This design comes from an exercise in tuning for small area on the open sky130 flow, not from production work. At most, simulation tests tie the RTL to the original design; equivalence was not proved. The series may have gaps, and a smaller design here may also do less where the tests do not look. The RTL of run 2 was laid out without a check of its function. Power is estimated from default activity; no workload was simulated.

### flow/constraint.sdc
create_clock -name core_clock -period 10.0 [get_ports {i_wb_clk}]
set_input_delay 2.0000 -clock core_clock [delete_from_list [all_inputs] [get_ports {i_wb_clk}]]
set_output_delay 2.0000 -clock core_clock [all_outputs]
set_load 0.01 [all_outputs]
### flow/run.sh
#!/bin/bash
# synth_recipe.tcl (not shown) runs the flow's synth.tcl, then flattens the netlist and writes it again
# the make line also repeats each setting of config.mk as NAME=value (left out here)
make -C /OpenROAD-flow-scripts/flow DESIGN_CONFIG=/design/flow/config.mk WORK_HOME=/design/flow/orfs CLKGATE_MAP_FILE= SYNTH_SCRIPT=/design/flow/synth_recipe.tcl finish
### flow/design.v
module down_clk
(
        input wire clk,                                                  
        input wire i_wb_rst,                                             
        input wire tick,                                                 
        input wire [15:0] divisor_reg,                                   
        output wire slow_tick                                            
);
        reg [15:0] divisor_reg_sync;
        wire zero_flag = divisor_reg_sync == 0;                          
        wire one_flag = divisor_reg_sync == 1;                           
        wire enable = (!zero_flag && !one_flag);                         
        wire odd_flag = divisor_reg_sync[0];                             
        wire [14:0] divisor_reg_sync_shifted = divisor_reg_sync >> 1;    
        reg [14:0] count;                                                
        reg slow_clk_calc;                                               
        wire toggle = enable && (
                        (!odd_flag && count == divisor_reg_sync_shifted-1) ||
                        (odd_flag && (((count == divisor_reg_sync_shifted) && !slow_clk_calc) || ((count == divisor_reg_sync_shifted-1) && slow_clk_calc))));
        assign slow_tick = tick && ((zero_flag | one_flag) || (toggle && !slow_clk_calc));
        always@(posedge clk or posedge i_wb_rst)
            if(i_wb_rst)    divisor_reg_sync <= 0;
            else if(tick)   divisor_reg_sync <= divisor_reg;
        always@(posedge clk or posedge i_wb_rst)
            begin
                if(i_wb_rst)
                    begin
                        count <= 0;
                        slow_clk_calc <= 0;
                    end
                else if(tick && enable)
                    begin
                        if(toggle)
                            begin
                                count <= 0;                              
                                slow_clk_calc <= ~slow_clk_calc;         
                            end
                        else
                            count <= count + 1;                          
                    end
            end
endmodule
module main_counter
(
        input wire clk,                                  
        input wire slow_tick,                            
        input wire rst,                                  
        input wire sw_rst,                               
        input wire irq_rst,                              
        input wire counter_en,                           
        input wire mode,                                 
        input wire timer_mode,                           
        input wire [15:0] period_reg,                    
        output reg [15:0] counter                        
);
        reg [15:0] period_reg_sync;                      
        reg sw_rst_sync;
        reg irq_rst_sync;
        reg counter_en_sync;
        reg mode_sync;
        reg timer_mode_sync;
        reg mode_prev;                                   
        reg counts;                                      
        always@(posedge clk or posedge rst) begin
            if(rst) begin
                period_reg_sync <= 16'b0;
                sw_rst_sync <= 0;
                irq_rst_sync <= 0;
                counter_en_sync <= 0;
                mode_sync <= 0;
                timer_mode_sync <= 0;
            end
            else if(slow_tick) begin
                period_reg_sync <= period_reg;
                sw_rst_sync <= sw_rst;
                irq_rst_sync <= irq_rst;
                counter_en_sync <= counter_en;
                mode_sync <= mode;
                timer_mode_sync <= timer_mode;
            end
        end
        always@(posedge clk or posedge rst) begin
            if(rst) begin
                counter <= 16'b0;
                mode_prev <= 1'b0;
                counts <= 1'b0;
            end else if(slow_tick) begin
                if(sw_rst_sync) begin
                    counter <= 16'b0;
                    mode_prev <= 1'b0;
                    counts <= 1'b0;
                end else begin
                        if(!mode_sync && mode_prev)  counter <= 16'b0;
                        if(!irq_rst_sync)    counts <= 1'b0;              
                        if(counter_en_sync) begin                         
                            if(mode_sync) begin       
                                if(counter < period_reg_sync-1) begin
                                    counter <= counter + 1;
                                end else begin
                                    counter <= 16'b0;
                                end
                            end else begin       
                                if(!timer_mode_sync && counts) begin
                                    counter <= 16'b0;                
                                end else begin
                                    if(counter >= period_reg_sync) begin
                                        counts <= 1'b1;              
                                        counter <= 16'b0;
                                    end else begin
                                        counter <= counter + 1;
                                    end
                                end
                            end
                        end
                        mode_prev <= mode_sync;
                end
            end
        end
endmodule
module pwm
(
        input wire clk,                                          
        input wire tick,                                         
        input wire rst,                                          
        input wire pwm_en,                                       
        input wire DC_sel,                                       
        input wire [15:0] i_DC,                                  
        input wire [15:0] counter,                               
        input wire [15:0] period_reg,                            
        input wire [15:0] DC_reg,                                
        output wire pwm                                          
);
        reg [15:0] period_reg_sync;
        reg [15:0] DC_reg_sync;
        reg pwm_en_sync;
        reg DC_sel_sync;
        reg pwm_calc;                                            
        wire [15:0] DC;                                          
        assign DC = DC_sel_sync? i_DC : DC_reg_sync;
        assign pwm = (DC > period_reg_sync)? 1'b1 : pwm_calc;
        always@(posedge clk or posedge rst) begin
            if(rst) begin
                period_reg_sync <= 0;
                DC_reg_sync <= 0;
                pwm_en_sync <= 0;
                DC_sel_sync <= 0;
            end else if(tick) begin
                period_reg_sync <= period_reg;
                DC_reg_sync <= DC_reg;
                pwm_en_sync <= pwm_en;
                DC_sel_sync <= DC_sel;
            end
        end
        always@(posedge clk or posedge rst) begin
            if(rst) begin
                pwm_calc <= 1'b0;
            end else if(tick && pwm_en_sync) begin
                if(counter < period_reg_sync) begin
                    pwm_calc <= (counter < DC)? 1'b1 : 1'b0;
                end else begin
                    pwm_calc <= 1'b0;
                end
            end
        end
endmodule
module timer
(
        input wire clk,                                          
        input wire tick,                                         
        input wire rst,                                          
        input wire timer_en,                                     
        input wire [15:0] counter,                               
        input wire [15:0] period_reg,                            
        output reg timer,                                        
        output reg irq_flag                                      
);
        reg [15:0] period_reg_sync;
        reg timer_en_sync;
        always@(posedge clk or posedge rst) begin
            if(rst) begin
                period_reg_sync <= 0;
                timer_en_sync <= 0;
            end else if(tick) begin
                period_reg_sync <= period_reg;
                timer_en_sync <= timer_en;
            end
        end
        always@(posedge clk or posedge rst) begin
            if(rst) begin
                timer <= 0;
                irq_flag <= 0;
            end else if(tick) begin
                if(timer_en_sync) begin
                    if(counter >= period_reg_sync) begin
                        timer <= 1'b1;
                        irq_flag <= 1'b1;
                    end else begin
                        timer <= 0;
                    end
                end else begin
                    timer <= 0;
                end
            end
        end
endmodule
module wb_slave#
(
        parameter num_ch = 4,                            
        parameter mem_width = 16,                        
        parameter mem_depth = 4 * num_ch,                
        parameter adr_width = 16                         
)
(
        input wire i_wb_clk,                             
        input wire i_wb_rst,                             
        input wire i_wb_cyc,                             
        input wire i_wb_stb,                             
        input wire i_wb_we,                              
        input wire [num_ch-1:0] irq_flag,                
        input wire [adr_width-1:0] i_wb_adr,             
        input wire [mem_width-1:0] i_wb_data,            
        output reg o_wb_ack,                             
        output reg [mem_width-1:0] o_wb_data,            
        output wire [mem_depth*mem_width-1:0] regs       
);
        wire [mem_width-1:0] regfile [0:mem_depth-1];    
        wire access = i_wb_cyc && i_wb_stb && (i_wb_adr < mem_depth);
        genvar g;
        generate
            for(g=0; g<mem_depth; g=g+1) begin: word
                reg [mem_width-1:0] r;
                always@(posedge i_wb_clk or posedge i_wb_rst) begin
                    if (i_wb_rst) begin
                        r <= 0;
                    end else if(access && i_wb_we && (i_wb_adr == g)) begin
                        r <= i_wb_data;
                    end else if(((g % 4) == 0) && irq_flag[g/4]) begin
                        r[5] <= 1'b1;
                    end
                end
                assign regfile[g] = r;
                assign regs[g*mem_width +: mem_width] = r;
            end
        endgenerate
        always@(posedge i_wb_clk or posedge i_wb_rst) begin
            if (i_wb_rst) begin
                o_wb_ack <= 0;
                o_wb_data <= 0;
            end else begin
                if(access) begin
                    if(!i_wb_we) o_wb_data <= regfile[i_wb_adr[3:0]];
                    o_wb_ack <= 1;
                end else begin
                    o_wb_ack <= 0;
                end
            end
        end
endmodule
module top#
(    
        parameter num_ch = 4,                                    
        parameter mem_width = 16,                                
        parameter mem_depth = 4 * num_ch,                        
        parameter adr_width = 16                                 
)
(    
        input wire i_wb_clk,                                     
        input wire i_wb_rst,                                     
        input wire i_wb_cyc,                                     
        input wire i_wb_stb,                                     
        input wire i_wb_we,                                      
        input wire [adr_width-1:0] i_wb_adr,                     
        input wire [mem_width-1:0] i_wb_data,                    
        input wire [num_ch*mem_width-1 : 0] i_DC,                
        input wire i_extclk,                                     
        input wire [num_ch-1:0] i_DC_valid,                      
        output wire [mem_width-1:0] o_wb_data,                   
        output wire o_wb_ack,                                    
        output wire [num_ch-1:0] o_pwm                           
);
        wire [num_ch-1:0] tick;                                  
        wire [num_ch-1:0] pwm_en;
        wire [num_ch-1:0] timer_en;
        wire [num_ch-1:0] slow_tick;                             
        wire [num_ch-1:0] pwm;                                   
        wire [num_ch-1:0] timer;                                 
        wire [num_ch-1:0] irq_flag;                              
        wire [num_ch*16-1 : 0] counter;                          
        wire [num_ch*mem_width-1 : 0] valid_ext_DC;              
        wire [mem_depth*mem_width-1 : 0] regs;                   
        reg [2:0] ext_sync;
        always@(posedge i_wb_clk or posedge i_wb_rst) begin
            if(i_wb_rst)    ext_sync <= 3'b0;
            else            ext_sync <= {ext_sync[1:0], i_extclk};
        end
        wire ext_rise = ext_sync[1] & ~ext_sync[2];
        wb_slave #(.num_ch(num_ch), .mem_width(mem_width), .mem_depth(mem_depth), .adr_width(adr_width))
            wb_slave_inst (
                    .i_wb_clk(i_wb_clk),
                    .i_wb_rst(i_wb_rst),
                    .i_wb_cyc(i_wb_cyc),
                    .i_wb_stb(i_wb_stb),
                    .i_wb_we(i_wb_we),
                    .irq_flag(irq_flag),
                    .i_wb_adr(i_wb_adr),
                    .i_wb_data(i_wb_data),
                    .o_wb_ack(o_wb_ack),
                    .o_wb_data(o_wb_data),
                    .regs(regs)
            );
        genvar i;                                                
        generate
            for(i=0; i<num_ch; i=i+1) begin: ch
                wire [15:0] ctrl    = regs[(4*i + 0)*mem_width +: 16];
                wire [15:0] period  = regs[(4*i + 1)*mem_width +: 16];
                wire [15:0] divisor = regs[(4*i + 2)*mem_width +: 16];
                wire [15:0] dc      = regs[(4*i + 3)*mem_width +: 16];
                        down_clk down_clk_inst(
                                .clk(i_wb_clk),
                                .i_wb_rst(i_wb_rst),
                                .tick(tick[i]),
                                .divisor_reg(divisor),
                                .slow_tick(slow_tick[i])
                        );
                        main_counter main_counter_inst(
                                .clk(i_wb_clk),
                                .slow_tick(slow_tick[i]),
                                .rst(i_wb_rst),
                                .sw_rst(ctrl[7]),
                                .irq_rst(ctrl[5]),
                                .counter_en(ctrl[2]),
                                .mode(ctrl[1]),
                                .timer_mode(ctrl[3]),
                                .period_reg(period),
                                .counter(counter[16*(i+1)-1 : 16*i])
                        );
                        pwm pwm_inst(
                                .clk(i_wb_clk),
                                .tick(tick[i]),
                                .rst(i_wb_rst),
                                .pwm_en(pwm_en[i]),
                                .DC_sel(ctrl[6]),
                                .i_DC(valid_ext_DC[mem_width*(i+1)-1 : mem_width*i]),
                                .counter(counter[16*(i+1)-1 : 16*i]),
                                .period_reg(period),
                                .DC_reg(dc),
                                .pwm(pwm[i])
                        );
                        timer timer_inst(
                                .clk(i_wb_clk),
                                .tick(tick[i]),
                                .rst(i_wb_rst),
                                .timer_en(timer_en[i]),
                                .counter(counter[16*(i+1)-1 : 16*i]),
                                .period_reg(period),
                                .timer(timer[i]),
                                .irq_flag(irq_flag[i])
                        );
                    assign tick[i] = ctrl[0]? ext_rise : 1'b1;
                    assign timer_en[i] = ~ctrl[1] & ctrl[2];       
                    assign pwm_en[i] = ctrl[1] & ctrl[2];          
                    assign valid_ext_DC[mem_width*(i+1)-1 : i*mem_width] = i_DC_valid[i]? i_DC[mem_width*(i+1)-1 : i*mem_width] : 0;
                    assign o_pwm[i] = ctrl[7]? 1'b0 : (ctrl[1]? pwm[i] : timer[i]);
            end
        endgenerate
endmodule
### flow/config.mk
export PLATFORM = sky130hd
export DESIGN_NAME = top
export DESIGN_NICKNAME = top
export VERILOG_FILES = /design/flow/design.v
export SDC_FILE = /design/flow/constraint.sdc
export NUM_CORES = 4
export LEC_CHECK = 0
export CAP_MARGIN = 20
export CORE_MARGIN = 2
export CORE_UTILIZATION = 40
export SLEW_MARGIN = 20
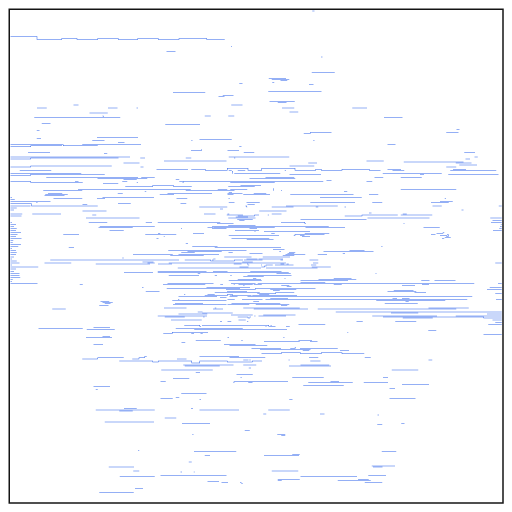
*Signal wires on met3, run 1*
(1.5 px per um)
longest straight run	150 um
wire length on this layer	8820 um
share of all routed wire	6.6%
main direction	horizontal

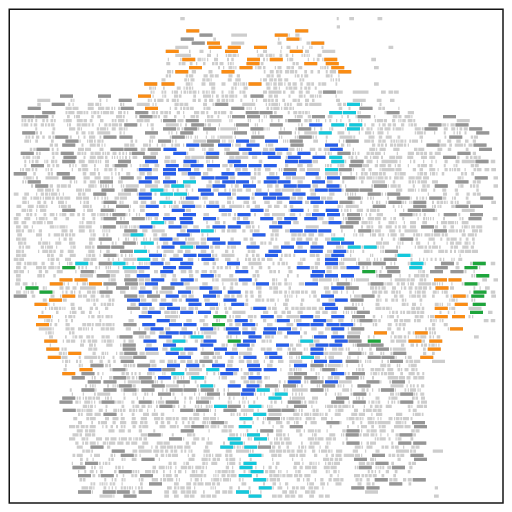
*Sequential cells coloured by netlist name, run 1*
(1.5 px per um) Other sequential cells in the stronger grey, the rest of the logic in the fainter grey.
colour	signal	placed flops
blue	`wb_slave_inst.word.r`	256
cyan	`ch.pwm_inst.DC_reg_sync`	64
green	`wb_slave_inst.o_wb_data`	16
orange	`ch.down_clk_inst.count`	60

==> flow_metrics.py, run 1 <==
metrics = {
    "status": {
        "outcome": "no timing/DRC/antenna violations",
    },
    "clocking": {
        "clk_path_buf_depth": 3,
        "numCtsBuffers": 81,
        "cts_max_level": 3,
        "cts.sinks": 712,
        "cts_setup_buffers": 0,
        "clkSlewWorstSetupHoldPaths_ns": 0.06,
        "cts_tree": "yes",
    },
    "synth": {
        "yosysMostFrequentCell": "dfrtp_1",
        "ys.flop_type": "dfrtp_1",
        "synthesis.area_um2": 42000,
        "synthArstFlopShare_pct": 100,
        "synth_seq_cells": 712,
        "synth-seq-area-share_pct": 42.4,
        "ys_types": 95,
        "synth_edf_count": 0,
        "synth.net_count": 4853,
        "synthCells": 4415,
        "synthTopCellsByCount": "712 x dfrtp_1, 612 x nand2_1, 332 x ha_1, 321 x inv_1, 276 x o21ai_0",
        "yosysWarnings": 6,
    },
    "routing": {
        "finalWirelength_mm": 134,
        "first_iter_violations": 3088,
        "avgRoutedWirePerCell_um": 22.7,
        "routed-via-count": 33700,
        "drc_errors": 0,
    },
    "sta": {
        "clock.fmax_mhz": 137,
        "setup_ws_ns": 2.69,
        "rsz0062_at_grt": "false",
        "setup_violations": 0,
        "drv_slew": 0,
        "finalHoldViolCount": 0,
        "fin_worst_skew_ns": 0.0322,
        "tns_ns": 0,
        "worst_pin_slew_ns": 1.20,
    },
    "critical_path": {
        "startpoint_type": "input port",
        "path_class": "input port to output pin",
        "path_cells": "clkdlybuf4s50_1 -> and2_1 -> nand2_1 -> o21a_1 -> inv_1 -> ha_1 -> nor2b_1 -> o21a_1 -> o21a_1 -> o21a_1 -> o21a_1 -> o21a_1 -> o21bai_1 -> a2111oi_0 -> clkdlybuf4s50_1",
        "cp-startpoint": "i_DC_valid[3]",
        "cp.arrival_ns": 5.31,
        "cp_common_cell": "o21a_1",
        "r2r_start": "ch[3].main_counter_inst.period_reg_sync[0]",
        "setup.worst_path.end_class": "output pin",
        "max_stage_delay_ns": 0.64,
        "path_buf_inv": 3,
        "critical_path.slowest_cell": "clkdlybuf4s50_1",
        "setup.worst_path.end": "o_pwm[3]",
    },
    "global_route": {
        "grt_use_total_pct": 24.9,
        "antenna_found_initial": 14,
        "grt_pass1_wl_mm": 205,
        "grt_max_degree": 167,
    },
    "power": {
        "power.internal_mw": 4.74,
        "p_comb_share_pct": 3.0,
        "ir_drop_mv": 0.125,
        "comb_cell_power_mw": 0.187,
        "power.density_nw_per_um2": 130,
        "p_sw_share_pct": 23.2,
        "clkPwrFrac_pct": 50.1,
        "p_leak_nw": 22.8,
    },
    "final_layout": {
        "layout_commonest_cell": "dfrtp_1",
        "drive_gt1_share_pct": 11.1,
        "syn2layout_area_growth_pct": 12.8,
        "fin_area_um2": 47400,
        "final_nets": 4906,
    },
    "die": {
        "dieArea_um2": 108000,
        "rows": 118,
        "die_w_um": 328,
        "initial_core_util_pct": 40.5,
    },
    "hold_path": {
        "worst_hold_path_type": "flop to flop",
    },
    "placed_design": {
        "dpl_cell_area_um2": 44600,
        "dp_hpwl_mm": 96.3,
    },
    "flow_run": {
        "drv_cap": 0,
    },
}
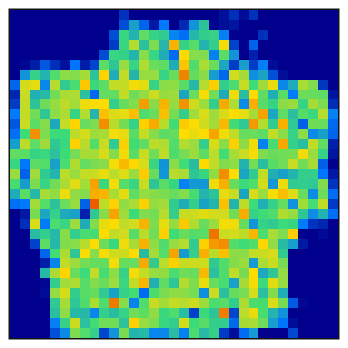
*Cell density map, run 1*
(1 px per um) The die is cut into 33 by 33 equal tiles; dark blue is low, red is high, 0 to 100% covered.
tiles over 75% full	6.2%
emptiest ninth of the die	north-east
nearly empty tiles	20%
mean over tiles	42%

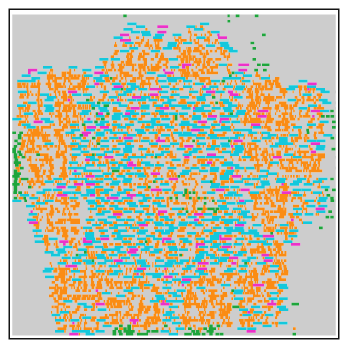
*Cells coloured by class, run 1*
(1 px per um) Fill, decap, tap and diode cells in grey.
colour	class	cells
cyan	flops	712
orange	combinational and other logic	3499
magenta	clock drivers and dummy loads	146
green	other buffers and delay cells	174

run 1: area by class of cell:
cell class | count | area share, %
Clock buffer | 110 | 4.85
Tap cell | 1380 | 3.64
Multi-Input combinational cell | 3178 | 46.9
Timing Repair Buffer | 174 | 3.50
Clock inverter | 36 | 0.911
Inverter | 321 | 2.55
Antenna cell | 5 | 0.0264
Sequential cell | 712 | 37.6
run 1: stage by stage:
| stage | instances | utilization [%] | power (mW) | hold slack, ns |
|---|---|---|---|---|
| after floorplan | 4415 | - | 3.03 | 0.331 |
| after global placement | 5764 | 43.0 | 3.13 | 0.332 |
| after detailed placement | 5764 | 43.0 | 3.13 | 0.336 |
| after CTS | 5910 | 45.6 | 6.22 | 0.349 |
| after global routing | 5912 | 45.6 | 6.34 | 0.356 |
| final | 5916 | 45.7 | 6.17 | 0.347 |
run 1: how the worst min path moves through the flow:
stage / startpoint / endpoint / slack, ns / depth (start not counted)
CTS: ext_sync[0] / ext_sync[1] / 0.35 / 0
floorplan: ext_sync[0] / ext_sync[1] / 0.33 / 0
global route: ext_sync[0] / ext_sync[1] / 0.36 / 0
finish: ext_sync[0] / ext_sync[1] / 0.35 / 0
global placement: ext_sync[0] / ext_sync[1] / 0.33 / 0
detailed placement: ext_sync[0] / ext_sync[1] / 0.34 / 0
run 1: kinds of logic after synthesis:
| logic type | Yosys count | share of synthesized area, % |
|---|---|---|
| and+or+nand+nor | 1387 | 16.1 |
| AOI/OAI and AO/OA | 1000 | 15.6 |
| DFF | 712 | 42.4 |
| buffers and inverters | 525 | 4.85 |
| adders and majority gates | 332 | 9.89 |
| muxes | 279 | 7.47 |
| xor gates and xnor gates | 180 | 3.75 |
run 1: flip-flops by register name (all words and copies together) (netlist names), 16 cells and up:
| register | flops |
|---|---|
| wb_slave_inst.word.r | 256 |
| ch.down_clk_inst.divisor_reg_sync | 64 |
| ch.main_counter_inst.counter | 64 |
| ch.main_counter_inst.period_reg_sync | 64 |
| ch.pwm_inst.DC_reg_sync | 64 |
| ch.timer_inst.period_reg_sync | 64 |
| ch.down_clk_inst.count | 60 |
| wb_slave_inst.o_wb_data | 16 |
run 1: layer usage:
metal,GRT usage (%),part of all wire [%],up-vias
li1,-,-,15800
met1,35.2,45,16700
met2,38.5,45,949
met3,4.55,6.6,239
met4,7.58,3.1,18
met5,0,0.086,-
==> run 2: a larger rewrite; changed files in full <==
removed: flow/run.sh
==> flow/design.v <==
module top
(
    input  wire        i_wb_clk,
    input  wire        i_wb_rst,
    input  wire        i_wb_cyc,
    input  wire        i_wb_stb,
    input  wire        i_wb_we,
    input  wire [15:0] i_wb_adr,
    input  wire [15:0] i_wb_data,
    input  wire [63:0] i_DC,
    input  wire        i_extclk,
    input  wire [3:0]  i_DC_valid,
    output reg  [15:0] o_wb_data,
    output reg         o_wb_ack,
    output wire [3:0]  o_pwm
);
    function lt16;
        input [15:0] a, b;
        integer i;
        reg r;
        begin
            r = 1'b0;
            for (i = 0; i < 16; i = i + 1)
                r = (~a[i] & b[i]) | (~a[i] & r) | (b[i] & r);
            lt16 = r;
        end
    endfunction
    function [16:0] inc16;
        input [15:0] a;
        integer i;
        reg cy;
        begin
            cy = 1'b1;
            for (i = 0; i < 16; i = i + 1) begin
                inc16[i] = a[i] ^ cy;
                cy = cy & a[i];
            end
            inc16[16] = cy;
        end
    endfunction
    reg [2:0] ext_sync;
    always @(posedge i_wb_clk or posedge i_wb_rst)
        if (i_wb_rst) ext_sync <= 3'b0;
        else          ext_sync <= {ext_sync[1:0], i_extclk};
    wire ext_rise = ext_sync[1] & ~ext_sync[2];
    reg live;
    always @(posedge i_wb_clk or posedge i_wb_rst)
        if (i_wb_rst) live <= 1'b0;
        else          live <= 1'b1;
    wire access = i_wb_cyc & i_wb_stb & ~|i_wb_adr[15:4];
    wire wr     = access & i_wb_we;
    wire [15:0] regs [0:15];
    wire [3:0]  irq;
    genvar c;
    generate
        for (c = 0; c < 4; c = c + 1) begin: ch
            reg [15:0] ctrl, period, divisor, dc;
            always @(posedge i_wb_clk or posedge i_wb_rst)
                if (i_wb_rst)                          ctrl <= 16'b0;
                else if (wr && i_wb_adr[3:0] == 4*c)   ctrl <= i_wb_data;
                else if (irq[c])                       ctrl[5] <= 1'b1;
            always @(posedge i_wb_clk or posedge i_wb_rst)
                if (i_wb_rst)                          period <= 16'b0;
                else if (wr && i_wb_adr[3:0] == 4*c+1) period <= i_wb_data;
            always @(posedge i_wb_clk or posedge i_wb_rst)
                if (i_wb_rst)                          divisor <= 16'b0;
                else if (wr && i_wb_adr[3:0] == 4*c+2) divisor <= i_wb_data;
            always @(posedge i_wb_clk or posedge i_wb_rst)
                if (i_wb_rst)                          dc <= 16'b0;
                else if (wr && i_wb_adr[3:0] == 4*c+3) dc <= i_wb_data;
            assign regs[4*c]   = ctrl;
            assign regs[4*c+1] = period;
            assign regs[4*c+2] = divisor;
            assign regs[4*c+3] = dc;
            wire tick = ~ctrl[0] | ext_rise;
            reg [15:0] dsync;
            reg [14:0] count;
            reg        slow;
            always @(posedge i_wb_clk)
                if (tick) dsync <= divisor;
            wire        den    = live & |dsync[15:1];
            wire        cinc   = ~dsync[0] | slow;
            wire [16:0] cnt1x  = inc16({1'b0, count});
            wire [14:0] cnt1   = cnt1x[14:0];
            wire        toggle = den & ((cinc ? cnt1 : count) == dsync[15:1]);
            wire        st     = tick & (~den | (toggle & ~slow));
            always @(posedge i_wb_clk or posedge i_wb_rst)
                if (i_wb_rst) begin
                    count <= 15'b0;
                    slow  <= 1'b0;
                end else if (tick & den) begin
                    if (toggle) begin
                        count <= 15'b0;
                        slow  <= ~slow;
                    end else
                        count <= cnt1;
                end
            reg [15:0] pmc;
            reg sw_s, irq_s, en_s, mode_s, tm_s;
            reg [15:0] counter;
            reg mode_prev, counts;
            always @(posedge i_wb_clk or posedge i_wb_rst)
                if (i_wb_rst) begin
                    en_s <= 1'b0; mode_s <= 1'b0;
                end else if (st) begin
                    en_s <= ctrl[2]; mode_s <= ctrl[1];
                end
            always @(posedge i_wb_clk)
                if (st) begin
                    pmc <= period; sw_s <= ctrl[7]; irq_s <= ctrl[5]; tm_s <= ctrl[3];
                end
            wire [16:0] incx = inc16(counter);
            wire [15:0] inc  = incx[15:0];
            wire        lt   = lt16(counter, pmc - {15'b0, mode_s});
            wire        stop = ~tm_s & counts;
            always @(posedge i_wb_clk or posedge i_wb_rst)
                if (i_wb_rst) begin
                    counter <= 16'b0; mode_prev <= 1'b0; counts <= 1'b0;
                end else if (st) begin
                    if (sw_s) begin
                        counter <= 16'b0; mode_prev <= 1'b0; counts <= 1'b0;
                    end else begin
                        mode_prev <= mode_s;
                        if (en_s & ~mode_s & ~stop & ~lt) counts <= 1'b1;
                        else if (~irq_s)                  counts <= 1'b0;
                        if (en_s) begin
                            if (lt & (mode_s | ~stop)) counter <= inc;
                            else                       counter <= 16'b0;
                        end else if (~mode_s & mode_prev)
                            counter <= 16'b0;
                    end
                end
            reg [15:0] psync, dcs;
            reg pm_s, pe_s, dsel_s;
            reg pwm_calc, timer, irq_flag;
            always @(posedge i_wb_clk or posedge i_wb_rst)
                if (i_wb_rst)  pe_s <= 1'b0;
                else if (tick) pe_s <= ctrl[2];
            always @(posedge i_wb_clk)
                if (tick) begin
                    psync <= period; dcs <= dc; pm_s <= ctrl[1]; dsel_s <= ctrl[6];
                end
            wire [15:0] dcx  = dsel_s ? (i_DC_valid[c] ? i_DC[16*c +: 16] : 16'b0) : dcs;
            wire        gt   = lt16(psync, dcx);
            wire        ltb  = lt16(counter, (pm_s & ~gt) ? dcx : psync);
            always @(posedge i_wb_clk or posedge i_wb_rst)
                if (i_wb_rst) begin
                    pwm_calc <= 1'b0; timer <= 1'b0; irq_flag <= 1'b0;
                end else if (tick) begin
                    if (pm_s & pe_s) pwm_calc <= ltb;
                    timer <= ~pm_s & pe_s & ~ltb;
                    if (~pm_s & pe_s & ~ltb) irq_flag <= 1'b1;
                end
            assign irq[c] = irq_flag;
            assign o_pwm[c] = ~ctrl[7] & (ctrl[1] ? (gt | pwm_calc) : timer);
        end
    endgenerate
    always @(posedge i_wb_clk or posedge i_wb_rst)
        if (i_wb_rst) begin
            o_wb_ack  <= 1'b0;
            o_wb_data <= 16'b0;
        end else begin
            o_wb_ack <= access;
            if (access & ~i_wb_we) o_wb_data <= regs[i_wb_adr[3:0]];
        end
endmodule
==> flow/flow/run.sh <==
#!/bin/bash
# The standard ORFS layout with these changes:
#  - synthesis: the standard flow's synthesis script unchanged up to technology mapping;
#    ABC maps the logic with an area-oriented script (flow/abc_area.script)
#    instead of ORFS's delay-oriented one. Registers are mapped before ABC,
#    exactly as in the standard synthesis.
#  - port buffers use the smallest buffer cell;
#  - the clock tree uses small clock buffers and no dummy loads.
set -euo pipefail
WORK=$PWD
export MY_ABC_SCRIPT=$WORK/flow/abc_area.script

# synthesis core: ORFS's synth.tcl with only the ABC call's script replaced
# (and its delay target dropped, as the area script ignores it)
python3 - "$FLOW_HOME/scripts/synth.tcl" "$WORK/synth_core.tcl" <<'PY'
import sys
s = open(sys.argv[1]).read()
old = "  log_cmd abc {*}$abc_args\n"
assert s.count(old) == 1
new = """  set abc_args [lreplace $abc_args 1 1 $::env(MY_ABC_SCRIPT)]
  set i [lsearch -exact $abc_args -D]
  if { $i >= 0 } { set abc_args [lreplace $abc_args $i [expr {$i + 1}]] }
  log_cmd abc {*}$abc_args
"""
open(sys.argv[2], "w").write(s.replace(old, new))
PY
# The standard flow's synthesis wrapper, sourcing the core above instead of ORFS's synth.tcl
python3 - "$WORK/synth_recipe.tcl" "$WORK/my_synth.tcl" "$WORK/synth_core.tcl" <<'PY'
import sys
s = open(sys.argv[1]).read()
old = "source $::env(SCRIPTS_DIR)/synth.tcl"
assert s.count(old) == 1
open(sys.argv[2], "w").write(s.replace(old, "source " + sys.argv[3]))
PY

export BUFFER_PORTS_ARGS="-buffer_cell sky130_fd_sc_hd__buf_1"
export CTS_ARGS="-sink_clustering_enable -repair_clock_nets -sink_clustering_size 14 -sink_clustering_max_diameter 40 -buf_list {sky130_fd_sc_hd__clkbuf_8} -dont_use_dummy_load"
bash standard.sh SYNTH_SCRIPT=$WORK/my_synth.tcl finish > standard_flow.log 2>&1
==> flow/flow/abc_area.script <==
strash
&get -n
&st
&dc2
&syn2
&dch -f
&nf -R 1000
&put
strash
&get -n
&st
&dch -f
&nf -R 1000
&put
topo
==> flow/standard.sh <==
#!/bin/bash
# synth_recipe.tcl (not shown) runs the flow's synth.tcl, then flattens the netlist and writes it again
# the make line also repeats each setting of config.mk as NAME=value (left out here)
make -C /OpenROAD-flow-scripts/flow DESIGN_CONFIG=/design/flow/config.mk WORK_HOME=/design/flow/orfs CLKGATE_MAP_FILE= SYNTH_SCRIPT=/design/flow/synth_recipe.tcl "${@:-finish}"
==> flow/config.mk <==
export PLATFORM = sky130hd
export DESIGN_NAME = top
export DESIGN_NICKNAME = top
export VERILOG_FILES = /design/flow/design.v
export SDC_FILE = /design/flow/constraint.sdc
export NUM_CORES = 4
export LEC_CHECK = 0
export CAP_MARGIN = 20
export CORE_MARGIN = 2
export CORE_UTILIZATION = 65
export PLACE_DENSITY = 0.75
export SLEW_MARGIN = 20
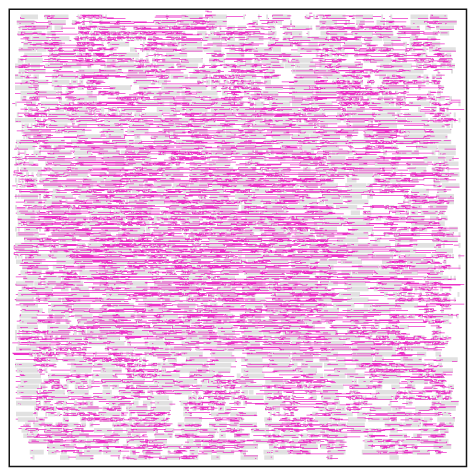
*Met1 routing, run 2*
(2 px per um) Cells faint in the background.
share of all routed wire	40%
nets with wire on the layer	2808
main direction	horizontal
wire length on this layer	36.3 mm
longest straight run	52.4 um

==> run 2 against run 1 <==
  * Still clean on timing, DRC and antenna
  * Clock skew rose by 0.040 ns
  * Synthesized area fell by 22%
  * Global-route usage rose by 11 points
  * Wire length fell by 32%
  * Total power fell by 19%
  * Synthesized cell count fell by 43%
  * Cell count fell by 42%
  * Sequential share of layout area rose by 16 points
==> flow_metrics.py, run 2 <==
metrics = {
    "die": {
        "core_area_um2": 49800,
        "die_w_um": 228,
        "dieArea_um2": 51900,
        "initial_core_util_pct": 65.5,
        "die-height_um": 228,
        "rows": 82,
    },
    "synth": {
        "synthSimpleGateAreaFrac_pct": 7.51,
        "synthesis.area_um2": 32600,
        "ys_types": 47,
        "yosysTopAreaCellShare_pct": 33.6,
        "synthCells": 2502,
        "synth_top_family_by_area": "compound AO/OA/AOI/OAI gates",
        "synth.mux.area_fraction_pct": 10.6,
        "synth-seq-area-share_pct": 59.0,
        "synth_seq_cells": 713,
        "ys.flop_type": "dfrtp_1",
        "synthAdderAreaFrac_pct": 5.35,
        "synth.net_count": 2724,
        "synthTopCellsByCount": "437 x dfrtp_1, 276 x edfxtp_1, 263 x mux2_1, 181 x a21oi_1, 146 x nand2_1",
        "synth_edf_count": 276,
        "synth_xor_area_share_pct": 2.69,
        "yosysWarnings": 1,
        "synth_top_area_cell": "dfrtp_1",
        "synth_compound_area_share_pct": 14.5,
        "yosysMostFrequentCell": "dfrtp_1",
        "synthArstFlopShare_pct": 61.3,
    },
    "status": {
        "outcome": "no timing/DRC/antenna violations",
    },
    "power": {
        "power.density_nw_per_um2": 141,
        "p_leak_nw": 16.6,
        "total_power_mw": 5.02,
        "ir_drop_mv": 0.113,
    },
    "final_layout": {
        "drive_gt1_share_pct": 5.82,
        "layout_commonest_cell": "dfrtp_1",
        "fin_area_um2": 35700,
        "multiInputGateArea_um2": 13400,
        "mostFrequentLayoutCells": "437 x dfrtp_1, 276 x edfxtp_1, 263 x mux2_1",
        "n_fill_cell": 3490,
        "syn2layout_area_growth_pct": 9.67,
        "final_nets": 2992,
    },
    "critical_path": {
        "max_stage_delay_ns": 0.72,
        "path_max_fanout": 28,
        "setup.worst_path.end_class": "flop",
        "r2r_cells": 35,
        "critical_path.slowest_cell": "and2_0",
        "cp_common_cell": "a21oi_1",
        "path_class": "input port to flop",
        "cp.arrival_ns": 8.79,
        "startpoint_type": "input port",
    },
    "routing": {
        "avgRoutedWirePerCell_um": 26.6,
        "drt-pass1-iter-count": 8,
        "routed-via-count": 23500,
        "antenna_left": 0,
        "finalWirelength_mm": 91.6,
        "first_iter_violations": 2653,
        "drc_errors": 0,
        "drt-vias-per-instance": 6.83,
    },
    "hold_path": {
        "whs_path_depth": 0,
        "worst_hold_path_type": "flop to flop",
    },
    "clocking": {
        "clk_latency_ns": 0.71,
        "clk_path_buf_depth": 3,
        "clkSlewWorstSetupHoldPaths_ns": 0.06,
        "cts_tree": "yes",
        "cts_max_level": 3,
        "cts_setup_buffers": 0,
        "cts.sinks": 713,
        "numCtsBuffers": 98,
    },
    "sta": {
        "finalHoldViolCount": 0,
        "tns_ns": 0,
        "worst_pin_slew_ns": 1.27,
        "rsz0062_at_grt": "false",
        "holdWs_ns": 0.353,
        "clock.fmax_mhz": 121,
        "drv_slew": 0,
        "fin_worst_skew_ns": 0.0721,
        "setup_violations": 0,
    },
    "placed_design": {
        "dpl_cell_area_um2": 34300,
        "dp_hpwl_mm": 64.4,
    },
    "global_route": {
        "antenna_found_initial": 2,
        "grt_max_degree": 159,
        "grt_use_total_pct": 35.6,
        "grt-ovfl-total": 0,
        "grt_pass1_wl_mm": 140,
    },
    "flow_run": {
        "drv_cap": 0,
    },
}
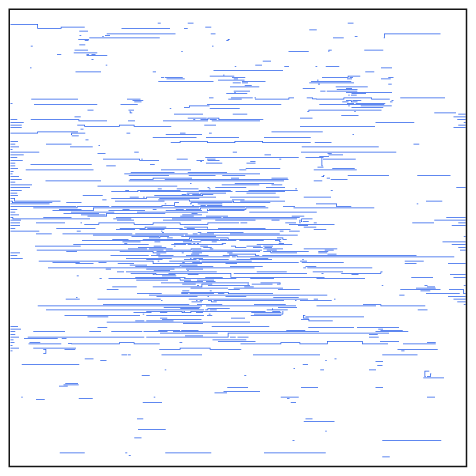
*Signal wires on met3, run 2*
(2 px per um)
main direction	horizontal
wire length on this layer	9520 um
share of all routed wire	10%

[run 2: cell count changes after synthesis, sizes merged, moves of 88 or more]
| cell | change |
|---|---|
| o21ai | -218 |
| ha | -216 |
| clkbuf | -160 |
| o21a | -120 |
| inv | -321 |
| edfxtp | +276 |
| nand4 | -88 |
| nand2 | -466 |
| dfrtp | -275 |
[run 2: final cells by class]
type,instances,share of cell area (%)
multi-input combinational,1760,37.4
sequential,713,53.8
clock buffer,98,3.78
timing repair buffer,168,2.29
inverter,29,0.350
antenna,3,0.0210
tap,672,2.35
[run 2: critical path, delay by kind of cell]
| kind | cells | cell delay, ns |
|---|---|---|
| simple gates | 6 | 1.31 |
| fa+ha+maj | 6 | 2.09 |
| compound gates | 22 | 3.02 |
| buf+inv | 2 | 0.35 |
[run 2: worst paths after layout]
check / to / slack [ns] / startpoint
worst max register to register: ch[2].irq_flag / 2.23 / ch[2].dsel_s
max in group asynchronous: ch[2].count[1] / 6.44 / i_wb_rst
worst min register to register: ext_sync[1] / 0.35 / ext_sync[0]
worst max-delay path: ch[2].irq_flag / 1.73 / i_DC_valid[2]
worst min-delay path: ext_sync[1] / 0.35 / ext_sync[0]
min in group asynchronous: ch[3].counter[2] / 1.51 / i_wb_rst
[run 2: cells by family (layout without fill, tap and decap cells)]
family / Yosys count / count (layout)
flops: 713 / 713
mux: 313 / 313
compound gates: 696 / 696
xor+xnor: 100 / 100
buf+inv: 29 / 295
simple gates: 505 / 505
other cells: 1 / 4
fa+ha+maj: 145 / 145
[run 2: per-layer routing]
metal / global-route usage [%] / part of all wire (%) / wire [um] / vias to the layer above
li1: - / - / - / 10300
met1: 48.7 / 40 / 36300 / 11800
met2: 54.6 / 46 / 42000 / 1258
met3: 9.36 / 10 / 9520 / 238
met4: 14.5 / 4.2 / 3820 / 2
met5: 0 / 0.012 / 11 / -
[run 2: stage by stage]
step | setup WS, ns | instances | utilization [%]
detailed placement | 1.25 | 3341 | 69.0
floorplan | 1.59 | 2502 | -
CTS | 1.89 | 3439 | 71.7
global placement | 1.45 | 3339 | 68.9
global route | 1.19 | 3440 | 71.8
finish | 1.73 | 3443 | 71.8
[run 2: report_power, final]
part           switching [mW]  leakage [nW]  total (mW)  internal [mW]
combinational           0.102          6.46       0.127         0.0249
sequential            0.00364          9.48        3.03           3.02
clock                    1.01         0.705        1.87          0.861
==> inputs of run 3 (changes only) <==
--- a/flow/design.v
+++ b/flow/design.v
@@ -86,4 +86,4 @@
             wire        st     = tick & (~den | (toggle & ~slow));
-            always @(posedge i_wb_clk or posedge i_wb_rst)
-                if (i_wb_rst) begin
+            always @(posedge i_wb_clk)
+                if (~live) begin
                     count <= 15'b0;
@@ -101,8 +101,2 @@
             reg mode_prev, counts;
-            always @(posedge i_wb_clk or posedge i_wb_rst)
-                if (i_wb_rst) begin
-                    en_s <= 1'b0; mode_s <= 1'b0;
-                end else if (st) begin
-                    en_s <= ctrl[2]; mode_s <= ctrl[1];
-                end
             always @(posedge i_wb_clk)
@@ -110,2 +104,3 @@
                     pmc <= period; sw_s <= ctrl[7]; irq_s <= ctrl[5]; tm_s <= ctrl[3];
+                    en_s <= ctrl[2]; mode_s <= ctrl[1];
                 end
@@ -115,4 +110,4 @@
             wire        stop = ~tm_s & counts;
-            always @(posedge i_wb_clk or posedge i_wb_rst)
-                if (i_wb_rst) begin
+            always @(posedge i_wb_clk)
+                if (~live) begin
                     counter <= 16'b0; mode_prev <= 1'b0; counts <= 1'b0;
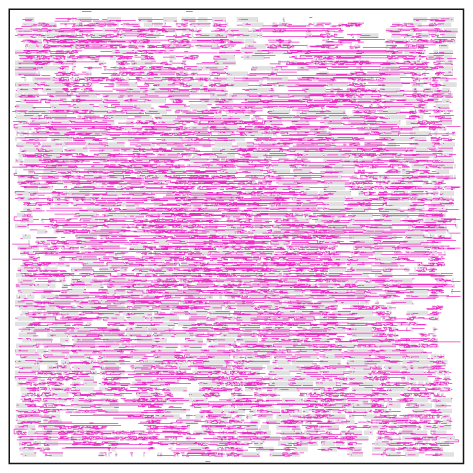
*Met1 routing, run 3*
(2 px per um) Cells faint in the background.
nets with wire on the layer	2868
wire length on this layer	36.8 mm
main direction	horizontal
longest straight run	68.1 um

==> run 3 against run 2 <==
  * Wire length grew 1.8%
  * Worst hold slack better by 0.011 ns
  * Combinational power hardly changed
  * Synthesized cell count rose by 2.2%
  * Critical endpoint is now ch[2].timer
  * Core utilization up 0.21 points
  * Global-route usage up 1.2 points
  * Setup slack better by 0.0020 ns
  * Non-clock buffer count shrank 2
  * Cell count is 1.2% higher
  * Flip-flop and latch count stayed put
==> flow_metrics.py, run 3 <==
metrics = {
    "final_layout": {
        "n_fill_cell": 3474,
        "multiInputGateArea_um2": 13500,
        "mostFrequentLayoutCells": "293 x dfrtp_1, 284 x edfxtp_1, 258 x mux2_1",
        "drive_gt1_share_pct": 5.61,
        "syn2layout_area_growth_pct": 9.43,
        "final_cells": 3485,
        "final_nets": 3041,
    },
    "critical_path": {
        "path_max_fanout": 16,
        "cp.arrival_ns": 8.82,
        "setup.worst_path.end_class": "flop",
        "path_class": "input port to flop",
        "r2r_cells": 34,
    },
    "clocking": {
        "clk_latency_ns": 0.70,
        "cts_setup_buffers": 0,
        "cts.sinks": 713,
        "numCtsBuffers": 94,
        "clkSlewWorstSetupHoldPaths_ns": 0.07,
        "cts_tree": "yes",
    },
    "synth": {
        "yosysMostFrequentCell": "dfrtp_1",
        "synth.net_count": 2779,
        "synthesis.area_um2": 32100,
        "ys.flop_type": "dfrtp_1",
        "yosysWarnings": 1,
        "synth_seq_cells": 713,
        "ys_types": 54,
        "synth_edf_count": 284,
        "synthTopCellsByCount": "293 x dfrtp_1, 284 x edfxtp_1, 258 x mux2_1, 213 x a21oi_1, 158 x nor2_1",
        "synth-seq-area-share_pct": 57.8,
        "synthArstFlopShare_pct": 41.1,
        "synthCells": 2557,
    },
    "power": {
        "power.density_nw_per_um2": 141,
        "ir_drop_mv": 0.115,
        "p_leak_nw": 15.8,
    },
    "sta": {
        "fin_worst_skew_ns": 0.0701,
        "drv_slew": 0,
        "tns_ns": 0,
        "rsz0062_at_grt": "false",
        "setup_violations": 0,
        "clock.fmax_mhz": 121,
    },
    "hold_path": {
        "worst_hold_path_type": "flop to flop",
        "whs_path_depth": 0,
    },
    "global_route": {
        "grt-ovfl-total": 0,
        "grt_pass1_wl_mm": 139,
        "grt_max_degree": 189,
        "gr-usage-met3_pct": 10.2,
        "busiest_layer": "met2",
        "antenna_found_initial": 9,
    },
    "routing": {
        "first_iter_violations": 2663,
        "finalWirelength_mm": 93.2,
        "antenna_left": 0,
        "drt-vias-per-instance": 6.88,
        "drc_errors": 0,
        "drt-pass1-iter-count": 8,
    },
    "placed_design": {
        "dp.cells": 3386,
        "dp_hpwl_mm": 65.9,
    },
    "die": {
        "die-height_um": 226,
        "initial_core_util_pct": 65.8,
    },
    "status": {
        "outcome": "no timing/DRC/antenna violations",
    },
}
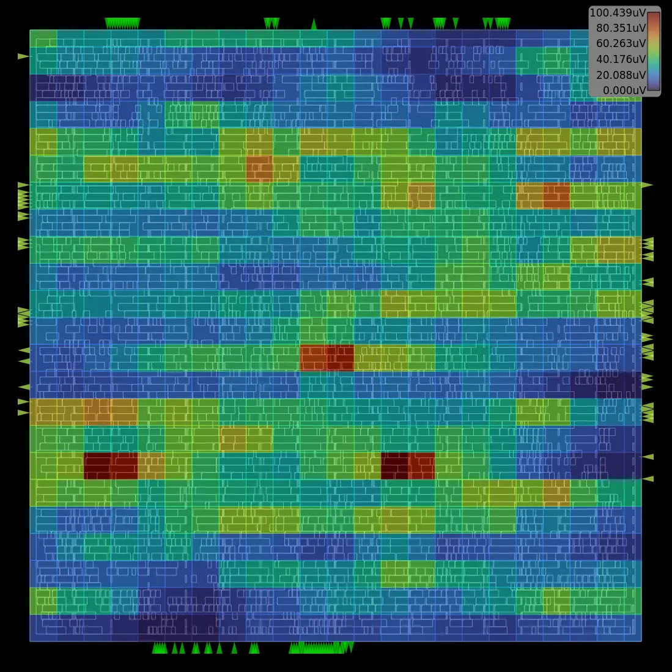
*Supply voltage drop heat map, run 3*
Switch Pwr: 1.08 mW
Overall Power: 4.95 mW

run 3: cell types whose count changed in the layout (fill, tap and decap cells not counted), sizes merged, moves of 27 or more:
cell / before / now
a21oi: 181 / 213
a22o: 113 / 57
a22oi: 96 / 137
dfrtp: 437 / 293
dfxtp: 0 / 136
nand2: 146 / 119
nor2: 117 / 158
run 3: worst max-delay path, delay by kind of cell:
family / cells / cell delay, ns
AO/OA/AOI/OAI: 20 / 2.87
adder cells (fa/ha/maj): 7 / 2.42
buffers and inverters: 1 / 0.06
multiplexers: 1 / 0.22
AND/OR/NAND/NOR: 6 / 1.25
run 3: cell type report:
type / count / area share, %
inverter: 27 / 0.310
antenna: 4 / 0.0285
timing repair buffer: 166 / 2.26
clock buffer: 94 / 3.68
multi-input combinational: 1817 / 38.5
sequential: 713 / 52.8
tap: 664 / 2.36
run 3: worst paths after layout:
check	from	end	slack (ns)
min reg2reg	ext_sync[0]	ext_sync[1]	0.36
max reg2reg	ch[2].dsel_s	ch[2].timer	2.27
max in group asynchronous	i_wb_rst	o_wb_data[2]	7.03
max	i_DC_valid[2]	ch[2].timer	1.74
min in group asynchronous	i_wb_rst	ch[3].period[3]	1.43
min	ext_sync[0]	ext_sync[1]	0.36
run 3: metal layers:
metal,vias up,part of all wire (%)
met5,-,0.061
met4,8,4.9
met3,303,11
met2,1322,45
met1,11900,40
li1,10500,-
run 3: cells by family after synthesis:
family | count (synthesis) | synth area share (%)
mux | 310 | 10.7
flops | 713 | 57.8
xor+xnor | 98 | 2.67
compound gates | 720 | 14.9
fa+ha+maj | 141 | 5.30
simple gates | 547 | 8.28
other cells | 1 | 0.0117
buf+inv | 27 | 0.315
run 3: power breakdown:
part | switching (mW) | internal (mW) | total, mW
sequential | 0.00266 | 3.02 | 3.02
clock | 0.971 | 0.827 | 1.80
combinational | 0.102 | 0.0247 | 0.127
total | 1.08 | 3.87 | 4.95
run 3: per-stage QoR:
stage	cell area [um2]	setup WS, ns	power [mW]	utilization, %	hold slack, ns
detailed placement	33800	1.10	3.20	69.2	0.345
CTS	35100	1.82	4.95	71.9	0.361
global route	35200	1.08	5.08	72.0	0.374
global placement	33800	1.14	3.20	69.2	0.335
floorplan	32100	1.48	3.13	-	0.331
finish	35200	1.74	4.95	72.0	0.364
==> inputs of run 4 (changes only) <==
--- a/flow/flow/run.sh
+++ b/flow/flow/run.sh
@@ -36,3 +36,3 @@
 export BUFFER_PORTS_ARGS="-buffer_cell sky130_fd_sc_hd__buf_1"
-export CTS_ARGS="-sink_clustering_enable -repair_clock_nets -sink_clustering_size 14 -sink_clustering_max_diameter 40 -buf_list {sky130_fd_sc_hd__clkbuf_8} -dont_use_dummy_load"
+export CTS_ARGS="-sink_clustering_enable -repair_clock_nets -sink_clustering_size 32 -sink_clustering_max_diameter 80 -buf_list {sky130_fd_sc_hd__clkbuf_16} -dont_use_dummy_load"
 bash standard.sh SYNTH_SCRIPT=$WORK/my_synth.tcl finish > standard_flow.log 2>&1
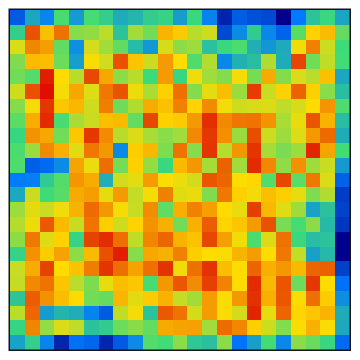
*Cell density map, run 4*
(1.5 px per um) The die is cut into 23 by 23 equal tiles; dark blue is low, red is high, 0 to 100% covered.
fullest tile	98%
tiles over 75% full	42%
nearly empty tiles	0.60%

==> run 4 against run 3 <==
  * Clock skew down 0.013 ns
  * Sequential power about the same
  * Count of clock-buffer cells in the layout decreased by 58
  * Combinational power about the same
  * Via count shrank 1.5%
  * First-iteration DRC count rose by 5.3%
  * Critical endpoint unchanged
  * Highest routed layer unchanged
==> flow_metrics.py, run 4 <==
metrics = {
    "power": {
        "power.density_nw_per_um2": 135,
        "p_leak_nw": 15.6,
        "ir_drop_mv": 0.147,
    },
    "final_layout": {
        "mostFrequentLayoutCells": "293 x dfrtp_1, 284 x edfxtp_1, 258 x mux2_1",
        "drive_gt1_share_pct": 3.62,
        "final_nets": 2983,
        "final_cells": 3425,
        "syn2layout_area_growth_pct": 8.20,
        "layout_commonest_cell": "dfrtp_1",
        "n_fill_cell": 3498,
    },
    "routing": {
        "finalWirelength_mm": 92.2,
        "drt-vias-per-instance": 6.89,
        "antenna_left": 0,
        "drt-pass1-iter-count": 9,
        "drc_errors": 0,
        "avgRoutedWirePerCell_um": 26.9,
        "first_iter_violations": 2804,
        "routed-via-count": 23600,
    },
    "sta": {
        "period_share_pct": 83.0,
        "clock.fmax_mhz": 121,
        "slew-limit-headroom_pct": 14.6,
        "post-route-min-period_ns": 8.30,
        "finalHoldViolCount": 0,
        "fin_worst_skew_ns": 0.0571,
        "worst_pin_slew_ns": 1.28,
        "drv_slew": 0,
        "tns_ns": 0,
        "holdWs_ns": 0.365,
        "rsz0062_at_grt": "false",
        "setup_violations": 0,
    },
    "die": {
        "initial_core_util_pct": 65.8,
        "die_w_um": 226,
        "io_pins": 127,
        "dieArea_um2": 51200,
        "core_area_um2": 48800,
        "rows": 81,
        "die-height_um": 226,
    },
    "synth": {
        "synthArstFlopShare_pct": 41.1,
        "yosys-top-cells-area": "edfxtp_1 27%, dfrtp_1 23%, mux2_1 9.0%",
        "synth.mux.area_fraction_pct": 10.7,
        "synthTopCellsByCount": "293 x dfrtp_1, 284 x edfxtp_1, 258 x mux2_1, 213 x a21oi_1, 158 x nor2_1",
        "synthAdderAreaFrac_pct": 5.30,
        "synthCells": 2557,
        "synth_compound_area_share_pct": 14.9,
        "synth_edf_count": 284,
        "yosysWarnings": 1,
        "syn_area_per_cell_um2": 12.6,
        "synth_xor_area_share_pct": 2.67,
        "synth_top_family_by_area": "compound AO/OA/AOI/OAI gates",
        "ys_types": 54,
        "synth_top_area_cell": "edfxtp_1",
        "synth-seq-area-share_pct": 57.8,
        "yosysTopAreaCellShare_pct": 26.5,
        "synth_seq_cells": 713,
        "synthesis.area_um2": 32100,
        "synth.net_count": 2779,
        "yosysMostFrequentCell": "dfrtp_1",
        "synthSimpleGateAreaFrac_pct": 8.28,
        "ys.flop_type": "dfrtp_1",
    },
    "global_route": {
        "grt-ovfl-total": 0,
        "grt_max_degree": 189,
        "grt_pass1_vias": 22600,
        "grt_pass1_wl_mm": 137,
        "grt_use_total_pct": 36.3,
        "antenna_found_initial": 7,
    },
    "critical_path": {
        "path_class": "input port to flop",
        "critical_path.slowest_cell": "and2_0",
        "r2r_cells": 34,
        "worstPathRequired_ns": 10.45,
        "path_buf_inv": 1,
        "cp_common_cell": "maj3_1",
        "cp.arrival_ns": 8.75,
        "setup.worst_path.end_class": "flop",
        "regToRegSetupSlack_ns": 2.32,
        "path_max_fanout": 16,
        "r2r-end": "ch[2].timer",
        "r2r_start": "ch[2].dsel_s",
        "startpoint_type": "input port",
        "max_stage_delay_ns": 0.64,
        "cpLargestDelayFamily": "compound AO/OA/AOI/OAI gates",
    },
    "clocking": {
        "cts_max_level": 2,
        "cts_setup_buffers": 0,
        "cts_tree": "yes",
        "numCtsBuffers": 36,
        "clkSlewWorstSetupHoldPaths_ns": 0.08,
        "clk_path_buf_depth": 3,
        "cts.repair.resized": 0,
        "cts_hold_buf": 0,
        "clk_latency_ns": 0.61,
        "cts.sinks": 713,
        "root_buffer": "clkbuf_16",
    },
    "placed_design": {
        "portBuffers": 126,
        "dp_hpwl_mm": 65.9,
        "dp.cells": 3386,
        "gp_congestion": 1.01,
    },
    "flow_run": {
        "drv_cap": 0,
    },
    "hold_path": {
        "hold_start": "ext_sync[0]",
        "whs_path_depth": 0,
        "worst_hold_path_type": "flop to flop",
        "worstHoldEndpoint": "ext_sync[1]",
    },
    "status": {
        "outcome": "no timing/DRC/antenna violations",
    },
}
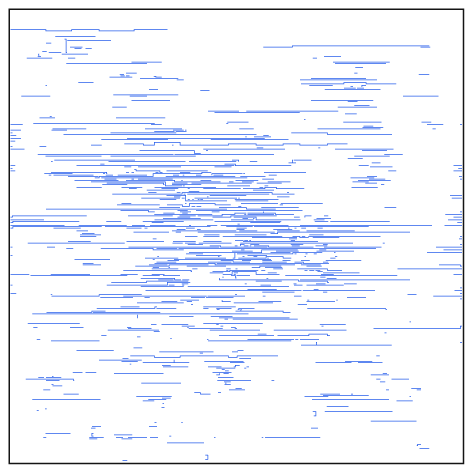
*Signal wires on met3, run 4*
(2 px per um)
share of all routed wire	10%
nets with wire on the layer	393
main direction	horizontal
longest straight run	108 um
wire length on this layer	9350 um

==> run 4: logic make-up after synthesis <==
| kind of cell | Yosys count |
|---|---|
| mux | 310 |
| flops | 713 |
| xor+xnor | 98 |
| simple gates | 547 |
| buf+inv | 27 |
| compound gates | 720 |
| fa+ha+maj | 141 |
| other cells | 1 |
==> run 4: how the worst max path moves through the flow <==
stage,start,to,slack (ns),depth (start not counted)
2_1_floorplan,i_DC_valid[2],ch[2].irq_flag,1.48,34
3_3_place_gp,i_DC_valid[2],ch[2].irq_flag,1.14,35
3_5_place_dp,i_DC_valid[2],ch[2].irq_flag,1.10,35
4_1_cts,i_DC_valid[2],ch[2].timer,1.72,35
5_1_grt,i_DC_valid[2],ch[2].timer,0.99,35
6_report,i_DC_valid[2],ch[2].timer,1.70,35
==> run 4: power breakdown <==
part           switching (mW)  internal [mW]  total (mW)  leakage, nW
clock network           0.893          0.648        1.54        0.444
registers             0.00266           3.02        3.02         8.66
logic                   0.101         0.0246       0.126         6.50
total                   0.997           3.69        4.69         15.6
==> run 4: routing by layer <==
metal / track usage [%] / share of wire [%] / up-vias
met1: 49.8 / 40 / 11700
met5: 0 / 0.048 / -
li1: - / - / 10400
met3: 9.10 / 10 / 266
met2: 56.3 / 46 / 1228
met4: 14.1 / 4.4 / 6
==> run 4: cell type report <==
| type | instances | area (um2) | area share, % |
|---|---|---|---|
| multi-input combinational | 1817 | 13500 | 39.0 |
| timing repair buffer | 166 | 793 | 2.28 |
| sequential | 713 | 18600 | 53.4 |
| tap | 664 | 831 | 2.39 |
| clock buffer | 36 | 901 | 2.59 |
| antenna | 2 | 5.00 | 0.0144 |
| inverter | 27 | 109 | 0.313 |
==> run 4: per-stage QoR <==
stage	util [%]	power [mW]	setup slack, ns	cell area [um2]
2_1_floorplan	-	3.13	1.48	32100
3_3_place_gp	69.2	3.20	1.14	33800
3_5_place_dp	69.2	3.20	1.10	33800
4_1_cts	71.1	4.69	1.72	34700
5_1_grt	71.2	4.80	0.992	34800
6_report	71.2	4.69	1.70	34800
==> inputs of run 5 (changes only) <==
--- a/flow/flow/run.sh
+++ b/flow/flow/run.sh
@@ -36,3 +36,3 @@
 export BUFFER_PORTS_ARGS="-buffer_cell sky130_fd_sc_hd__buf_1"
-export CTS_ARGS="-sink_clustering_enable -repair_clock_nets -sink_clustering_size 32 -sink_clustering_max_diameter 80 -buf_list {sky130_fd_sc_hd__clkbuf_16} -dont_use_dummy_load"
+export CTS_ARGS="-sink_clustering_enable -repair_clock_nets -sink_clustering_size 16 -sink_clustering_max_diameter 55 -buf_list {sky130_fd_sc_hd__clkbuf_8} -dont_use_dummy_load"
 bash standard.sh SYNTH_SCRIPT=$WORK/my_synth.tcl finish > standard_flow.log 2>&1
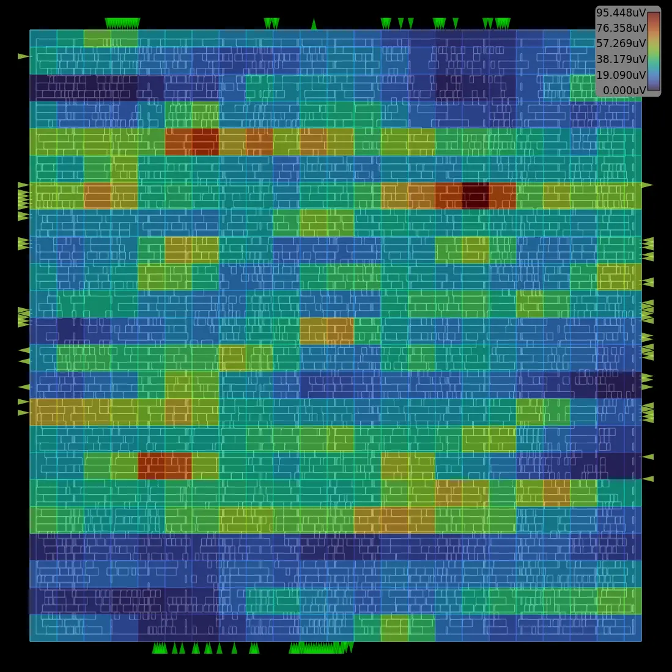
*Supply voltage drop heat map, run 5*
P_int: 3.54 mW
Overall Power: 4.54 mW
power per cell area: 131 nW/um2
Switch Pwr: 1.00 mW

==> run 5 against run 4 <==
  * First-iteration DRC count shrank 8.5%
  * Non-clock buffer count is the same
  * Combinational power is essentially flat
  * Setup slack gained 0.080 ns
  * Total power shrank 3.1%
  * Worst hold slack gained 0.0094 ns
  * Count of clock-buffer cells in the layout grew 20
  * Critical path type unchanged
==> flow_metrics.py, run 5 <==
metrics = {
    "sta": {
        "slew-limit-headroom_pct": 13.1,
        "post-route-min-period_ns": 8.22,
        "tns_ns": 0,
        "setup_violations": 0,
        "rsz0062_at_grt": "false",
        "drv_slew": 0,
    },
    "final_layout": {
        "final_core_util_pct": 70.9,
        "n_fill_cell": 3535,
        "syn2layout_area_growth_pct": 7.81,
        "layout_commonest_cell": "dfrtp_1",
    },
    "synth": {
        "synthTopCellsByCount": "293 x dfrtp_1, 284 x edfxtp_1, 258 x mux2_1, 213 x a21oi_1, 158 x nor2_1",
        "ys.flop_type": "dfrtp_1",
        "yosysTopAreaCellShare_pct": 26.5,
        "yosysWarnings": 1,
        "synth_edf_count": 284,
        "synthArstFlopShare_pct": 41.1,
        "yosysMostFrequentCell": "dfrtp_1",
        "yosys-top-cells-area": "edfxtp_1 27%, dfrtp_1 23%, mux2_1 9.0%",
        "synthCells": 2557,
        "ys_types": 54,
        "synthesis.area_um2": 32100,
    },
    "die": {
        "io_pins": 127,
        "initial_core_util_pct": 65.8,
        "core_area_um2": 48800,
        "die_w_um": 226,
        "rows": 81,
        "dieArea_um2": 51200,
        "die-height_um": 226,
    },
    "global_route": {
        "antenna_found_initial": 5,
        "grt_use_total_pct": 36.4,
        "grt_pass1_wl_mm": 138,
    },
    "routing": {
        "first_iter_violations": 2567,
        "avgRoutedWirePerCell_um": 26.8,
        "drt-pass1-iter-count": 9,
        "routed-via-count": 23700,
        "drt-vias-per-instance": 6.88,
        "finalWirelength_mm": 92.4,
    },
    "clocking": {
        "clkSlewWorstSetupHoldPaths_ns": 0.10,
        "cts_max_level": 2,
        "clk_latency_ns": 0.71,
        "numCtsBuffers": 56,
        "cts.repair.resized": 0,
        "root_buffer": "clkbuf_8",
        "cts_hold_buf": 0,
        "clk_path_buf_depth": 3,
    },
    "critical_path": {
        "max_stage_delay_ns": 0.65,
        "cp.arrival_ns": 8.79,
        "setup.worst_path.end": "ch[2].timer",
        "path_class": "input port to flop",
        "critical_path.slowest_cell": "and2_0",
        "r2r_start": "ch[2].dsel_s",
        "cp-startpoint": "i_DC_valid[2]",
    },
    "power": {
        "p_leak_nw": 15.6,
        "ir_drop_mv": 0.132,
    },
    "status": {
        "outcome": "no timing/DRC/antenna violations",
    },
    "placed_design": {
        "gp_congestion": 1.01,
    },
}
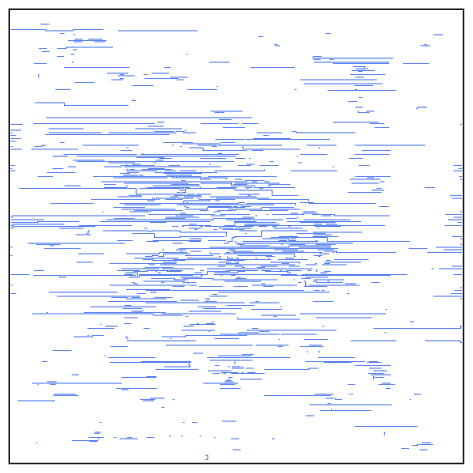
*Signal wires on met3, run 5*
(2 px per um)
nets with wire on the layer	417
share of all routed wire	10%

## run 5: cell counts after synthesis
No cell type changed its count.
## run 5: logic make-up after synthesis
kind of cell | Yosys count | synth area share, %
XOR/XNOR | 98 | 2.67
other | 1 | 0.0117
AO/OA/AOI/OAI | 720 | 14.9
AND/OR/NAND/NOR | 547 | 8.28
buffers and inverters | 27 | 0.315
flip-flops | 713 | 57.8
multiplexers | 310 | 10.7
adder cells (fa/ha/maj) | 141 | 5.30
## run 5: worst max-delay path: cells and delay by family
kind                       cells  cell delay (ns)
buffers and inverters          1             0.06
adders and majority gates      7             2.42
and+or+nand+nor                6             1.24
AOI/OAI and AO/OA             20             2.84
muxes                          1             0.22
## run 5: worst min path at each step
stage / from / endpoint / slack [ns] / depth (start not counted)
2_1_floorplan: ext_sync[0] / ext_sync[1] / 0.33 / 0
3_3_place_gp: ext_sync[0] / ext_sync[1] / 0.33 / 0
3_5_place_dp: ext_sync[0] / ext_sync[1] / 0.34 / 0
4_1_cts: ext_sync[0] / ext_sync[1] / 0.37 / 0
5_1_grt: ext_sync[0] / ext_sync[1] / 0.38 / 0
6_report: ext_sync[0] / ext_sync[1] / 0.37 / 0
## run 5: layout make-up
cell class / instances / area [um2] / area share, %
diodes: 5 / 12.5 / 0.0361
clock buffers: 56 / 771 / 2.22
inverters: 27 / 109 / 0.314
multi-input cells: 1817 / 13500 / 39.1
flip-flops and latches: 713 / 18600 / 53.6
well taps: 664 / 831 / 2.40
repair buffers: 166 / 793 / 2.29
## run 5: layer usage
metal / up-vias / track usage [%] / part of all wire, %
met5: - / 0 / 0.023
met4: 4 / 16.2 / 4.6
met3: 277 / 9.34 / 10
met2: 1262 / 55.9 / 45
met1: 11800 / 49.3 / 40
li1: 10400 / - / -
## run 5: where the power goes
| group | total (mW) | internal [mW] | switching (mW) |
|---|---|---|---|
| Combinational | 0.126 | 0.0246 | 0.101 |
| Clock | 1.40 | 0.499 | 0.897 |
| Sequential | 3.02 | 3.02 | 0.00268 |
## run 5: through the flow
step | worst slack, ns | cell area (um2) | std cells
floorplan | 1.48 | 32100 | 2557
global placement | 1.14 | 33800 | 3386
finish | 1.78 | 34600 | 3448
CTS | 1.85 | 34600 | 3442
global route | 1.11 | 34600 | 3444
detailed placement | 1.10 | 33800 | 3386
==> inputs of run 6 (changes only) <==
==> flow/flow/abc_area.script (replaced) <==
strash
&get -n
&st
&dc2
&syn2
&dch -f
&nf -R 2000 -C 32 -E 30
&put
topo
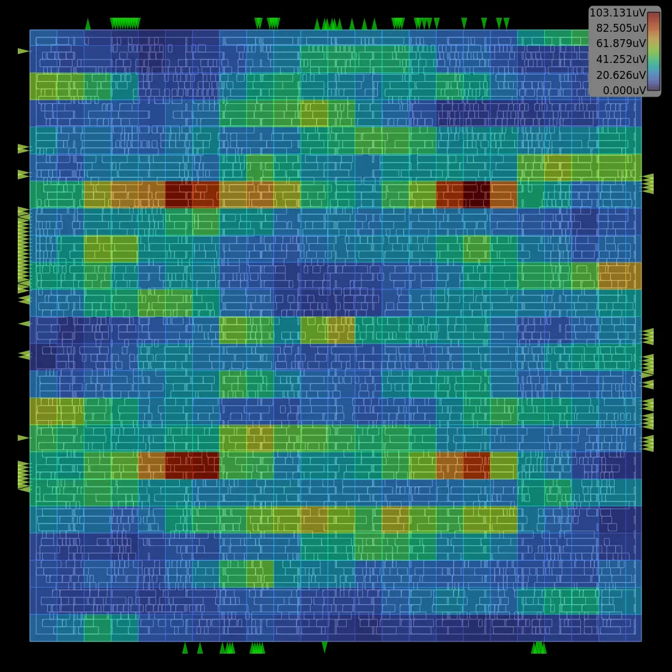
*Supply voltage drop heat map, run 6*
Switch Pwr: 1.01 mW
P_int: 3.54 mW
Overall Power: 4.55 mW

==> run 6 against run 5 <==
  * Wire length decreased by 0.76%
  * Clock power about the same
  * Critical endpoint unchanged
  * First-iteration DRC count increased by 10%
  * Clock skew increased by 0.0030 ns
==> flow_metrics.py, run 6 <==
metrics = {
    "status": {
        "outcome": "no timing/DRC/antenna violations",
    },
    "global_route": {
        "grtUsageMet1_pct": 51.3,
        "grt_max_degree": 162,
        "grt_pass1_vias": 22300,
        "grtUsageMet2_pct": 55.2,
        "busiest_layer": "met2",
        "grt_pass1_wl_mm": 137,
        "antenna_found_initial": 2,
        "grt_use_total_pct": 36.1,
        "gr-usage-met3_pct": 6.70,
        "grt-ovfl-total": 0,
    },
    "routing": {
        "first_iter_violations": 2827,
        "drc_errors": 0,
        "finalWirelength_mm": 91.7,
        "drt-pass1-iter-count": 6,
        "drt-vias-per-instance": 6.90,
        "avgRoutedWirePerCell_um": 26.8,
        "routed-via-count": 23600,
        "antenna_left": 0,
    },
    "final_layout": {
        "layout_commonest_cell": "dfrtp_1",
        "final_nets": 2979,
        "final_core_util_pct": 70.8,
        "drive_gt1_share_pct": 4.25,
        "mostFrequentLayoutCells": "293 x dfrtp_1, 284 x edfxtp_1, 256 x mux2_1",
        "final_cells": 3423,
        "fin_area_um2": 34500,
        "syn2layout_area_growth_pct": 7.90,
    },
    "clocking": {
        "cts_max_level": 2,
        "numCtsBuffers": 56,
        "clk_latency_ns": 0.71,
        "cts_tree": "yes",
        "clk_path_buf_depth": 3,
        "cts_setup_buffers": 0,
        "cts_hold_buf": 0,
        "cts.sinks": 713,
        "root_buffer": "clkbuf_8",
        "clkSlewWorstSetupHoldPaths_ns": 0.09,
        "cts.repair.resized": 0,
    },
    "die": {
        "die-height_um": 226,
        "rows": 81,
        "initial_core_util_pct": 65.6,
        "dieArea_um2": 51000,
        "die_w_um": 226,
        "core_area_um2": 48700,
        "io_pins": 127,
    },
    "critical_path": {
        "cp_common_cell": "maj3_1",
        "startpoint_type": "input port",
        "r2r_cells": 32,
        "critical_path.slowest_cell": "o21ai_0",
        "setup.worst_path.end_class": "flop",
        "max_stage_delay_ns": 0.42,
        "r2r_start": "ch[2].dsel_s",
        "r2r-end": "ch[2].timer",
        "path_class": "input port to flop",
        "worstPathRequired_ns": 10.55,
        "cp.arrival_ns": 8.96,
        "path_max_fanout": 15,
        "regToRegSetupSlack_ns": 2.44,
    },
    "synth": {
        "yosysWarnings": 1,
        "ys_types": 56,
        "synthCells": 2531,
        "yosys-top-cells-area": "edfxtp_1 27%, dfrtp_1 23%, mux2_1 9.0%",
        "synthArstFlopShare_pct": 41.1,
        "synthesis.area_um2": 32000,
        "yosysMostFrequentCell": "dfrtp_1",
        "synth_seq_cells": 713,
        "synth-seq-area-share_pct": 58.1,
        "synth_edf_count": 284,
        "yosysTopAreaCellShare_pct": 26.7,
        "synthTopCellsByCount": "293 x dfrtp_1, 284 x edfxtp_1, 256 x mux2_1, 225 x nor2_1, 213 x a22oi_1",
        "ys.flop_type": "dfrtp_1",
        "synth_top_area_cell": "edfxtp_1",
    },
    "power": {
        "clkPwrFrac_pct": 30.9,
        "power.density_nw_per_um2": 132,
        "p_seq_share_pct": 66.3,
        "p_leak_nw": 15.1,
        "ir_drop_mv": 0.144,
        "p_comb_share_pct": 2.8,
        "p_sw_share_pct": 22.2,
    },
    "sta": {
        "rsz0062_at_grt": "false",
        "post-route-min-period_ns": 8.41,
        "drv_slew": 0,
        "finalHoldViolCount": 0,
        "period_share_pct": 84.1,
        "tns_ns": 0,
        "slew-limit-headroom_pct": 16.1,
        "clock.fmax_mhz": 119,
        "setup_violations": 0,
    },
    "hold_path": {
        "hold_start": "ext_sync[0]",
        "worstHoldEndpoint": "ext_sync[1]",
        "whs_path_depth": 0,
        "worst_hold_path_type": "flop to flop",
    },
    "placed_design": {
        "dp.cells": 3361,
        "gp_congestion": 0.972,
        "dp_hpwl_mm": 65.5,
        "dpl_cell_area_um2": 33700,
    },
    "flow_run": {
        "drv_cap": 0,
    },
}
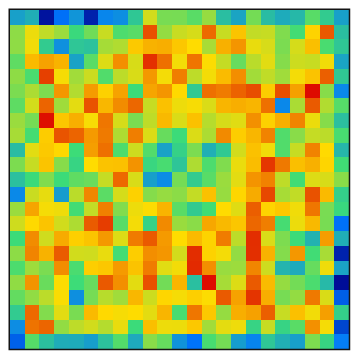
*Cell density map, run 6*
(1.5 px per um) The die is cut into 23 by 23 equal tiles; dark blue is low, red is high, 0 to 100% covered.
tiles over 75% full	35%
mean over tiles	66%
fullest tile	99%

run 6: metal layers:
layer / part of all wire, % / wire length, um
met1: 41 / 37600
met2: 45 / 41400
met4: 4.4 / 4070
met3: 9.3 / 8550
met5: 0.0087 / 8
run 6: worst max path at each step:
stage | to | start | depth (start not counted)
after floorplan | ch[3].timer | i_DC_valid[3] | 34
after global placement | ch[3].timer | i_DC_valid[3] | 36
after detailed placement | ch[3].timer | i_DC_valid[3] | 36
after CTS | ch[3].timer | i_DC_valid[3] | 36
after global routing | ch[2].timer | i_DC_valid[2] | 33
final | ch[2].timer | i_DC_valid[2] | 33
run 6: kinds of logic (layout without fill, tap and decap cells):
group | after synthesis | count (layout) | synth area share, %
compound gates | 675 | 675 | 14.7
xor+xnor | 96 | 96 | 2.63
fa+ha+maj | 151 | 151 | 5.64
buf+inv | 44 | 268 | 0.517
flops | 713 | 713 | 58.1
mux | 307 | 307 | 10.6
other cells | 1 | 5 | 0.0117
simple gates | 544 | 544 | 7.77
run 6: layout make-up:
cell class,count,area (um2)
Sequential cell,713,18600
Fill cell,3461,14300
Multi-Input combinational cell,1774,13300
Tap cell,664,831
Timing Repair Buffer,168,812
Clock buffer,56,771
Inverter,44,173
Antenna cell,4,10.0
run 6: through the flow:
step | power (mW) | hold WS (ns) | setup slack, ns
3_3_place_gp | 3.20 | 0.341 | 1.03
4_1_cts | 4.55 | 0.377 | 1.63
5_1_grt | 4.66 | 0.392 | 0.882
3_5_place_dp | 3.20 | 0.346 | 0.968
6_report | 4.55 | 0.373 | 1.59
2_1_floorplan | 3.13 | 0.331 | 0.741
run 6: worst max-delay path: cells and delay by family:
kind                     cells  cell delay, ns
AO/OA/AOI/OAI               18            2.77
AND/OR/NAND/NOR              4            0.91
adder cells (fa/ha/maj)      9            2.97
buffers and inverters        2            0.31
run 6: power by group through the flow:
| stage | Combinational (mW) | Sequential, mW | Clock [mW] |
|---|---|---|---|
| finish | 0.128 | 3.02 | 1.41 |
| global placement | 0.121 | 3.08 | 0 |
| floorplan | 0.0456 | 3.08 | 0 |
| global route | 0.135 | 3.02 | 1.51 |
| CTS | 0.124 | 3.02 | 1.41 |
| detailed placement | 0.123 | 3.08 | 0 |
==> inputs of run 7 (changes only) <==
--- a/flow/config.mk
+++ b/flow/config.mk
@@ -7,3 +7,3 @@
 export LEC_CHECK = 0
-export CAP_MARGIN = 20
+export CAP_MARGIN = 0
 export CORE_MARGIN = 2
@@ -11,2 +11,2 @@
 export PLACE_DENSITY = 0.75
-export SLEW_MARGIN = 20
+export SLEW_MARGIN = 0
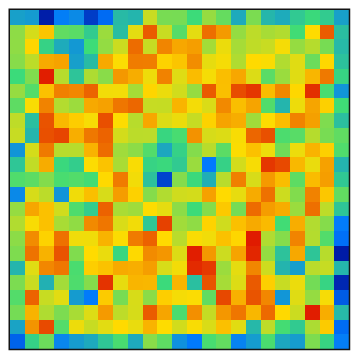
*Cell density map, run 7*
(1.5 px per um) The die is cut into 23 by 23 equal tiles; dark blue is low, red is high, 0 to 100% covered.
mean over tiles	66%
tiles over 75% full	35%
fullest tile	97%

==> run 7 against run 6 <==
  * Still clean
  * Synthesized cell count unchanged
  * Flip-flop and latch count unchanged
  * Maximum frequency about the same
  * Combinational power barely moved
  * Setup slack gained 0.0030 ns
  * Synthesized area unchanged
  * Count of clock-buffer cells in the layout stayed put
  * Clock skew grew 0.0057 ns
  * Wire length is 0.24% higher
  * Sequential share of layout area up 0.10 points
  * Design area down 0.19%
  * Via count decreased by 0.27%
  * Critical path type unchanged
==> flow_metrics.py, run 7 <==
metrics = {
    "final_layout": {
        "mostFrequentLayoutCells": "293 x dfrtp_1, 284 x edfxtp_1, 256 x mux2_1",
        "drive_gt1_share_pct": 4.03,
    },
    "critical_path": {
        "setup.worst_path.end_class": "flop",
        "setup.worst_path.end": "ch[3].timer",
        "cp.depth": 36,
        "startpoint_type": "input port",
        "r2r_cells": 32,
        "path_class": "input port to flop",
        "cp-startpoint": "i_DC_valid[3]",
        "cpLargestDelayFamily": "adder cells",
        "critical_path.slowest_cell": "maj3_1",
        "r2r_start": "ch[2].dsel_s",
    },
    "synth": {
        "yosysTopAreaCellShare_pct": 26.7,
        "yosysMostFrequentCell": "dfrtp_1",
        "yosysWarnings": 1,
        "synthTopCellsByCount": "293 x dfrtp_1, 284 x edfxtp_1, 256 x mux2_1, 225 x nor2_1, 213 x a22oi_1",
        "ys.flop_type": "dfrtp_1",
        "synthesis.area_um2": 32000,
        "synth_edf_count": 284,
        "synth_top_area_cell": "edfxtp_1",
    },
    "routing": {
        "routed-via-count": 23600,
        "drt-vias-per-instance": 6.89,
        "antenna_left": 0,
    },
    "hold_path": {
        "worst_hold_path_type": "flop to flop",
    },
    "placed_design": {
        "gp_congestion": 0.972,
    },
    "die": {
        "die_w_um": 226,
        "core_area_um2": 48700,
        "dieArea_um2": 51000,
        "rows": 81,
    },
    "clocking": {
        "clk_path_buf_depth": 3,
        "clkSlewWorstSetupHoldPaths_ns": 0.09,
        "cts_max_level": 2,
    },
    "status": {
        "outcome": "no timing/DRC/antenna violations",
    },
    "global_route": {
        "grt_pass1_wl_mm": 138,
        "grt-ovfl-total": 0,
        "grt_max_degree": 162,
    },
    "sta": {
        "drv_slew": 0,
    },
    "power": {
        "ir_drop_mv": 0.156,
        "p_leak_nw": 15.1,
    },
    "flow_run": {
        "drv_cap": 0,
    },
}
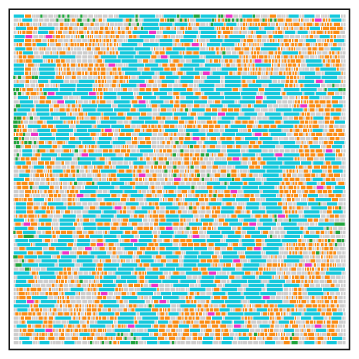
*Cells coloured by class, run 7*
(1.5 px per um) Fill, decap, tap and diode cells in grey.
colour	class	cells
magenta	clock drivers	56
green	other buffers and delay cells	165
orange	combinational and other logic	1818
cyan	flops	713

==> run 7: cell count changes in the layout (fill, tap and decap cells not counted), sizes merged <==
cell   change
buf        -3
diode      -1
==> run 7: through the flow <==
step                std cells  area, um2  utilization, %  hold WS [ns]  worst slack, ns
floorplan                2531      32000               -         0.331            0.741
CTS                      3416      34400            70.6         0.377             1.62
global placement         3360      33600            69.0         0.341             1.03
finish                   3419      34400            70.6         0.375             1.59
global route             3416      34400            70.6         0.392            0.892
detailed placement       3360      33600            69.0         0.346            0.926
==> run 7: cell families (layout without fill, tap and decap cells) <==
group / Yosys count / in the layout / synth area share [%]
fa+ha+maj: 151 / 151 / 5.64
flops: 713 / 713 / 58.1
xor+xnor: 96 / 96 / 2.63
other cells: 1 / 4 / 0.0117
compound gates: 675 / 675 / 14.7
buf+inv: 44 / 265 / 0.517
simple gates: 544 / 544 / 7.77
mux: 307 / 307 / 10.6
==> run 7: layout make-up <==
cell class	instances	area (um2)
diodes	3	7.51
fillers	3457	14300
clock buffers	56	771
well taps	664	831
repair buffers	165	778
multi-input cells	1774	13300
inverters	44	173
flip-flops and latches	713	18600
==> run 7: power by group <==
group          internal (mW)  leakage (nW)  switching (mW)
registers               3.01          8.63         0.00247
clock network          0.499         0.403           0.909
logic                 0.0247          6.06           0.102
==> run 7: how the worst min path moves through the flow <==
stage | cells past startpoint | from | slack, ns | end
floorplan | 0 | ext_sync[0] | 0.33 | ext_sync[1]
global placement | 0 | ext_sync[0] | 0.34 | ext_sync[1]
detailed placement | 0 | ext_sync[0] | 0.35 | ext_sync[1]
CTS | 0 | ext_sync[0] | 0.38 | ext_sync[1]
global route | 0 | ext_sync[0] | 0.39 | ext_sync[1]
finish | 0 | ext_sync[0] | 0.37 | ext_sync[1]
==> run 7: metal layers <==
metal / vias to the layer above / share of wire, % / track usage [%] / wire [um]
li1: 10300 / - / - / -
met1: 11800 / 41 / 51.8 / 37800
met2: 1154 / 45 / 55.7 / 41500
met3: 232 / 9.3 / 6.79 / 8540
met4: 0 / 4.4 / 15.1 / 4030
met5: - / 0 / 0 / 0
==> inputs of run 8 (changes only) <==
--- a/flow/flow/run.sh
+++ b/flow/flow/run.sh
@@ -36,3 +36,3 @@
 export BUFFER_PORTS_ARGS="-buffer_cell sky130_fd_sc_hd__buf_1"
-export CTS_ARGS="-sink_clustering_enable -repair_clock_nets -sink_clustering_size 16 -sink_clustering_max_diameter 55 -buf_list {sky130_fd_sc_hd__clkbuf_8} -dont_use_dummy_load"
+export CTS_ARGS="-sink_clustering_enable -repair_clock_nets -sink_clustering_size 18 -sink_clustering_max_diameter 45 -buf_list {sky130_fd_sc_hd__clkbuf_8} -dont_use_dummy_load"
 bash standard.sh SYNTH_SCRIPT=$WORK/my_synth.tcl finish > standard_flow.log 2>&1
--- a/flow/config.mk
+++ b/flow/config.mk
@@ -7,6 +7,6 @@
 export LEC_CHECK = 0
-export CAP_MARGIN = 0
+export CAP_MARGIN = 20
 export CORE_MARGIN = 2
-export CORE_UTILIZATION = 65
-export PLACE_DENSITY = 0.75
-export SLEW_MARGIN = 0
+export CORE_UTILIZATION = 80
+export PLACE_DENSITY = 0.88
+export SLEW_MARGIN = 20
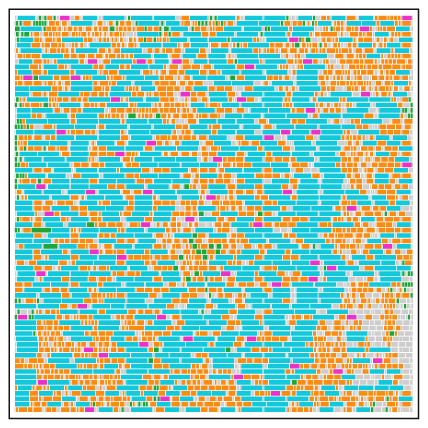
*Cells coloured by class, run 8*
(2 px per um) Fill, decap, tap and diode cells in grey.
colour	class	cells
cyan	flops	713
green	other buffers and delay cells	161
magenta	clock drivers	60
orange	combinational and other logic	1818

==> run 8 against run 7 <==
  * Non-clock buffer count is 4 lower
  * Wire length is 6.6% higher
  * Synthesized area stayed put
  * Sequential share of layout area is 0.084 points higher
  * Critical path depth is 4 lower
  * Clock skew is 0.012 ns higher
  * Sequential power hardly changed
  * Clock power is 4% higher
  * Total power is 1.2% higher
  * Cell count is 3.9% lower
  * Highest routed layer is now met5
==> flow_metrics.py, run 8 <==
metrics = {
    "critical_path": {
        "path_class": "input port to flop",
        "path_buf_inv": 2,
        "cp.depth": 32,
        "setup.worst_path.end_class": "flop",
        "startpoint_type": "input port",
        "r2r_cells": 31,
        "cpLargestDelayFamily": "adder cells",
    },
    "hold_path": {
        "whs_path_depth": 0,
        "worst_hold_path_type": "flop to flop",
    },
    "global_route": {
        "grtUsageMet1_pct": 58.9,
        "busiest_layer": "met2",
        "grt-ovfl-total": 0,
        "grt_max_degree": 196,
        "grt_pass1_wl_mm": 146,
        "grtUsageMet2_pct": 72.8,
        "gr-usage-met3_pct": 15.1,
    },
    "die": {
        "die_w_um": 204,
        "core_area_um2": 39500,
        "dieArea_um2": 41600,
        "io_pins": 127,
        "rows": 73,
    },
    "synth": {
        "yosysTopAreaCellShare_pct": 26.7,
        "yosysMostFrequentCell": "dfrtp_1",
        "synthTopCellsByCount": "293 x dfrtp_1, 284 x edfxtp_1, 256 x mux2_1, 225 x nor2_1, 213 x a22oi_1",
        "synth_edf_count": 284,
        "yosysWarnings": 1,
        "synthesis.area_um2": 32000,
        "ys.flop_type": "dfrtp_1",
        "synth_top_area_cell": "edfxtp_1",
    },
    "final_layout": {
        "drive_gt1_share_pct": 4.51,
        "final_core_util_pct": 86.9,
        "n_fill_cell": 1850,
        "layout_commonest_cell": "dfrtp_1",
        "mostFrequentLayoutCells": "293 x dfrtp_1, 284 x edfxtp_1, 256 x mux2_1",
    },
    "power": {
        "power.internal_mw": 3.57,
        "p_sw_mw": 1.03,
        "p_sw_share_pct": 22.4,
        "ir_drop_mv": 0.154,
        "p_comb_share_pct": 2.9,
        "p_leak_nw": 15.1,
        "clkPwrFrac_pct": 31.6,
    },
    "clocking": {
        "cts_max_level": 2,
        "clkSlewWorstSetupHoldPaths_ns": 0.09,
        "root_buffer": "clkbuf_8",
    },
    "routing": {
        "first_iter_violations": 3880,
        "antenna_left": 0,
        "drt-vias-per-instance": 7.67,
        "routed-via-count": 25200,
    },
    "placed_design": {
        "portBuffers": 126,
        "gp_congestion": 1.01,
    },
    "sta": {
        "holdWs_ns": 0.382,
        "drv_slew": 0,
        "rsz0062_at_grt": "false",
    },
    "status": {
        "outcome": "no timing/DRC/antenna violations",
    },
}
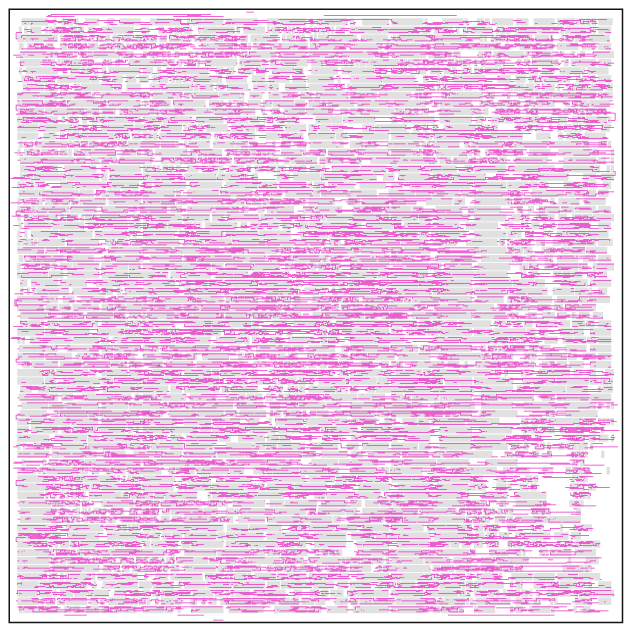
*Met1 routing, run 8*
(3 px per um) Cells faint in the background.
main direction	horizontal
share of all routed wire	34%
longest straight run	53.1 um
nets with wire on the layer	2826

## run 8: routing by layer
metal | wire, um | vias up
met2 | 44000 | 2106
met4 | 7690 | 8
met1 | 32900 | 12200
li1 | - | 10300
met5 | 112 | -
met3 | 13300 | 602
## run 8: final cells by class
cell class	count	area, um2	share of cell area [%]
tap	525	657	1.91
timing repair buffer	161	782	2.28
clock buffer	60	826	2.40
antenna	9	22.5	0.0655
sequential	713	18600	54.1
multi-input combinational	1774	13300	38.8
inverter	44	173	0.502
## run 8: power by group through the flow
stage                     sequential, mW  clock, mW  combinational (mW)
final                               3.02       1.46               0.133
after floorplan                     3.08          0              0.0456
after CTS                           3.02       1.42               0.120
after detailed placement            3.08          0               0.119
after global placement              3.08          0               0.115
after global routing                3.02       1.52               0.136
## run 8: worst paths after layout
kind	from	to	slack [ns]
setup / recovery	i_DC_valid[2]	ch[2].timer	1.26
hold / removal	ext_sync[0]	ext_sync[1]	0.38
setup reg to reg	ch[2].dsel_s	ch[2].timer	2.26
hold reg to reg	ext_sync[0]	ext_sync[1]	0.38
max in group asynchronous	i_wb_rst	ch[2].timer	7.02
min in group asynchronous	i_wb_rst	ext_sync[0]	1.40
## run 8: kinds of logic after synthesis
kind of cell               share of synthesized area (%)
other                                             0.0117
muxes                                               10.6
DFF                                                 58.1
buffers and inverters                              0.517
adders and majority gates                           5.64
AOI/OAI and AO/OA                                   14.7
xor gates and xnor gates                            2.63
and+or+nand+nor                                     7.77
## run 8: per-stage QoR
stage               area, um2  std cells  setup WS [ns]
finish                  34400       3286           1.26
CTS                     34300       3274           1.31
floorplan               32000       2531          0.741
detailed placement      33400       3214          0.673
global route            34400       3283          0.744
global placement        33400       3214          0.751
==> inputs of run 9 (changes only) <==
--- a/flow/design.v
+++ b/flow/design.v
@@ -50,3 +50,4 @@
     wire access = i_wb_cyc & i_wb_stb & ~|i_wb_adr[15:4];
-    wire wr     = access & i_wb_we;
+    wire wr     = access & i_wb_we & ~i_wb_rst;
+    wire rd     = access & ~i_wb_we;
     wire [15:0] regs [0:15];
@@ -57,15 +58,15 @@
             reg [15:0] ctrl, period, divisor, dc;
-            always @(posedge i_wb_clk or posedge i_wb_rst)
-                if (i_wb_rst)                          ctrl <= 16'b0;
-                else if (wr && i_wb_adr[3:0] == 4*c)   ctrl <= i_wb_data;
-                else if (irq[c])                       ctrl[5] <= 1'b1;
-            always @(posedge i_wb_clk or posedge i_wb_rst)
-                if (i_wb_rst)                          period <= 16'b0;
-                else if (wr && i_wb_adr[3:0] == 4*c+1) period <= i_wb_data;
-            always @(posedge i_wb_clk or posedge i_wb_rst)
-                if (i_wb_rst)                          divisor <= 16'b0;
-                else if (wr && i_wb_adr[3:0] == 4*c+2) divisor <= i_wb_data;
-            always @(posedge i_wb_clk or posedge i_wb_rst)
-                if (i_wb_rst)                          dc <= 16'b0;
-                else if (wr && i_wb_adr[3:0] == 4*c+3) dc <= i_wb_data;
+            wire [3:0] wsel, wkeep;
+            genvar k;
+            for (k = 0; k < 4; k = k + 1) begin: w
+                assign wsel[k]  = wr & (i_wb_adr[3:0] == 4*c+k);
+                assign wkeep[k] = live & ~wsel[k];
+            end
+            wire [15:0] ctrl_keep = ctrl | {10'b0, irq[c], 5'b0};
+            always @(posedge i_wb_clk) begin
+                ctrl    <= ({16{wsel[0]}} & i_wb_data) | ({16{wkeep[0]}} & ctrl_keep);
+                period  <= ({16{wsel[1]}} & i_wb_data) | ({16{wkeep[1]}} & period);
+                divisor <= ({16{wsel[2]}} & i_wb_data) | ({16{wkeep[2]}} & divisor);
+                dc      <= ({16{wsel[3]}} & i_wb_data) | ({16{wkeep[3]}} & dc);
+            end
             assign regs[4*c]   = ctrl;
@@ -74,3 +75,4 @@
             assign regs[4*c+3] = dc;
-            wire tick = ~ctrl[0] | ext_rise;
+            wire tick  = ~(ctrl[0] & live) | ext_rise;
+            wire tload = tick & live;
             reg [15:0] dsync;
@@ -79,3 +81,3 @@
             always @(posedge i_wb_clk)
-                if (tick) dsync <= divisor;
+                dsync <= ({16{tload}} & divisor) | ({16{~tick}} & dsync);
             wire        den    = live & |dsync[15:1];
@@ -101,7 +103,11 @@
             reg mode_prev, counts;
-            always @(posedge i_wb_clk)
-                if (st) begin
-                    pmc <= period; sw_s <= ctrl[7]; irq_s <= ctrl[5]; tm_s <= ctrl[3];
-                    en_s <= ctrl[2]; mode_s <= ctrl[1];
-                end
+            wire sload = st & live;
+            always @(posedge i_wb_clk) begin
+                pmc    <= ({16{sload}} & period) | ({16{~st}} & pmc);
+                sw_s   <= (sload & ctrl[7]) | (~st & sw_s);
+                irq_s  <= (sload & ctrl[5]) | (~st & irq_s);
+                tm_s   <= (sload & ctrl[3]) | (~st & tm_s);
+                en_s   <= (sload & ctrl[2]) | (~st & en_s);
+                mode_s <= (sload & ctrl[1]) | (~st & mode_s);
+            end
             wire [16:0] incx = inc16(counter);
@@ -131,8 +137,10 @@
             always @(posedge i_wb_clk or posedge i_wb_rst)
-                if (i_wb_rst)  pe_s <= 1'b0;
-                else if (tick) pe_s <= ctrl[2];
-            always @(posedge i_wb_clk)
-                if (tick) begin
-                    psync <= period; dcs <= dc; pm_s <= ctrl[1]; dsel_s <= ctrl[6];
-                end
+                if (i_wb_rst) pe_s <= 1'b0;
+                else          pe_s <= (tload & ctrl[2]) | (~tick & pe_s);
+            always @(posedge i_wb_clk) begin
+                psync  <= ({16{tload}} & period) | ({16{~tick}} & psync);
+                dcs    <= ({16{tload}} & dc)     | ({16{~tick}} & dcs);
+                pm_s   <= (tload & ctrl[1]) | (~tick & pm_s);
+                dsel_s <= (tload & ctrl[6]) | (~tick & dsel_s);
+            end
             wire [15:0] dcx  = dsel_s ? (i_DC_valid[c] ? i_DC[16*c +: 16] : 16'b0) : dcs;
@@ -149,3 +157,3 @@
             assign irq[c] = irq_flag;
-            assign o_pwm[c] = ~ctrl[7] & (ctrl[1] ? (gt | pwm_calc) : timer);
+            assign o_pwm[c] = live & ~ctrl[7] & (ctrl[1] ? (gt | pwm_calc) : timer);
         end
@@ -158,3 +166,3 @@
             o_wb_ack <= access;
-            if (access & ~i_wb_we) o_wb_data <= regs[i_wb_adr[3:0]];
+            o_wb_data <= ({16{rd & live}} & regs[i_wb_adr[3:0]]) | ({16{~rd}} & o_wb_data);
         end
--- a/flow/flow/run.sh
+++ b/flow/flow/run.sh
@@ -36,3 +36,3 @@
 export BUFFER_PORTS_ARGS="-buffer_cell sky130_fd_sc_hd__buf_1"
-export CTS_ARGS="-sink_clustering_enable -repair_clock_nets -sink_clustering_size 18 -sink_clustering_max_diameter 45 -buf_list {sky130_fd_sc_hd__clkbuf_8} -dont_use_dummy_load"
+export CTS_ARGS="-sink_clustering_enable -repair_clock_nets -sink_clustering_size 16 -sink_clustering_max_diameter 55 -buf_list {sky130_fd_sc_hd__clkbuf_8} -dont_use_dummy_load"
 bash standard.sh SYNTH_SCRIPT=$WORK/my_synth.tcl finish > standard_flow.log 2>&1
--- a/flow/config.mk
+++ b/flow/config.mk
@@ -7,6 +7,7 @@
 export LEC_CHECK = 0
-export CAP_MARGIN = 20
+export CAP_MARGIN = 0
 export CORE_MARGIN = 2
-export CORE_UTILIZATION = 80
-export PLACE_DENSITY = 0.88
-export SLEW_MARGIN = 20
+export CORE_UTILIZATION = 65
+export GPL_TIMING_DRIVEN = 0
+export PLACE_DENSITY = 0.75
+export SLEW_MARGIN = 0
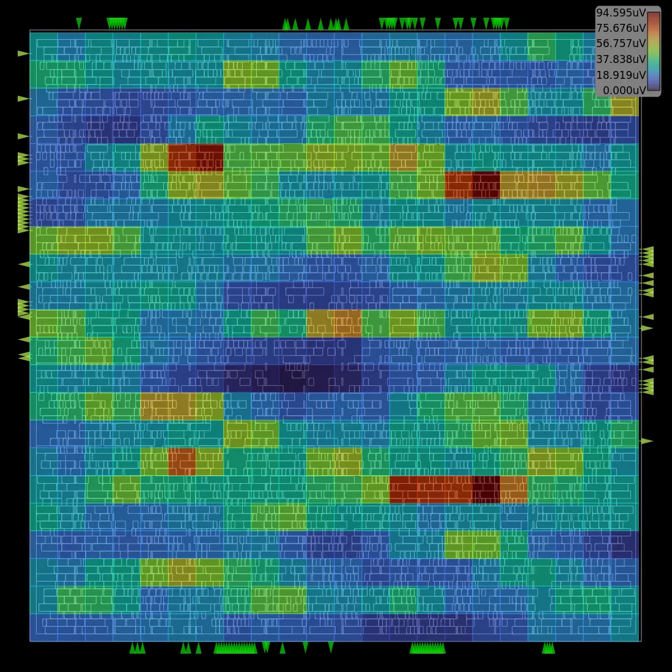
*Supply voltage drop heat map, run 9*
Switch Pwr: 1.06 mW
Overall Power: 4.45 mW
P_int: 3.39 mW
power per cell area: 134 nW/um2

==> run 9 against run 8 <==
  * The layout now fails its checks (max-capacitance violations, max-slew violations)
  * Die area up 18%
  * Critical endpoint is now ch[3].irq_flag
  * Flip-flop and latch count did not move
  * Via count is 15% higher
  * Non-clock buffer count shrank 8
  * Sequential share of layout area down 11 points
  * Sequential power fell by 5%
  * Core utilization down 16 points
  * Maximum frequency fell by 7.6%
  * Register-to-register slack worse by 0.84 ns
  * Critical path type unchanged
  * Largest power group unchanged
  * Total power decreased by 3.4%
==> flow_metrics.py, run 9 <==
metrics = {
    "status": {
        "outcome": "finished with violations",
        "failed_checks": "max-capacitance violations, max-slew violations",
    },
    "synth": {
        "yosysMostFrequentCell": "dfxtp_1",
        "ys_types": 53,
        "synthTopCellsByCount": "676 x dfxtp_1, 597 x nor2_1, 571 x a21oi_1, 426 x nand2_1, 193 x a22oi_1",
        "synth-seq-area-share_pct": 47.2,
        "ys.flop_type": "dfxtp_1",
        "synthesis.area_um2": 30600,
        "yosysTopAreaCellShare_pct": 44.2,
        "synthCells": 3519,
        "synthArstFlopShare_pct": 5.19,
        "syn_area_per_cell_um2": 8.70,
        "synth_top_area_cell": "dfxtp_1",
        "yosysWarnings": 1,
        "synth_edf_count": 0,
    },
    "hold_path": {
        "worst_hold_path_type": "flop to flop",
        "worstHoldEndpoint": "ext_sync[1]",
        "whs_path_depth": 0,
        "hold_start": "ext_sync[0]",
    },
    "critical_path": {
        "r2r_start": "ch[3].dsel_s",
        "r2r-end": "ch[3].irq_flag",
        "setup.worst_path.end_class": "flop",
        "path_max_fanout": 28,
        "startpoint_type": "input port",
        "path_class": "input port to flop",
        "regToRegSetupSlack_ns": 1.42,
        "r2r_cells": 33,
    },
    "die": {
        "core_area_um2": 46600,
        "io_pins": 127,
        "dieArea_um2": 48900,
        "rows": 79,
        "die_w_um": 221,
    },
    "clocking": {
        "root_buffer": "clkbuf_8",
        "cts_hold_buf": 0,
        "cts_max_level": 2,
        "clkSlewWorstSetupHoldPaths_ns": 0.10,
        "cts.sinks": 713,
    },
    "sta": {
        "rsz0062_at_grt": "false",
        "slew-limit-headroom_pct": -9.67,
        "drv_slew": 71,
        "setup_ws_ns": 0.546,
        "tns_ns": 0,
    },
    "power": {
        "ir_drop_mv": 0.124,
        "p_leak_nw": 13.4,
    },
    "final_layout": {
        "n_fill_cell": 3730,
        "drive_gt1_share_pct": 3.16,
        "layout_commonest_cell": "dfxtp_1",
        "mostFrequentLayoutCells": "676 x dfxtp_1, 588 x nor2_1, 571 x a21oi_1",
        "final_nets": 3953,
    },
    "global_route": {
        "grt_use_total_pct": 40.3,
        "grt_max_degree": 94,
        "grt_pass1_wl_mm": 154,
        "grt-ovfl-total": 0,
    },
    "routing": {
        "drt-vias-per-instance": 6.68,
        "routed-via-count": 29000,
        "finalWirelength_mm": 102,
        "antenna_left": 0,
        "avgRoutedWirePerCell_um": 23.5,
        "first_iter_violations": 3879,
    },
    "placed_design": {
        "place_ws_ns": -0.321,
        "gp_congestion": 0.964,
        "portBuffers": 126,
    },
    "flow_run": {
        "drv_cap": 6,
    },
}
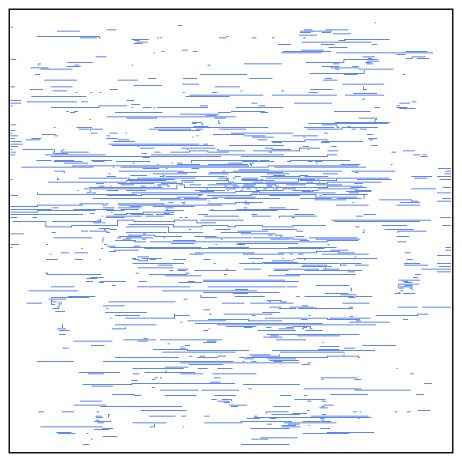
*Signal wires on met3, run 9*
(2 px per um)
share of all routed wire	10%
longest straight run	89.7 um
main direction	horizontal
wire length on this layer	10400 um

run 9: changes by cell type in the layout (fill, tap and decap cells not counted), sizes merged, moves of 20 or more:
cell | before | now
a22o | 60 | 119
o21ai | 62 | 128
nor2 | 225 | 597
a21oi | 152 | 571
dfxtp | 136 | 676
nand3 | 23 | 58
mux2 | 256 | 0
edfxtp | 284 | 0
dfrtp | 293 | 37
nand2 | 140 | 426
a22oi | 213 | 193
run 9: final cells by class:
type	count	area, um2	area share, %
flip-flops and latches	713	14500	43.5
diodes	3	7.51	0.0226
repair buffers	153	928	2.79
multi-input cells	2763	16100	48.5
well taps	607	759	2.29
clock buffers	57	785	2.36
inverters	43	164	0.493
run 9: how the worst max path moves through the flow:
stage	depth (start not counted)	to	slack, ns	start
after floorplan	9	ch[3].counter[0]	1.19	live
after global placement	9	ch[3].counter[15]	-3.70	live
after detailed placement	35	ch[3].irq_flag	-0.32	i_DC_valid[3]
after CTS	35	ch[3].irq_flag	0.39	i_DC_valid[3]
after global routing	32	ch[2].irq_flag	0.11	i_DC_valid[2]
final	34	ch[3].irq_flag	0.55	i_DC_valid[3]
run 9: cell families after synthesis:
group,count (synthesis),share of synthesized area [%]
AOI/OAI and AO/OA,1203,24.6
xor gates and xnor gates,102,2.92
adders and majority gates,164,6.31
buffers and inverters,43,0.527
DFF,713,47.2
muxes,49,1.60
other,1,0.0122
and+or+nand+nor,1244,16.8
run 9: metal layers:
metal	up-vias	GRT usage, %	part of all wire, %
met2	1562	62.4	44
met1	13700	52.8	39
met5	-	1.27	0.12
met3	346	7.91	10
li1	13400	-	-
met4	8	22.7	6.1
run 9: critical path: cells and delay by family:
kind,cells,cell delay [ns]
AO/OA/AOI/OAI,18,3.01
adder cells (fa/ha/maj),9,3.35
buffers and inverters,1,0.06
AND/OR/NAND/NOR,6,1.61
run 9: per-stage QoR:
stage / cells / hold WS, ns / util (%) / area, um2
floorplan: 3519 / 0.331 / - / 30600
global placement: 4252 / 0.338 / 68.4 / 31800
detailed placement: 4279 / 0.342 / 69.6 / 32400
CTS: 4336 / 0.365 / 71.3 / 33200
global route: 4337 / 0.369 / 71.4 / 33200
finish: 4339 / 0.360 / 71.4 / 33200
run 9: where the power goes:
group          internal [mW]  switching, mW  total (mW)  leakage [nW]
clock network          0.507          0.931        1.44         0.410
registers               2.85        0.00964        2.86          5.93
logic                 0.0356          0.119       0.155          7.01
total                   3.39           1.06        4.45          13.4
==> inputs of run 10 (changes only) <==
--- a/flow/config.mk
+++ b/flow/config.mk
@@ -10,3 +10,2 @@
 export CORE_UTILIZATION = 65
-export GPL_TIMING_DRIVEN = 0
 export PLACE_DENSITY = 0.75
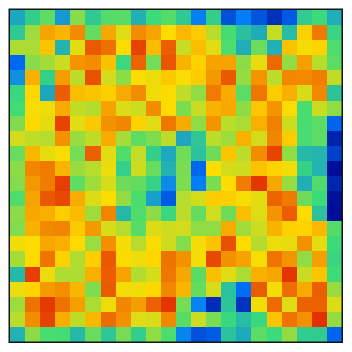
*Cell density map, run 10*
(1.5 px per um) The die is cut into 22 by 22 equal tiles; dark blue is low, red is high, 0 to 100% covered.
mean over tiles	66%
fullest tile	95%
tiles over 75% full	38%

==> run 10 against run 9 <==
  * The run now finishes clean
  * Clock power barely moved
  * Combinational power about the same
  * Design area fell by 0.24%
  * Non-clock buffer count rose by 28
  * Largest cell class unchanged
  * Flip-flop and latch count is the same
==> flow_metrics.py, run 10 <==
metrics = {
    "status": {
        "outcome": "no timing/DRC/antenna violations",
    },
    "die": {
        "die_w_um": 221,
        "dieArea_um2": 48900,
        "initial_core_util_pct": 65.8,
        "core_area_um2": 46600,
        "rows": 79,
        "io_pins": 127,
    },
    "clocking": {
        "cts.sinks": 713,
        "cts_setup_buffers": 0,
        "root_buffer": "clkbuf_8",
        "clkSlewWorstSetupHoldPaths_ns": 0.09,
        "clk_latency_ns": 0.71,
        "cts_max_level": 2,
        "cts_tree": "yes",
        "numCtsBuffers": 56,
        "clk_path_buf_depth": 3,
        "cts.repair.resized": 0,
        "cts_hold_buf": 0,
    },
    "synth": {
        "yosys-top-cells-area": "dfxtp_1 44%, a21oi_1 9.3%, nor2_1 7.3%",
        "synth_edf_count": 0,
        "synthTopCellsByCount": "676 x dfxtp_1, 597 x nor2_1, 571 x a21oi_1, 426 x nand2_1, 193 x a22oi_1",
        "synth.net_count": 3741,
        "synth-seq-area-share_pct": 47.2,
        "synth_seq_cells": 713,
        "yosysTopAreaCellShare_pct": 44.2,
        "synth_top_area_cell": "dfxtp_1",
        "ys_types": 53,
        "syn_area_per_cell_um2": 8.70,
        "synthCells": 3519,
        "ys.flop_type": "dfxtp_1",
        "synthesis.area_um2": 30600,
        "yosysMostFrequentCell": "dfxtp_1",
        "yosysWarnings": 1,
        "synthArstFlopShare_pct": 5.19,
    },
    "sta": {
        "period_share_pct": 86.3,
        "finalHoldViolCount": 0,
        "fin_worst_skew_ns": 0.0788,
        "slew-limit-headroom_pct": 20.1,
        "clock.fmax_mhz": 116,
        "rsz0062_at_grt": "false",
        "setup_ws_ns": 1.37,
        "worst_pin_slew_ns": 1.20,
        "tns_ns": 0,
        "setup_violations": 0,
        "post-route-min-period_ns": 8.63,
        "drv_slew": 0,
    },
    "critical_path": {
        "cpLargestDelayFamily": "compound AO/OA/AOI/OAI gates",
        "cp.arrival_ns": 9.21,
        "max_stage_delay_ns": 0.62,
        "worstPathRequired_ns": 10.58,
        "critical_path.slowest_cell": "and2_0",
        "path_buf_inv": 2,
        "path_class": "input port to flop",
        "setup.worst_path.end_class": "flop",
        "cp_common_cell": "maj3_1",
        "r2r_start": "ch[2].dsel_s",
        "startpoint_type": "input port",
        "cp-startpoint": "i_DC_valid[2]",
        "path_max_fanout": 22,
    },
    "global_route": {
        "grt_use_total_pct": 41.5,
        "grt_max_degree": 108,
        "grt-ovfl-total": 0,
        "grtUsageMet1_pct": 55.5,
        "antenna_found_initial": 1,
        "gr-usage-met3_pct": 9.69,
        "grt_pass1_wl_mm": 158,
        "busiest_layer": "met2",
        "grtUsageMet2_pct": 63.3,
    },
    "routing": {
        "first_iter_violations": 4193,
        "avgRoutedWirePerCell_um": 24.0,
        "antenna_left": 0,
        "drc_errors": 0,
        "finalWirelength_mm": 105,
        "routed-via-count": 29300,
        "drt-vias-per-instance": 6.71,
        "drt-pass1-iter-count": 12,
    },
    "placed_design": {
        "place_ws_ns": 0.765,
        "portBuffers": 126,
        "gp_congestion": 1.01,
        "dpl_cell_area_um2": 32400,
        "dp_hpwl_mm": 74.7,
        "dp.cells": 4307,
    },
    "final_layout": {
        "final_cells": 4364,
        "final_core_util_pct": 71.2,
        "layout_commonest_cell": "dfxtp_1",
        "fin_area_um2": 33100,
        "drive_gt1_share_pct": 3.54,
        "final_nets": 3980,
        "mostFrequentLayoutCells": "676 x dfxtp_1, 594 x nor2_1, 571 x a21oi_1",
        "syn2layout_area_growth_pct": 8.28,
    },
    "power": {
        "p_leak_nw": 13.4,
        "ir_drop_mv": 0.139,
        "power.density_nw_per_um2": 134,
    },
    "hold_path": {
        "hold_start": "ext_sync[0]",
        "worst_hold_path_type": "flop to flop",
    },
    "flow_run": {
        "drv_cap": 0,
    },
}
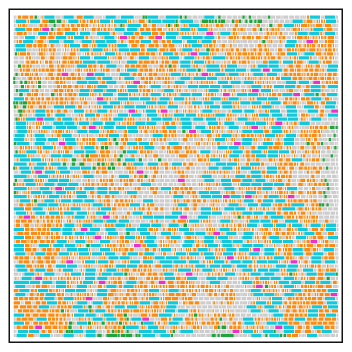
*Cells coloured by class, run 10*
(1.5 px per um) Fill, decap, tap and diode cells in grey.
colour	class	cells
green	other buffers and delay cells	181
magenta	clock drivers	56
orange	combinational and other logic	2806
cyan	flops	713

==> run 10: cell counts after synthesis <==
Identical to the previous run, type by type.
==> run 10: worst paths after layout <==
path / slack, ns / end / cells after the start
max: 1.37 / ch[2].irq_flag / 31
min: 0.35 / ext_sync[1] / 0
max reg2reg: 2.31 / ch[2].irq_flag / 30
min reg2reg: 0.35 / ext_sync[1] / 0
max in group asynchronous: 7.63 / live / 2
min in group asynchronous: 1.55 / o_wb_ack / 2
==> run 10: area by class of cell <==
type / count / area, um2
multi-input combinational: 2763 / 16100
sequential: 713 / 14500
fill: 3638 / 13400
timing repair buffer: 181 / 890
clock buffer: 56 / 771
tap: 607 / 759
inverter: 43 / 161
antenna: 1 / 2.50
==> run 10: power breakdown <==
group          switching [mW]  internal, mW  total, mW  leakage [nW]
clock                   0.912         0.499       1.41         0.403
sequential             0.0108          2.85       2.86          5.93
combinational           0.122        0.0348      0.157          7.05
total                    1.05          3.38       4.43          13.4
==> run 10: metal layers <==
metal | vias up | routed length, um
met5 | - | 0
met4 | 0 | 5950
met3 | 360 | 12600
met2 | 1728 | 45500
met1 | 13800 | 40600
li1 | 13500 | -
==> run 10: cell families after synthesis <==
kind of cell / Yosys count / share of synthesized area (%)
buffers and inverters: 43 / 0.527
adders and majority gates: 164 / 6.31
other: 1 / 0.0122
AOI/OAI and AO/OA: 1203 / 24.6
muxes: 49 / 1.60
and+or+nand+nor: 1244 / 16.8
DFF: 713 / 47.2
xor gates and xnor gates: 102 / 2.92
==> run 10: metrics by stage <==
stage / total power [mW] / hold WS, ns
after floorplan: 2.97 / 0.331
after global placement: 3.07 / 0.336
after detailed placement: 3.07 / 0.336
after CTS: 4.40 / 0.356
after global routing: 4.52 / 0.370
final: 4.43 / 0.354
==> inputs of run 11 (changes only) <==
==> flow/flow/abc_area.script (replaced) <==
strash
&get -n
&st
&dch -x
&nf -R 2000 -C 32 -E 30
&put
strash
&get -n
&st
&dch -x
&nf -R 2000 -C 32 -E 30
&put
strash
&get -n
&st
&dch -x
&nf -R 2000 -C 32 -E 30
&put
strash
&get -n
&st
&dch -x
&nf -R 2000 -C 32 -E 30
&put
strash
&get -n
&st
&dch -x
&nf -R 2000 -C 32 -E 30
&put
strash
&get -n
&st
&dch -x
&nf -R 2000 -C 32 -E 30
&put
strash
&get -n
&st
&dch -x
&nf -R 2000 -C 32 -E 30
&put
strash
&get -n
&st
&dch -x
&nf -R 2000 -C 32 -E 30
&put
strash
&get -n
&st
&dch -x
&nf -R 2000 -C 32 -E 30
&put
strash
&get -n
&st
&dch -x
&nf -R 2000 -C 32 -E 30
&put
strash
&get -n
&st
&dch -x
&nf -R 2000 -C 32 -E 30
&put
strash
&get -n
&st
&dch -x
&nf -R 2000 -C 32 -E 30
&put
strash
&get -n
&st
&dch -x
&nf -R 2000 -C 32 -E 30
&put
strash
&get -n
&st
&dch -x
&nf -R 2000 -C 32 -E 30
&put
strash
&get -n
&st
&dch -x
&nf -R 2000 -C 32 -E 30
&put
topo
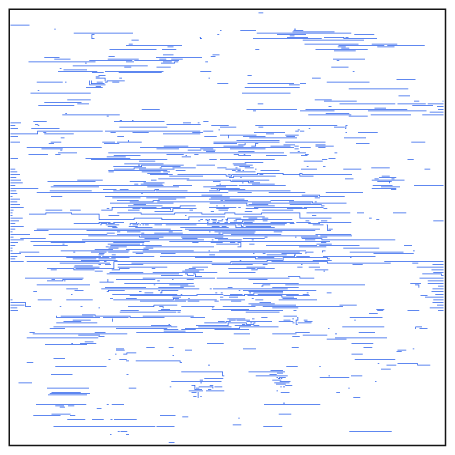
*Signal wires on met3, run 11*
(2 px per um)
wire length on this layer	10500 um
main direction	horizontal
share of all routed wire	11%

==> run 11 against run 10 <==
  * Worst hold slack better by 0.017 ns
  * Critical path depth decreased by 14
  * Non-clock buffer count is 2 lower
  * Via count down 9.1%
  * Combinational power down 11%
  * Still clean
  * Die area down 3.3%
  * Synthesized area is 3.4% lower
  * Sequential share of layout area grew 1.4 points
  * Global-route usage shrank 2.1 points
  * Flip-flop and latch count unchanged
==> flow_metrics.py, run 11 <==
metrics = {
    "status": {
        "outcome": "no timing/DRC/antenna violations",
    },
    "synth": {
        "synth_seq_cells": 713,
        "synth-seq-area-share_pct": 48.9,
        "synthSimpleGateAreaFrac_pct": 8.60,
        "synth_compound_area_share_pct": 32.5,
        "synth_edf_count": 0,
        "synthesis.area_um2": 29600,
        "yosysWarnings": 1,
        "synth.mux.area_fraction_pct": 1.94,
        "synth_top_area_cell": "dfxtp_1",
    },
    "sta": {
        "finalHoldViolCount": 0,
        "post-route-min-period_ns": 7.53,
        "setup_ws_ns": 2.47,
        "worst_pin_slew_ns": 1.36,
        "clock.fmax_mhz": 133,
        "tns_ns": 0,
        "holdWs_ns": 0.372,
    },
    "clocking": {
        "clk_latency_ns": 0.71,
        "clk_path_buf_depth": 3,
        "cts_setup_buffers": 0,
        "cts_tree": "yes",
        "cts_hold_buf": 0,
        "root_buffer": "clkbuf_8",
    },
    "global_route": {
        "gr-usage-met3_pct": 9.08,
        "busiest_layer": "met2",
        "antenna_found_initial": 1,
        "grtUsageMet2_pct": 59.8,
        "grtUsageMet1_pct": 52.8,
    },
    "routing": {
        "routed-via-count": 26600,
    },
    "power": {
        "total_power_mw": 4.39,
        "clkPwrFrac_pct": 32.1,
        "power.internal_mw": 3.37,
    },
    "die": {
        "rows": 78,
        "dieArea_um2": 47200,
    },
    "critical_path": {
        "r2r_cells": 27,
        "path_class": "input port to output pin",
        "worstPathRequired_ns": 8.00,
        "startpoint_type": "input port",
        "r2r-end": "ch[2].counter[0]",
        "r2r_start": "ch[2].count[0]",
        "max_stage_delay_ns": 0.64,
    },
    "placed_design": {
        "gp_congestion": 1.02,
        "place_ws_ns": 2.12,
        "dp.cells": 3599,
        "portBuffers": 126,
        "dp_hpwl_mm": 66.4,
        "dpl_cell_area_um2": 31300,
    },
    "final_layout": {
        "seq_area_um2": 14500,
        "drive_gt1_share_pct": 4.61,
        "mostFrequentLayoutCells": "676 x dfxtp_1, 537 x a22o_1, 272 x nor2_1",
        "multiInputGateArea_um2": 15200,
    },
    "flow_run": {
        "drv_cap": 0,
    },
}
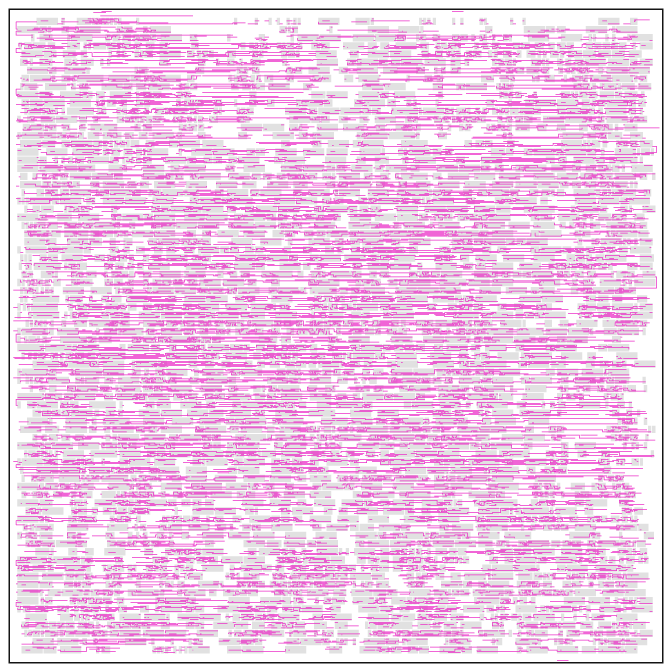
*Met1 routing, run 11*
(3 px per um) Cells faint in the background.
wire length on this layer	37.9 mm
longest straight run	63.0 um
share of all routed wire	40%
main direction	horizontal

-- run 11: cell count changes after synthesis, moves of 23 or more --
cell,previous run,this run
a21oi_1,571,129
a22oi_1,193,222
a222oi_1,27,67
nand3_1,58,27
nor2_1,597,277
a22o_1,119,537
a221oi_1,19,47
nand2_1,426,113
nor3_1,36,59
maj3_1,48,8
o21ai_0,128,96
-- run 11: power by group through the flow --
| stage | sequential (mW) | clock (mW) | combinational [mW] |
|---|---|---|---|
| finish | 2.84 | 1.41 | 0.140 |
| CTS | 2.84 | 1.41 | 0.132 |
| global route | 2.84 | 1.51 | 0.143 |
| global placement | 2.91 | 0 | 0.129 |
| detailed placement | 2.91 | 0 | 0.132 |
| floorplan | 2.91 | 0 | 0.0472 |
-- run 11: cell families after synthesis --
family	count (synthesis)
AOI/OAI and AO/OA	1242
xor gates and xnor gates	87
adders and majority gates	124
buffers and inverters	21
DFF	713
muxes	57
other	1
and+or+nand+nor	576
-- run 11: final cells by class --
cell class | count | share of cell area, %
clock buffers | 56 | 2.40
inverters | 21 | 0.253
multi-input cells | 2087 | 47.3
flip-flops and latches | 713 | 45.0
well taps | 600 | 2.34
repair buffers | 179 | 2.71
-- run 11: critical path, delay by kind of cell --
kind	cells	cell delay, ns
AOI/OAI and AO/OA	11	2.11
and+or+nand+nor	4	1.12
buffers and inverters	2	0.31
-- run 11: routing by layer --
metal  up-vias  share of wire, %
li1      11900                 -
met1     12800                40
met2      1642                43
met3       332                11
met4         2               5.5
met5         -             0.012
-- run 11: how the worst max path moves through the flow --
stage	to	start
3_3_place_gp	ch[2].irq_flag	i_DC_valid[2]
4_1_cts	o_pwm[3]	i_DC_valid[3]
3_5_place_dp	ch[2].irq_flag	i_DC_valid[2]
6_report	o_pwm[1]	i_DC_valid[1]
5_1_grt	o_pwm[3]	i_DC_valid[3]
2_1_floorplan	ch[3].count[0]	live
==> inputs of run 12 (changes only) <==
--- a/flow/flow/run.sh
+++ b/flow/flow/run.sh
@@ -36,3 +36,3 @@
 export BUFFER_PORTS_ARGS="-buffer_cell sky130_fd_sc_hd__buf_1"
-export CTS_ARGS="-sink_clustering_enable -repair_clock_nets -sink_clustering_size 16 -sink_clustering_max_diameter 55 -buf_list {sky130_fd_sc_hd__clkbuf_8} -dont_use_dummy_load"
+export CTS_ARGS="-sink_clustering_enable -repair_clock_nets -sink_clustering_size 18 -sink_clustering_max_diameter 65 -buf_list {sky130_fd_sc_hd__clkbuf_8} -dont_use_dummy_load"
 bash standard.sh SYNTH_SCRIPT=$WORK/my_synth.tcl finish > standard_flow.log 2>&1
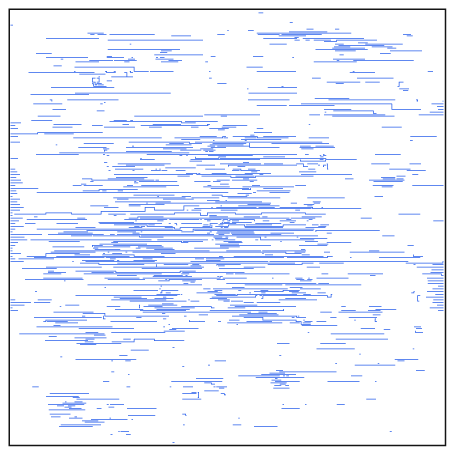
*Signal wires on met3, run 12*
(2 px per um)
longest straight run	95.5 um
main direction	horizontal
wire length on this layer	10600 um
nets with wire on the layer	515
share of all routed wire	11%

==> run 12 against run 11 <==
  * Critical path depth stayed put
  * Sequential share of layout area is 0.15 points higher
  * Wire length is 0.36% lower
  * Synthesized area stayed put
  * Worst hold slack better by 0.0054 ns
  * Setup slack better by 0.054 ns
  * Clock skew is 0.014 ns lower
  * Core utilization is 0.24 points lower
  * Sequential power hardly changed
  * Critical path type unchanged
==> flow_metrics.py, run 12 <==
metrics = {
    "routing": {
        "drc_errors": 0,
        "routed-via-count": 26500,
        "drt-vias-per-instance": 7.26,
        "avgRoutedWirePerCell_um": 25.8,
        "first_iter_violations": 3932,
        "drt-pass1-iter-count": 10,
    },
    "die": {
        "initial_core_util_pct": 65.5,
        "io_pins": 127,
        "dieArea_um2": 47200,
        "rows": 78,
        "core_area_um2": 45200,
    },
    "placed_design": {
        "gp_congestion": 1.02,
        "dpl_cell_area_um2": 31300,
        "dp_hpwl_mm": 66.4,
        "portBuffers": 126,
    },
    "synth": {
        "synth-seq-area-share_pct": 48.9,
        "synth_seq_cells": 713,
        "synthesis.area_um2": 29600,
        "synthCells": 2821,
        "yosysWarnings": 1,
        "synth_edf_count": 0,
        "yosysTopAreaCellShare_pct": 45.8,
        "synth_top_area_cell": "dfxtp_1",
        "ys.flop_type": "dfxtp_1",
    },
    "sta": {
        "post-route-min-period_ns": 7.47,
        "setup_violations": 0,
        "fin_worst_skew_ns": 0.0530,
        "clock.fmax_mhz": 134,
        "rsz0062_at_grt": "false",
        "worst_pin_slew_ns": 1.35,
        "finalHoldViolCount": 0,
        "drv_slew": 0,
        "slew-limit-headroom_pct": 9.73,
        "tns_ns": 0,
        "period_share_pct": 74.7,
    },
    "critical_path": {
        "cp.arrival_ns": 5.47,
        "setup.worst_path.end_class": "output pin",
        "r2r_cells": 27,
        "cpLargestDelayFamily": "compound AO/OA/AOI/OAI gates",
        "cp_common_cell": "o21ai_0",
        "path_buf_inv": 2,
        "max_stage_delay_ns": 0.64,
        "r2r_start": "ch[2].count[0]",
        "r2r-end": "ch[2].counter[10]",
        "path_cells": "buf_1 -> and2_0 -> a22oi_1 -> a22oi_1 -> a21oi_1 -> a221oi_1 -> o21ai_0 -> o221ai_1 -> a21oi_1 -> a221oi_1 -> o21ai_0 -> a222oi_1 -> o21ai_0 -> nand2_1 -> nor2_1 -> nor3_1 -> buf_1",
        "startpoint_type": "input port",
        "path_class": "input port to output pin",
        "worstPathRequired_ns": 8.00,
    },
    "global_route": {
        "antenna_found_initial": 0,
        "grt_use_total_pct": 39.2,
        "grt_pass1_vias": 25100,
        "grt-ovfl-total": 0,
    },
    "clocking": {
        "cts.sinks": 713,
        "numCtsBuffers": 48,
        "cts_setup_buffers": 0,
        "cts.repair.resized": 0,
        "clk_path_buf_depth": 3,
        "clk_latency_ns": 0.70,
        "cts_hold_buf": 0,
        "cts_tree": "yes",
        "root_buffer": "clkbuf_8",
    },
    "final_layout": {
        "mostFrequentLayoutCells": "676 x dfxtp_1, 537 x a22o_1, 272 x nor2_1",
        "final_nets": 3272,
        "fin_area_um2": 32000,
        "drive_gt1_share_pct": 4.36,
        "n_fill_cell": 3510,
    },
    "hold_path": {
        "worstHoldEndpoint": "ext_sync[1]",
        "hold_start": "ext_sync[0]",
    },
    "status": {
        "outcome": "no timing/DRC/antenna violations",
    },
    "flow_run": {
        "drv_cap": 0,
    },
    "power": {
        "ir_drop_mv": 0.133,
    },
}
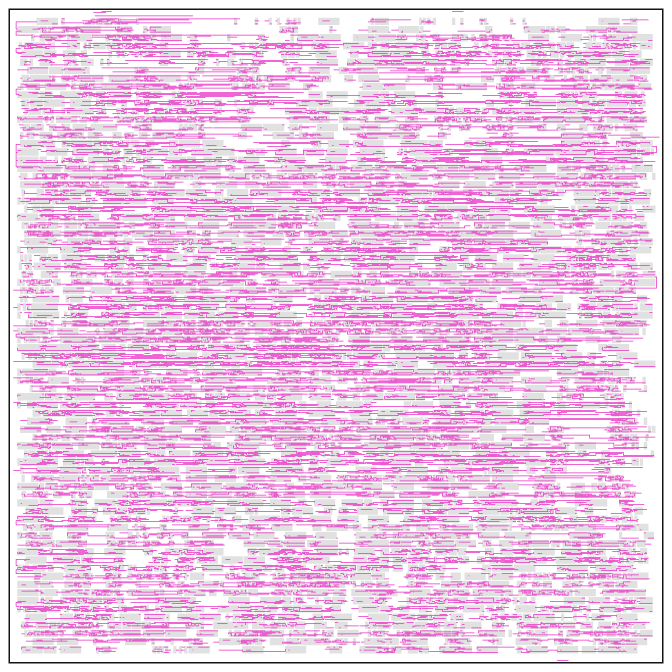
*Met1 routing, run 12*
(3 px per um) Cells faint in the background.
wire length on this layer	37.4 mm
nets with wire on the layer	3120
main direction	horizontal
share of all routed wire	40%

[run 12: per-layer routing]
metal	wire length, um	track usage [%]	vias up
met4	5500	20.3	0
met1	37400	52.9	12700
met5	0	0	-
met2	40400	59.3	1594
li1	-	-	11900
met3	10600	8.25	335
[run 12: power breakdown]
part	internal, mW	switching [mW]	total [mW]
clock	0.432	0.885	1.32
combinational	0.0250	0.115	0.140
sequential	2.84	0.00170	2.84
total	3.30	1.00	4.30
[run 12: final cells by class]
cell class	instances	area, um2	share of cell area (%)
multi-input combinational	2087	15200	47.5
timing repair buffer	179	871	2.72
clock buffer	48	661	2.06
inverter	21	81.3	0.254
sequential	713	14500	45.2
tap	600	751	2.35
[run 12: cell families after synthesis]
| kind of cell | after synthesis | synth area share (%) |
|---|---|---|
| fa+ha+maj | 124 | 5.18 |
| mux | 57 | 1.94 |
| buf+inv | 21 | 0.267 |
| xor+xnor | 87 | 2.58 |
| compound gates | 1242 | 32.5 |
| other cells | 1 | 0.0127 |
| simple gates | 576 | 8.60 |
| flops | 713 | 48.9 |
[run 12: worst max path at each step]
stage | depth (start not counted) | from | endpoint | slack [ns]
detailed placement | 30 | i_DC_valid[2] | ch[2].irq_flag | 2.12
global placement | 30 | i_DC_valid[2] | ch[2].irq_flag | 2.18
CTS | 17 | i_DC_valid[3] | o_pwm[3] | 2.58
global route | 17 | i_DC_valid[3] | o_pwm[3] | 2.12
finish | 17 | i_DC_valid[1] | o_pwm[1] | 2.53
floorplan | 6 | live | ch[3].count[0] | 3.12
[run 12: through the flow]
| stage | hold WS (ns) | cells | util (%) | worst slack [ns] | total power, mW |
|---|---|---|---|---|---|
| floorplan | 0.331 | 2821 | - | 3.12 | 2.96 |
| global route | 0.400 | 3648 | 70.8 | 2.12 | 4.41 |
| global placement | 0.341 | 3599 | 69.4 | 2.18 | 3.04 |
| CTS | 0.373 | 3647 | 70.8 | 2.58 | 4.30 |
| finish | 0.377 | 3648 | 70.8 | 2.53 | 4.30 |
| detailed placement | 0.349 | 3599 | 69.4 | 2.12 | 3.04 |
[run 12: worst reg2reg max path, delay by kind of cell, from the launching register on]
family	cells	cell delay, ns
fa+ha+maj	11	2.17
buf+inv	2	0.42
compound gates	9	2.00
simple gates	4	1.35
flops	1	0.36
mux	1	0.23
==> inputs of run 13 (changes only) <==
--- a/flow/config.mk
+++ b/flow/config.mk
@@ -9,4 +9,4 @@
 export CORE_MARGIN = 2
-export CORE_UTILIZATION = 65
-export PLACE_DENSITY = 0.75
+export CORE_UTILIZATION = 55
+export PLACE_DENSITY = 0.65
 export SLEW_MARGIN = 0
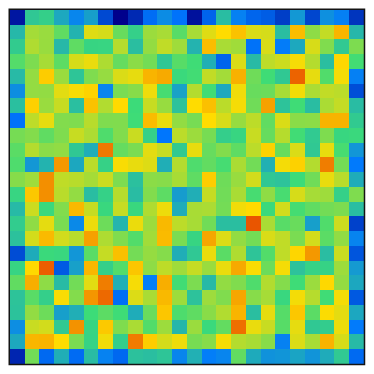
*Cell density map, run 13*
(1.5 px per um) The die is cut into 24 by 24 equal tiles; dark blue is low, red is high, 0 to 100% covered.
mean over tiles	56%
nearly empty tiles	0.20%
fullest tile	90%
tiles over 75% full	11%

==> run 13 against run 12 <==
  * Count of clock-buffer cells in the layout grew 4
  * Clock power up 5%
  * Total power up 1.5%
  * Wire length rose by 4.0%
  * Sequential power barely moved
  * Flip-flop and latch count stayed put
  * Critical path type unchanged
  * Highest routed layer is now met5
==> flow_metrics.py, run 13 <==
metrics = {
    "die": {
        "initial_core_util_pct": 56.0,
        "core_area_um2": 52900,
        "rows": 84,
        "dieArea_um2": 55600,
        "die-height_um": 236,
        "io_pins": 127,
        "die_w_um": 236,
    },
    "sta": {
        "fin_worst_skew_ns": 0.0695,
        "slew-limit-headroom_pct": 5.33,
        "setup_violations": 0,
        "tns_ns": 0,
        "period_share_pct": 74.5,
        "drv_slew": 0,
        "finalHoldViolCount": 0,
        "rsz0062_at_grt": "false",
        "clock.fmax_mhz": 134,
        "post-route-min-period_ns": 7.45,
        "worst_pin_slew_ns": 1.42,
        "setup_ws_ns": 2.55,
        "holdWs_ns": 0.360,
    },
    "clocking": {
        "cts.repair.resized": 0,
        "cts_setup_buffers": 0,
        "clk_latency_ns": 0.70,
        "cts.sinks": 713,
        "cts_hold_buf": 0,
        "clkSlewWorstSetupHoldPaths_ns": 0.11,
        "root_buffer": "clkbuf_8",
        "numCtsBuffers": 52,
        "cts_tree": "yes",
        "cts_max_level": 2,
        "clk_path_buf_depth": 3,
    },
    "critical_path": {
        "cp-startpoint": "i_DC_valid[1]",
        "path_buf_inv": 2,
        "regToRegSetupSlack_ns": 3.37,
        "cp_common_cell": "o21ai_0",
        "r2r_start": "ch[2].count[0]",
        "worstPathRequired_ns": 8.00,
        "max_stage_delay_ns": 0.66,
        "r2r-end": "ch[2].pmc[11]",
        "r2r_cells": 26,
        "setup.worst_path.end_class": "output pin",
        "cp.arrival_ns": 5.45,
        "critical_path.slowest_cell": "and2_0",
        "cpLargestDelayFamily": "compound AO/OA/AOI/OAI gates",
        "path_max_fanout": 16,
        "startpoint_type": "input port",
        "path_class": "input port to output pin",
        "path_cells": "buf_1 -> and2_0 -> a22oi_1 -> a22oi_1 -> a21oi_1 -> a221oi_1 -> o21ai_0 -> o221ai_1 -> a21oi_1 -> a221oi_1 -> o21ai_0 -> a222oi_1 -> o21ai_0 -> nand2_1 -> nor2_1 -> nor3_1 -> buf_1",
    },
    "synth": {
        "synthArstFlopShare_pct": 5.19,
        "synthesis.area_um2": 29600,
        "yosysWarnings": 1,
        "syn_area_per_cell_um2": 10.5,
        "synthCells": 2821,
        "ys.flop_type": "dfxtp_1",
        "yosysMostFrequentCell": "dfxtp_1",
        "synth_seq_cells": 713,
        "yosysTopAreaCellShare_pct": 45.8,
        "synth-seq-area-share_pct": 48.9,
        "synth_top_area_cell": "dfxtp_1",
        "synth_edf_count": 0,
        "yosys-top-cells-area": "dfxtp_1 46%, a22o_1 16%, a22oi_1 5.6%",
    },
    "power": {
        "p_sw_mw": 1.03,
        "total_power_mw": 4.37,
        "p_seq_share_pct": 65.1,
        "p_sw_share_pct": 23.6,
        "clkPwrFrac_pct": 31.6,
        "power.internal_mw": 3.33,
        "power.density_nw_per_um2": 135,
        "ir_drop_mv": 0.0993,
        "p_comb_share_pct": 3.3,
    },
    "final_layout": {
        "final_cells": 3746,
        "final_core_util_pct": 61.0,
        "fin_area_um2": 32200,
        "seq_area_um2": 14500,
        "final_nets": 3281,
        "multiInputGateArea_um2": 15200,
        "drive_gt1_share_pct": 4.71,
        "syn2layout_area_growth_pct": 8.94,
        "n_fill_cell": 4431,
        "mostFrequentLayoutCells": "676 x dfxtp_1, 537 x a22o_1, 271 x nor2_1",
    },
    "placed_design": {
        "dpl_cell_area_um2": 31500,
        "portBuffers": 126,
        "gp_congestion": 0.980,
        "dp_hpwl_mm": 68.8,
        "dp.cells": 3693,
        "place_ws_ns": 2.23,
    },
    "global_route": {
        "grt_pass1_vias": 24500,
        "grt-ovfl-total": 0,
        "grt_use_total_pct": 34.1,
        "grt_pass1_wl_mm": 149,
        "antenna_found_initial": 1,
    },
    "status": {
        "outcome": "no timing/DRC/antenna violations",
    },
    "flow_run": {
        "drv_cap": 0,
    },
    "routing": {
        "first_iter_violations": 3032,
        "routed-via-count": 26200,
        "avgRoutedWirePerCell_um": 26.1,
        "drt-vias-per-instance": 6.98,
        "drt-pass1-iter-count": 10,
        "drc_errors": 0,
    },
    "hold_path": {
        "worstHoldEndpoint": "ext_sync[1]",
        "hold_start": "ext_sync[0]",
        "whs_path_depth": 0,
    },
}
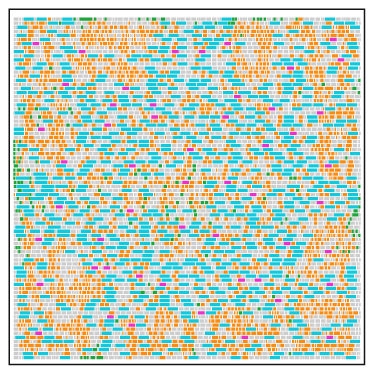
*Cells coloured by class, run 13*
(1.5 px per um) Fill, decap, tap and diode cells in grey.
colour	class	cells
cyan	flops	713
magenta	clock drivers	52
orange	combinational and other logic	2108
green	other buffers and delay cells	184

-- run 13: cell count changes in the layout (fill, tap and decap cells not counted) --
cell / delta
nor2_1: -1
clkbuf_8: +4
nor2_2: +1
nor2b_2: +1
buf_4: +5
diode_2: +1
nor2b_1: -1
-- run 13: final cells by class --
class / count / area share (%)
multi-input combinational: 2087 / 47.2
sequential: 713 / 44.9
timing repair buffer: 184 / 2.82
tap: 688 / 2.67
clock buffer: 52 / 2.22
inverter: 21 / 0.252
antenna: 1 / 0.00777
-- run 13: cell families (layout without fill, tap and decap cells) --
kind of cell               count (synthesis)  in the layout  synth area share [%]
and+or+nand+nor                          576            576                  8.60
buffers and inverters                     21            257                 0.267
AOI/OAI and AO/OA                       1242           1242                  32.5
other                                      1              2                0.0127
DFF                                      713            713                  48.9
adders and majority gates                124            124                  5.18
muxes                                     57             57                  1.94
xor gates and xnor gates                  87             87                  2.58
-- run 13: worst max path at each step --
stage | endpoint | cells past startpoint | slack (ns)
detailed placement | ch[2].irq_flag | 30 | 2.23
CTS | o_pwm[1] | 17 | 2.61
finish | o_pwm[1] | 17 | 2.55
floorplan | ch[3].count[0] | 6 | 3.12
global placement | ch[2].irq_flag | 30 | 2.35
global route | o_pwm[3] | 17 | 2.20
-- run 13: layer usage --
| layer | GRT usage (%) | part of all wire (%) | up-vias |
|---|---|---|---|
| met5 | 0 | 0.010 | - |
| met4 | 13.3 | 4.1 | 2 |
| met3 | 6.76 | 9.6 | 233 |
| met2 | 52.6 | 44 | 1304 |
| met1 | 47.2 | 43 | 12700 |
| li1 | - | - | 11900 |
-- run 13: power by group through the flow --
stage,Sequential (mW),Clock (mW),Combinational (mW)
detailed placement,2.91,0,0.138
global route,2.84,1.49,0.148
finish,2.84,1.38,0.144
floorplan,2.91,0,0.0472
global placement,2.91,0,0.136
CTS,2.84,1.39,0.138

[re-timing with driven ports]
In the flow no input, the clock included, has a driving cell. The finished layouts below were timed again as built, in two steps. Step 1 sets driving cells, clkbuf_16 on the clock port and buf_2 on the other inputs (assumed; they add their load-dependent delay and slew). Step 2 moves the port delays by t, midway between the first and last clock arrival at a register: inputs arrive t later, outputs are due t later. That takes back most of the time a late clock gives input paths. a / b / c = ideal ports / drivers / drivers and shift; a / b = the first two.
run | shift t [ns] | setup WS [ns] | slew at the worst register clock pin (ns) | worst slew at a driven data input, ns
run 1 | 0.725 | 2.687 / 2.664 / 2.664 | 0.07 / 0.07 | 0.15
run 2 | 0.738 | 1.734 / 1.770 / 1.032 | 0.09 / 0.09 | 0.06
run 3 | 0.733 | 1.736 / 1.771 / 1.038 | 0.09 / 0.09 | 0.08
run 4 | 0.640 | 1.704 / 1.738 / 1.098 | 0.12 / 0.12 | 0.09
run 5 | 0.749 | 1.784 / 1.818 / 1.069 | 0.11 / 0.11 | 0.08
run 6 | 0.739 | 1.591 / 1.627 / 0.888 | 0.11 / 0.11 | 0.10
run 7 | 0.736 | 1.594 / 1.627 / 0.891 | 0.11 / 0.11 | 0.12
run 8 | 0.752 | 1.262 / 1.291 / 0.539 | 0.12 / 0.12 | 0.09
run 9 | 0.756 | 0.546 / 0.577 / -0.179 | 0.11 / 0.11 | 0.08
run 10 | 0.736 | 1.368 / 1.408 / 0.672 | 0.11 / 0.11 | 0.07
run 11 | 0.745 | 2.471 / 2.441 / 2.024 | 0.11 / 0.11 | 0.07
run 12 | 0.731 | 2.525 / 2.495 / 2.044 | 0.12 / 0.12 | 0.07
run 13 | 0.730 | 2.549 / 2.526 / 2.142 | 0.12 / 0.12 | 0.08
The setup slack of run 9, which loses most, moves by +0.031 ns with the drivers and by -0.725 ns with both steps.
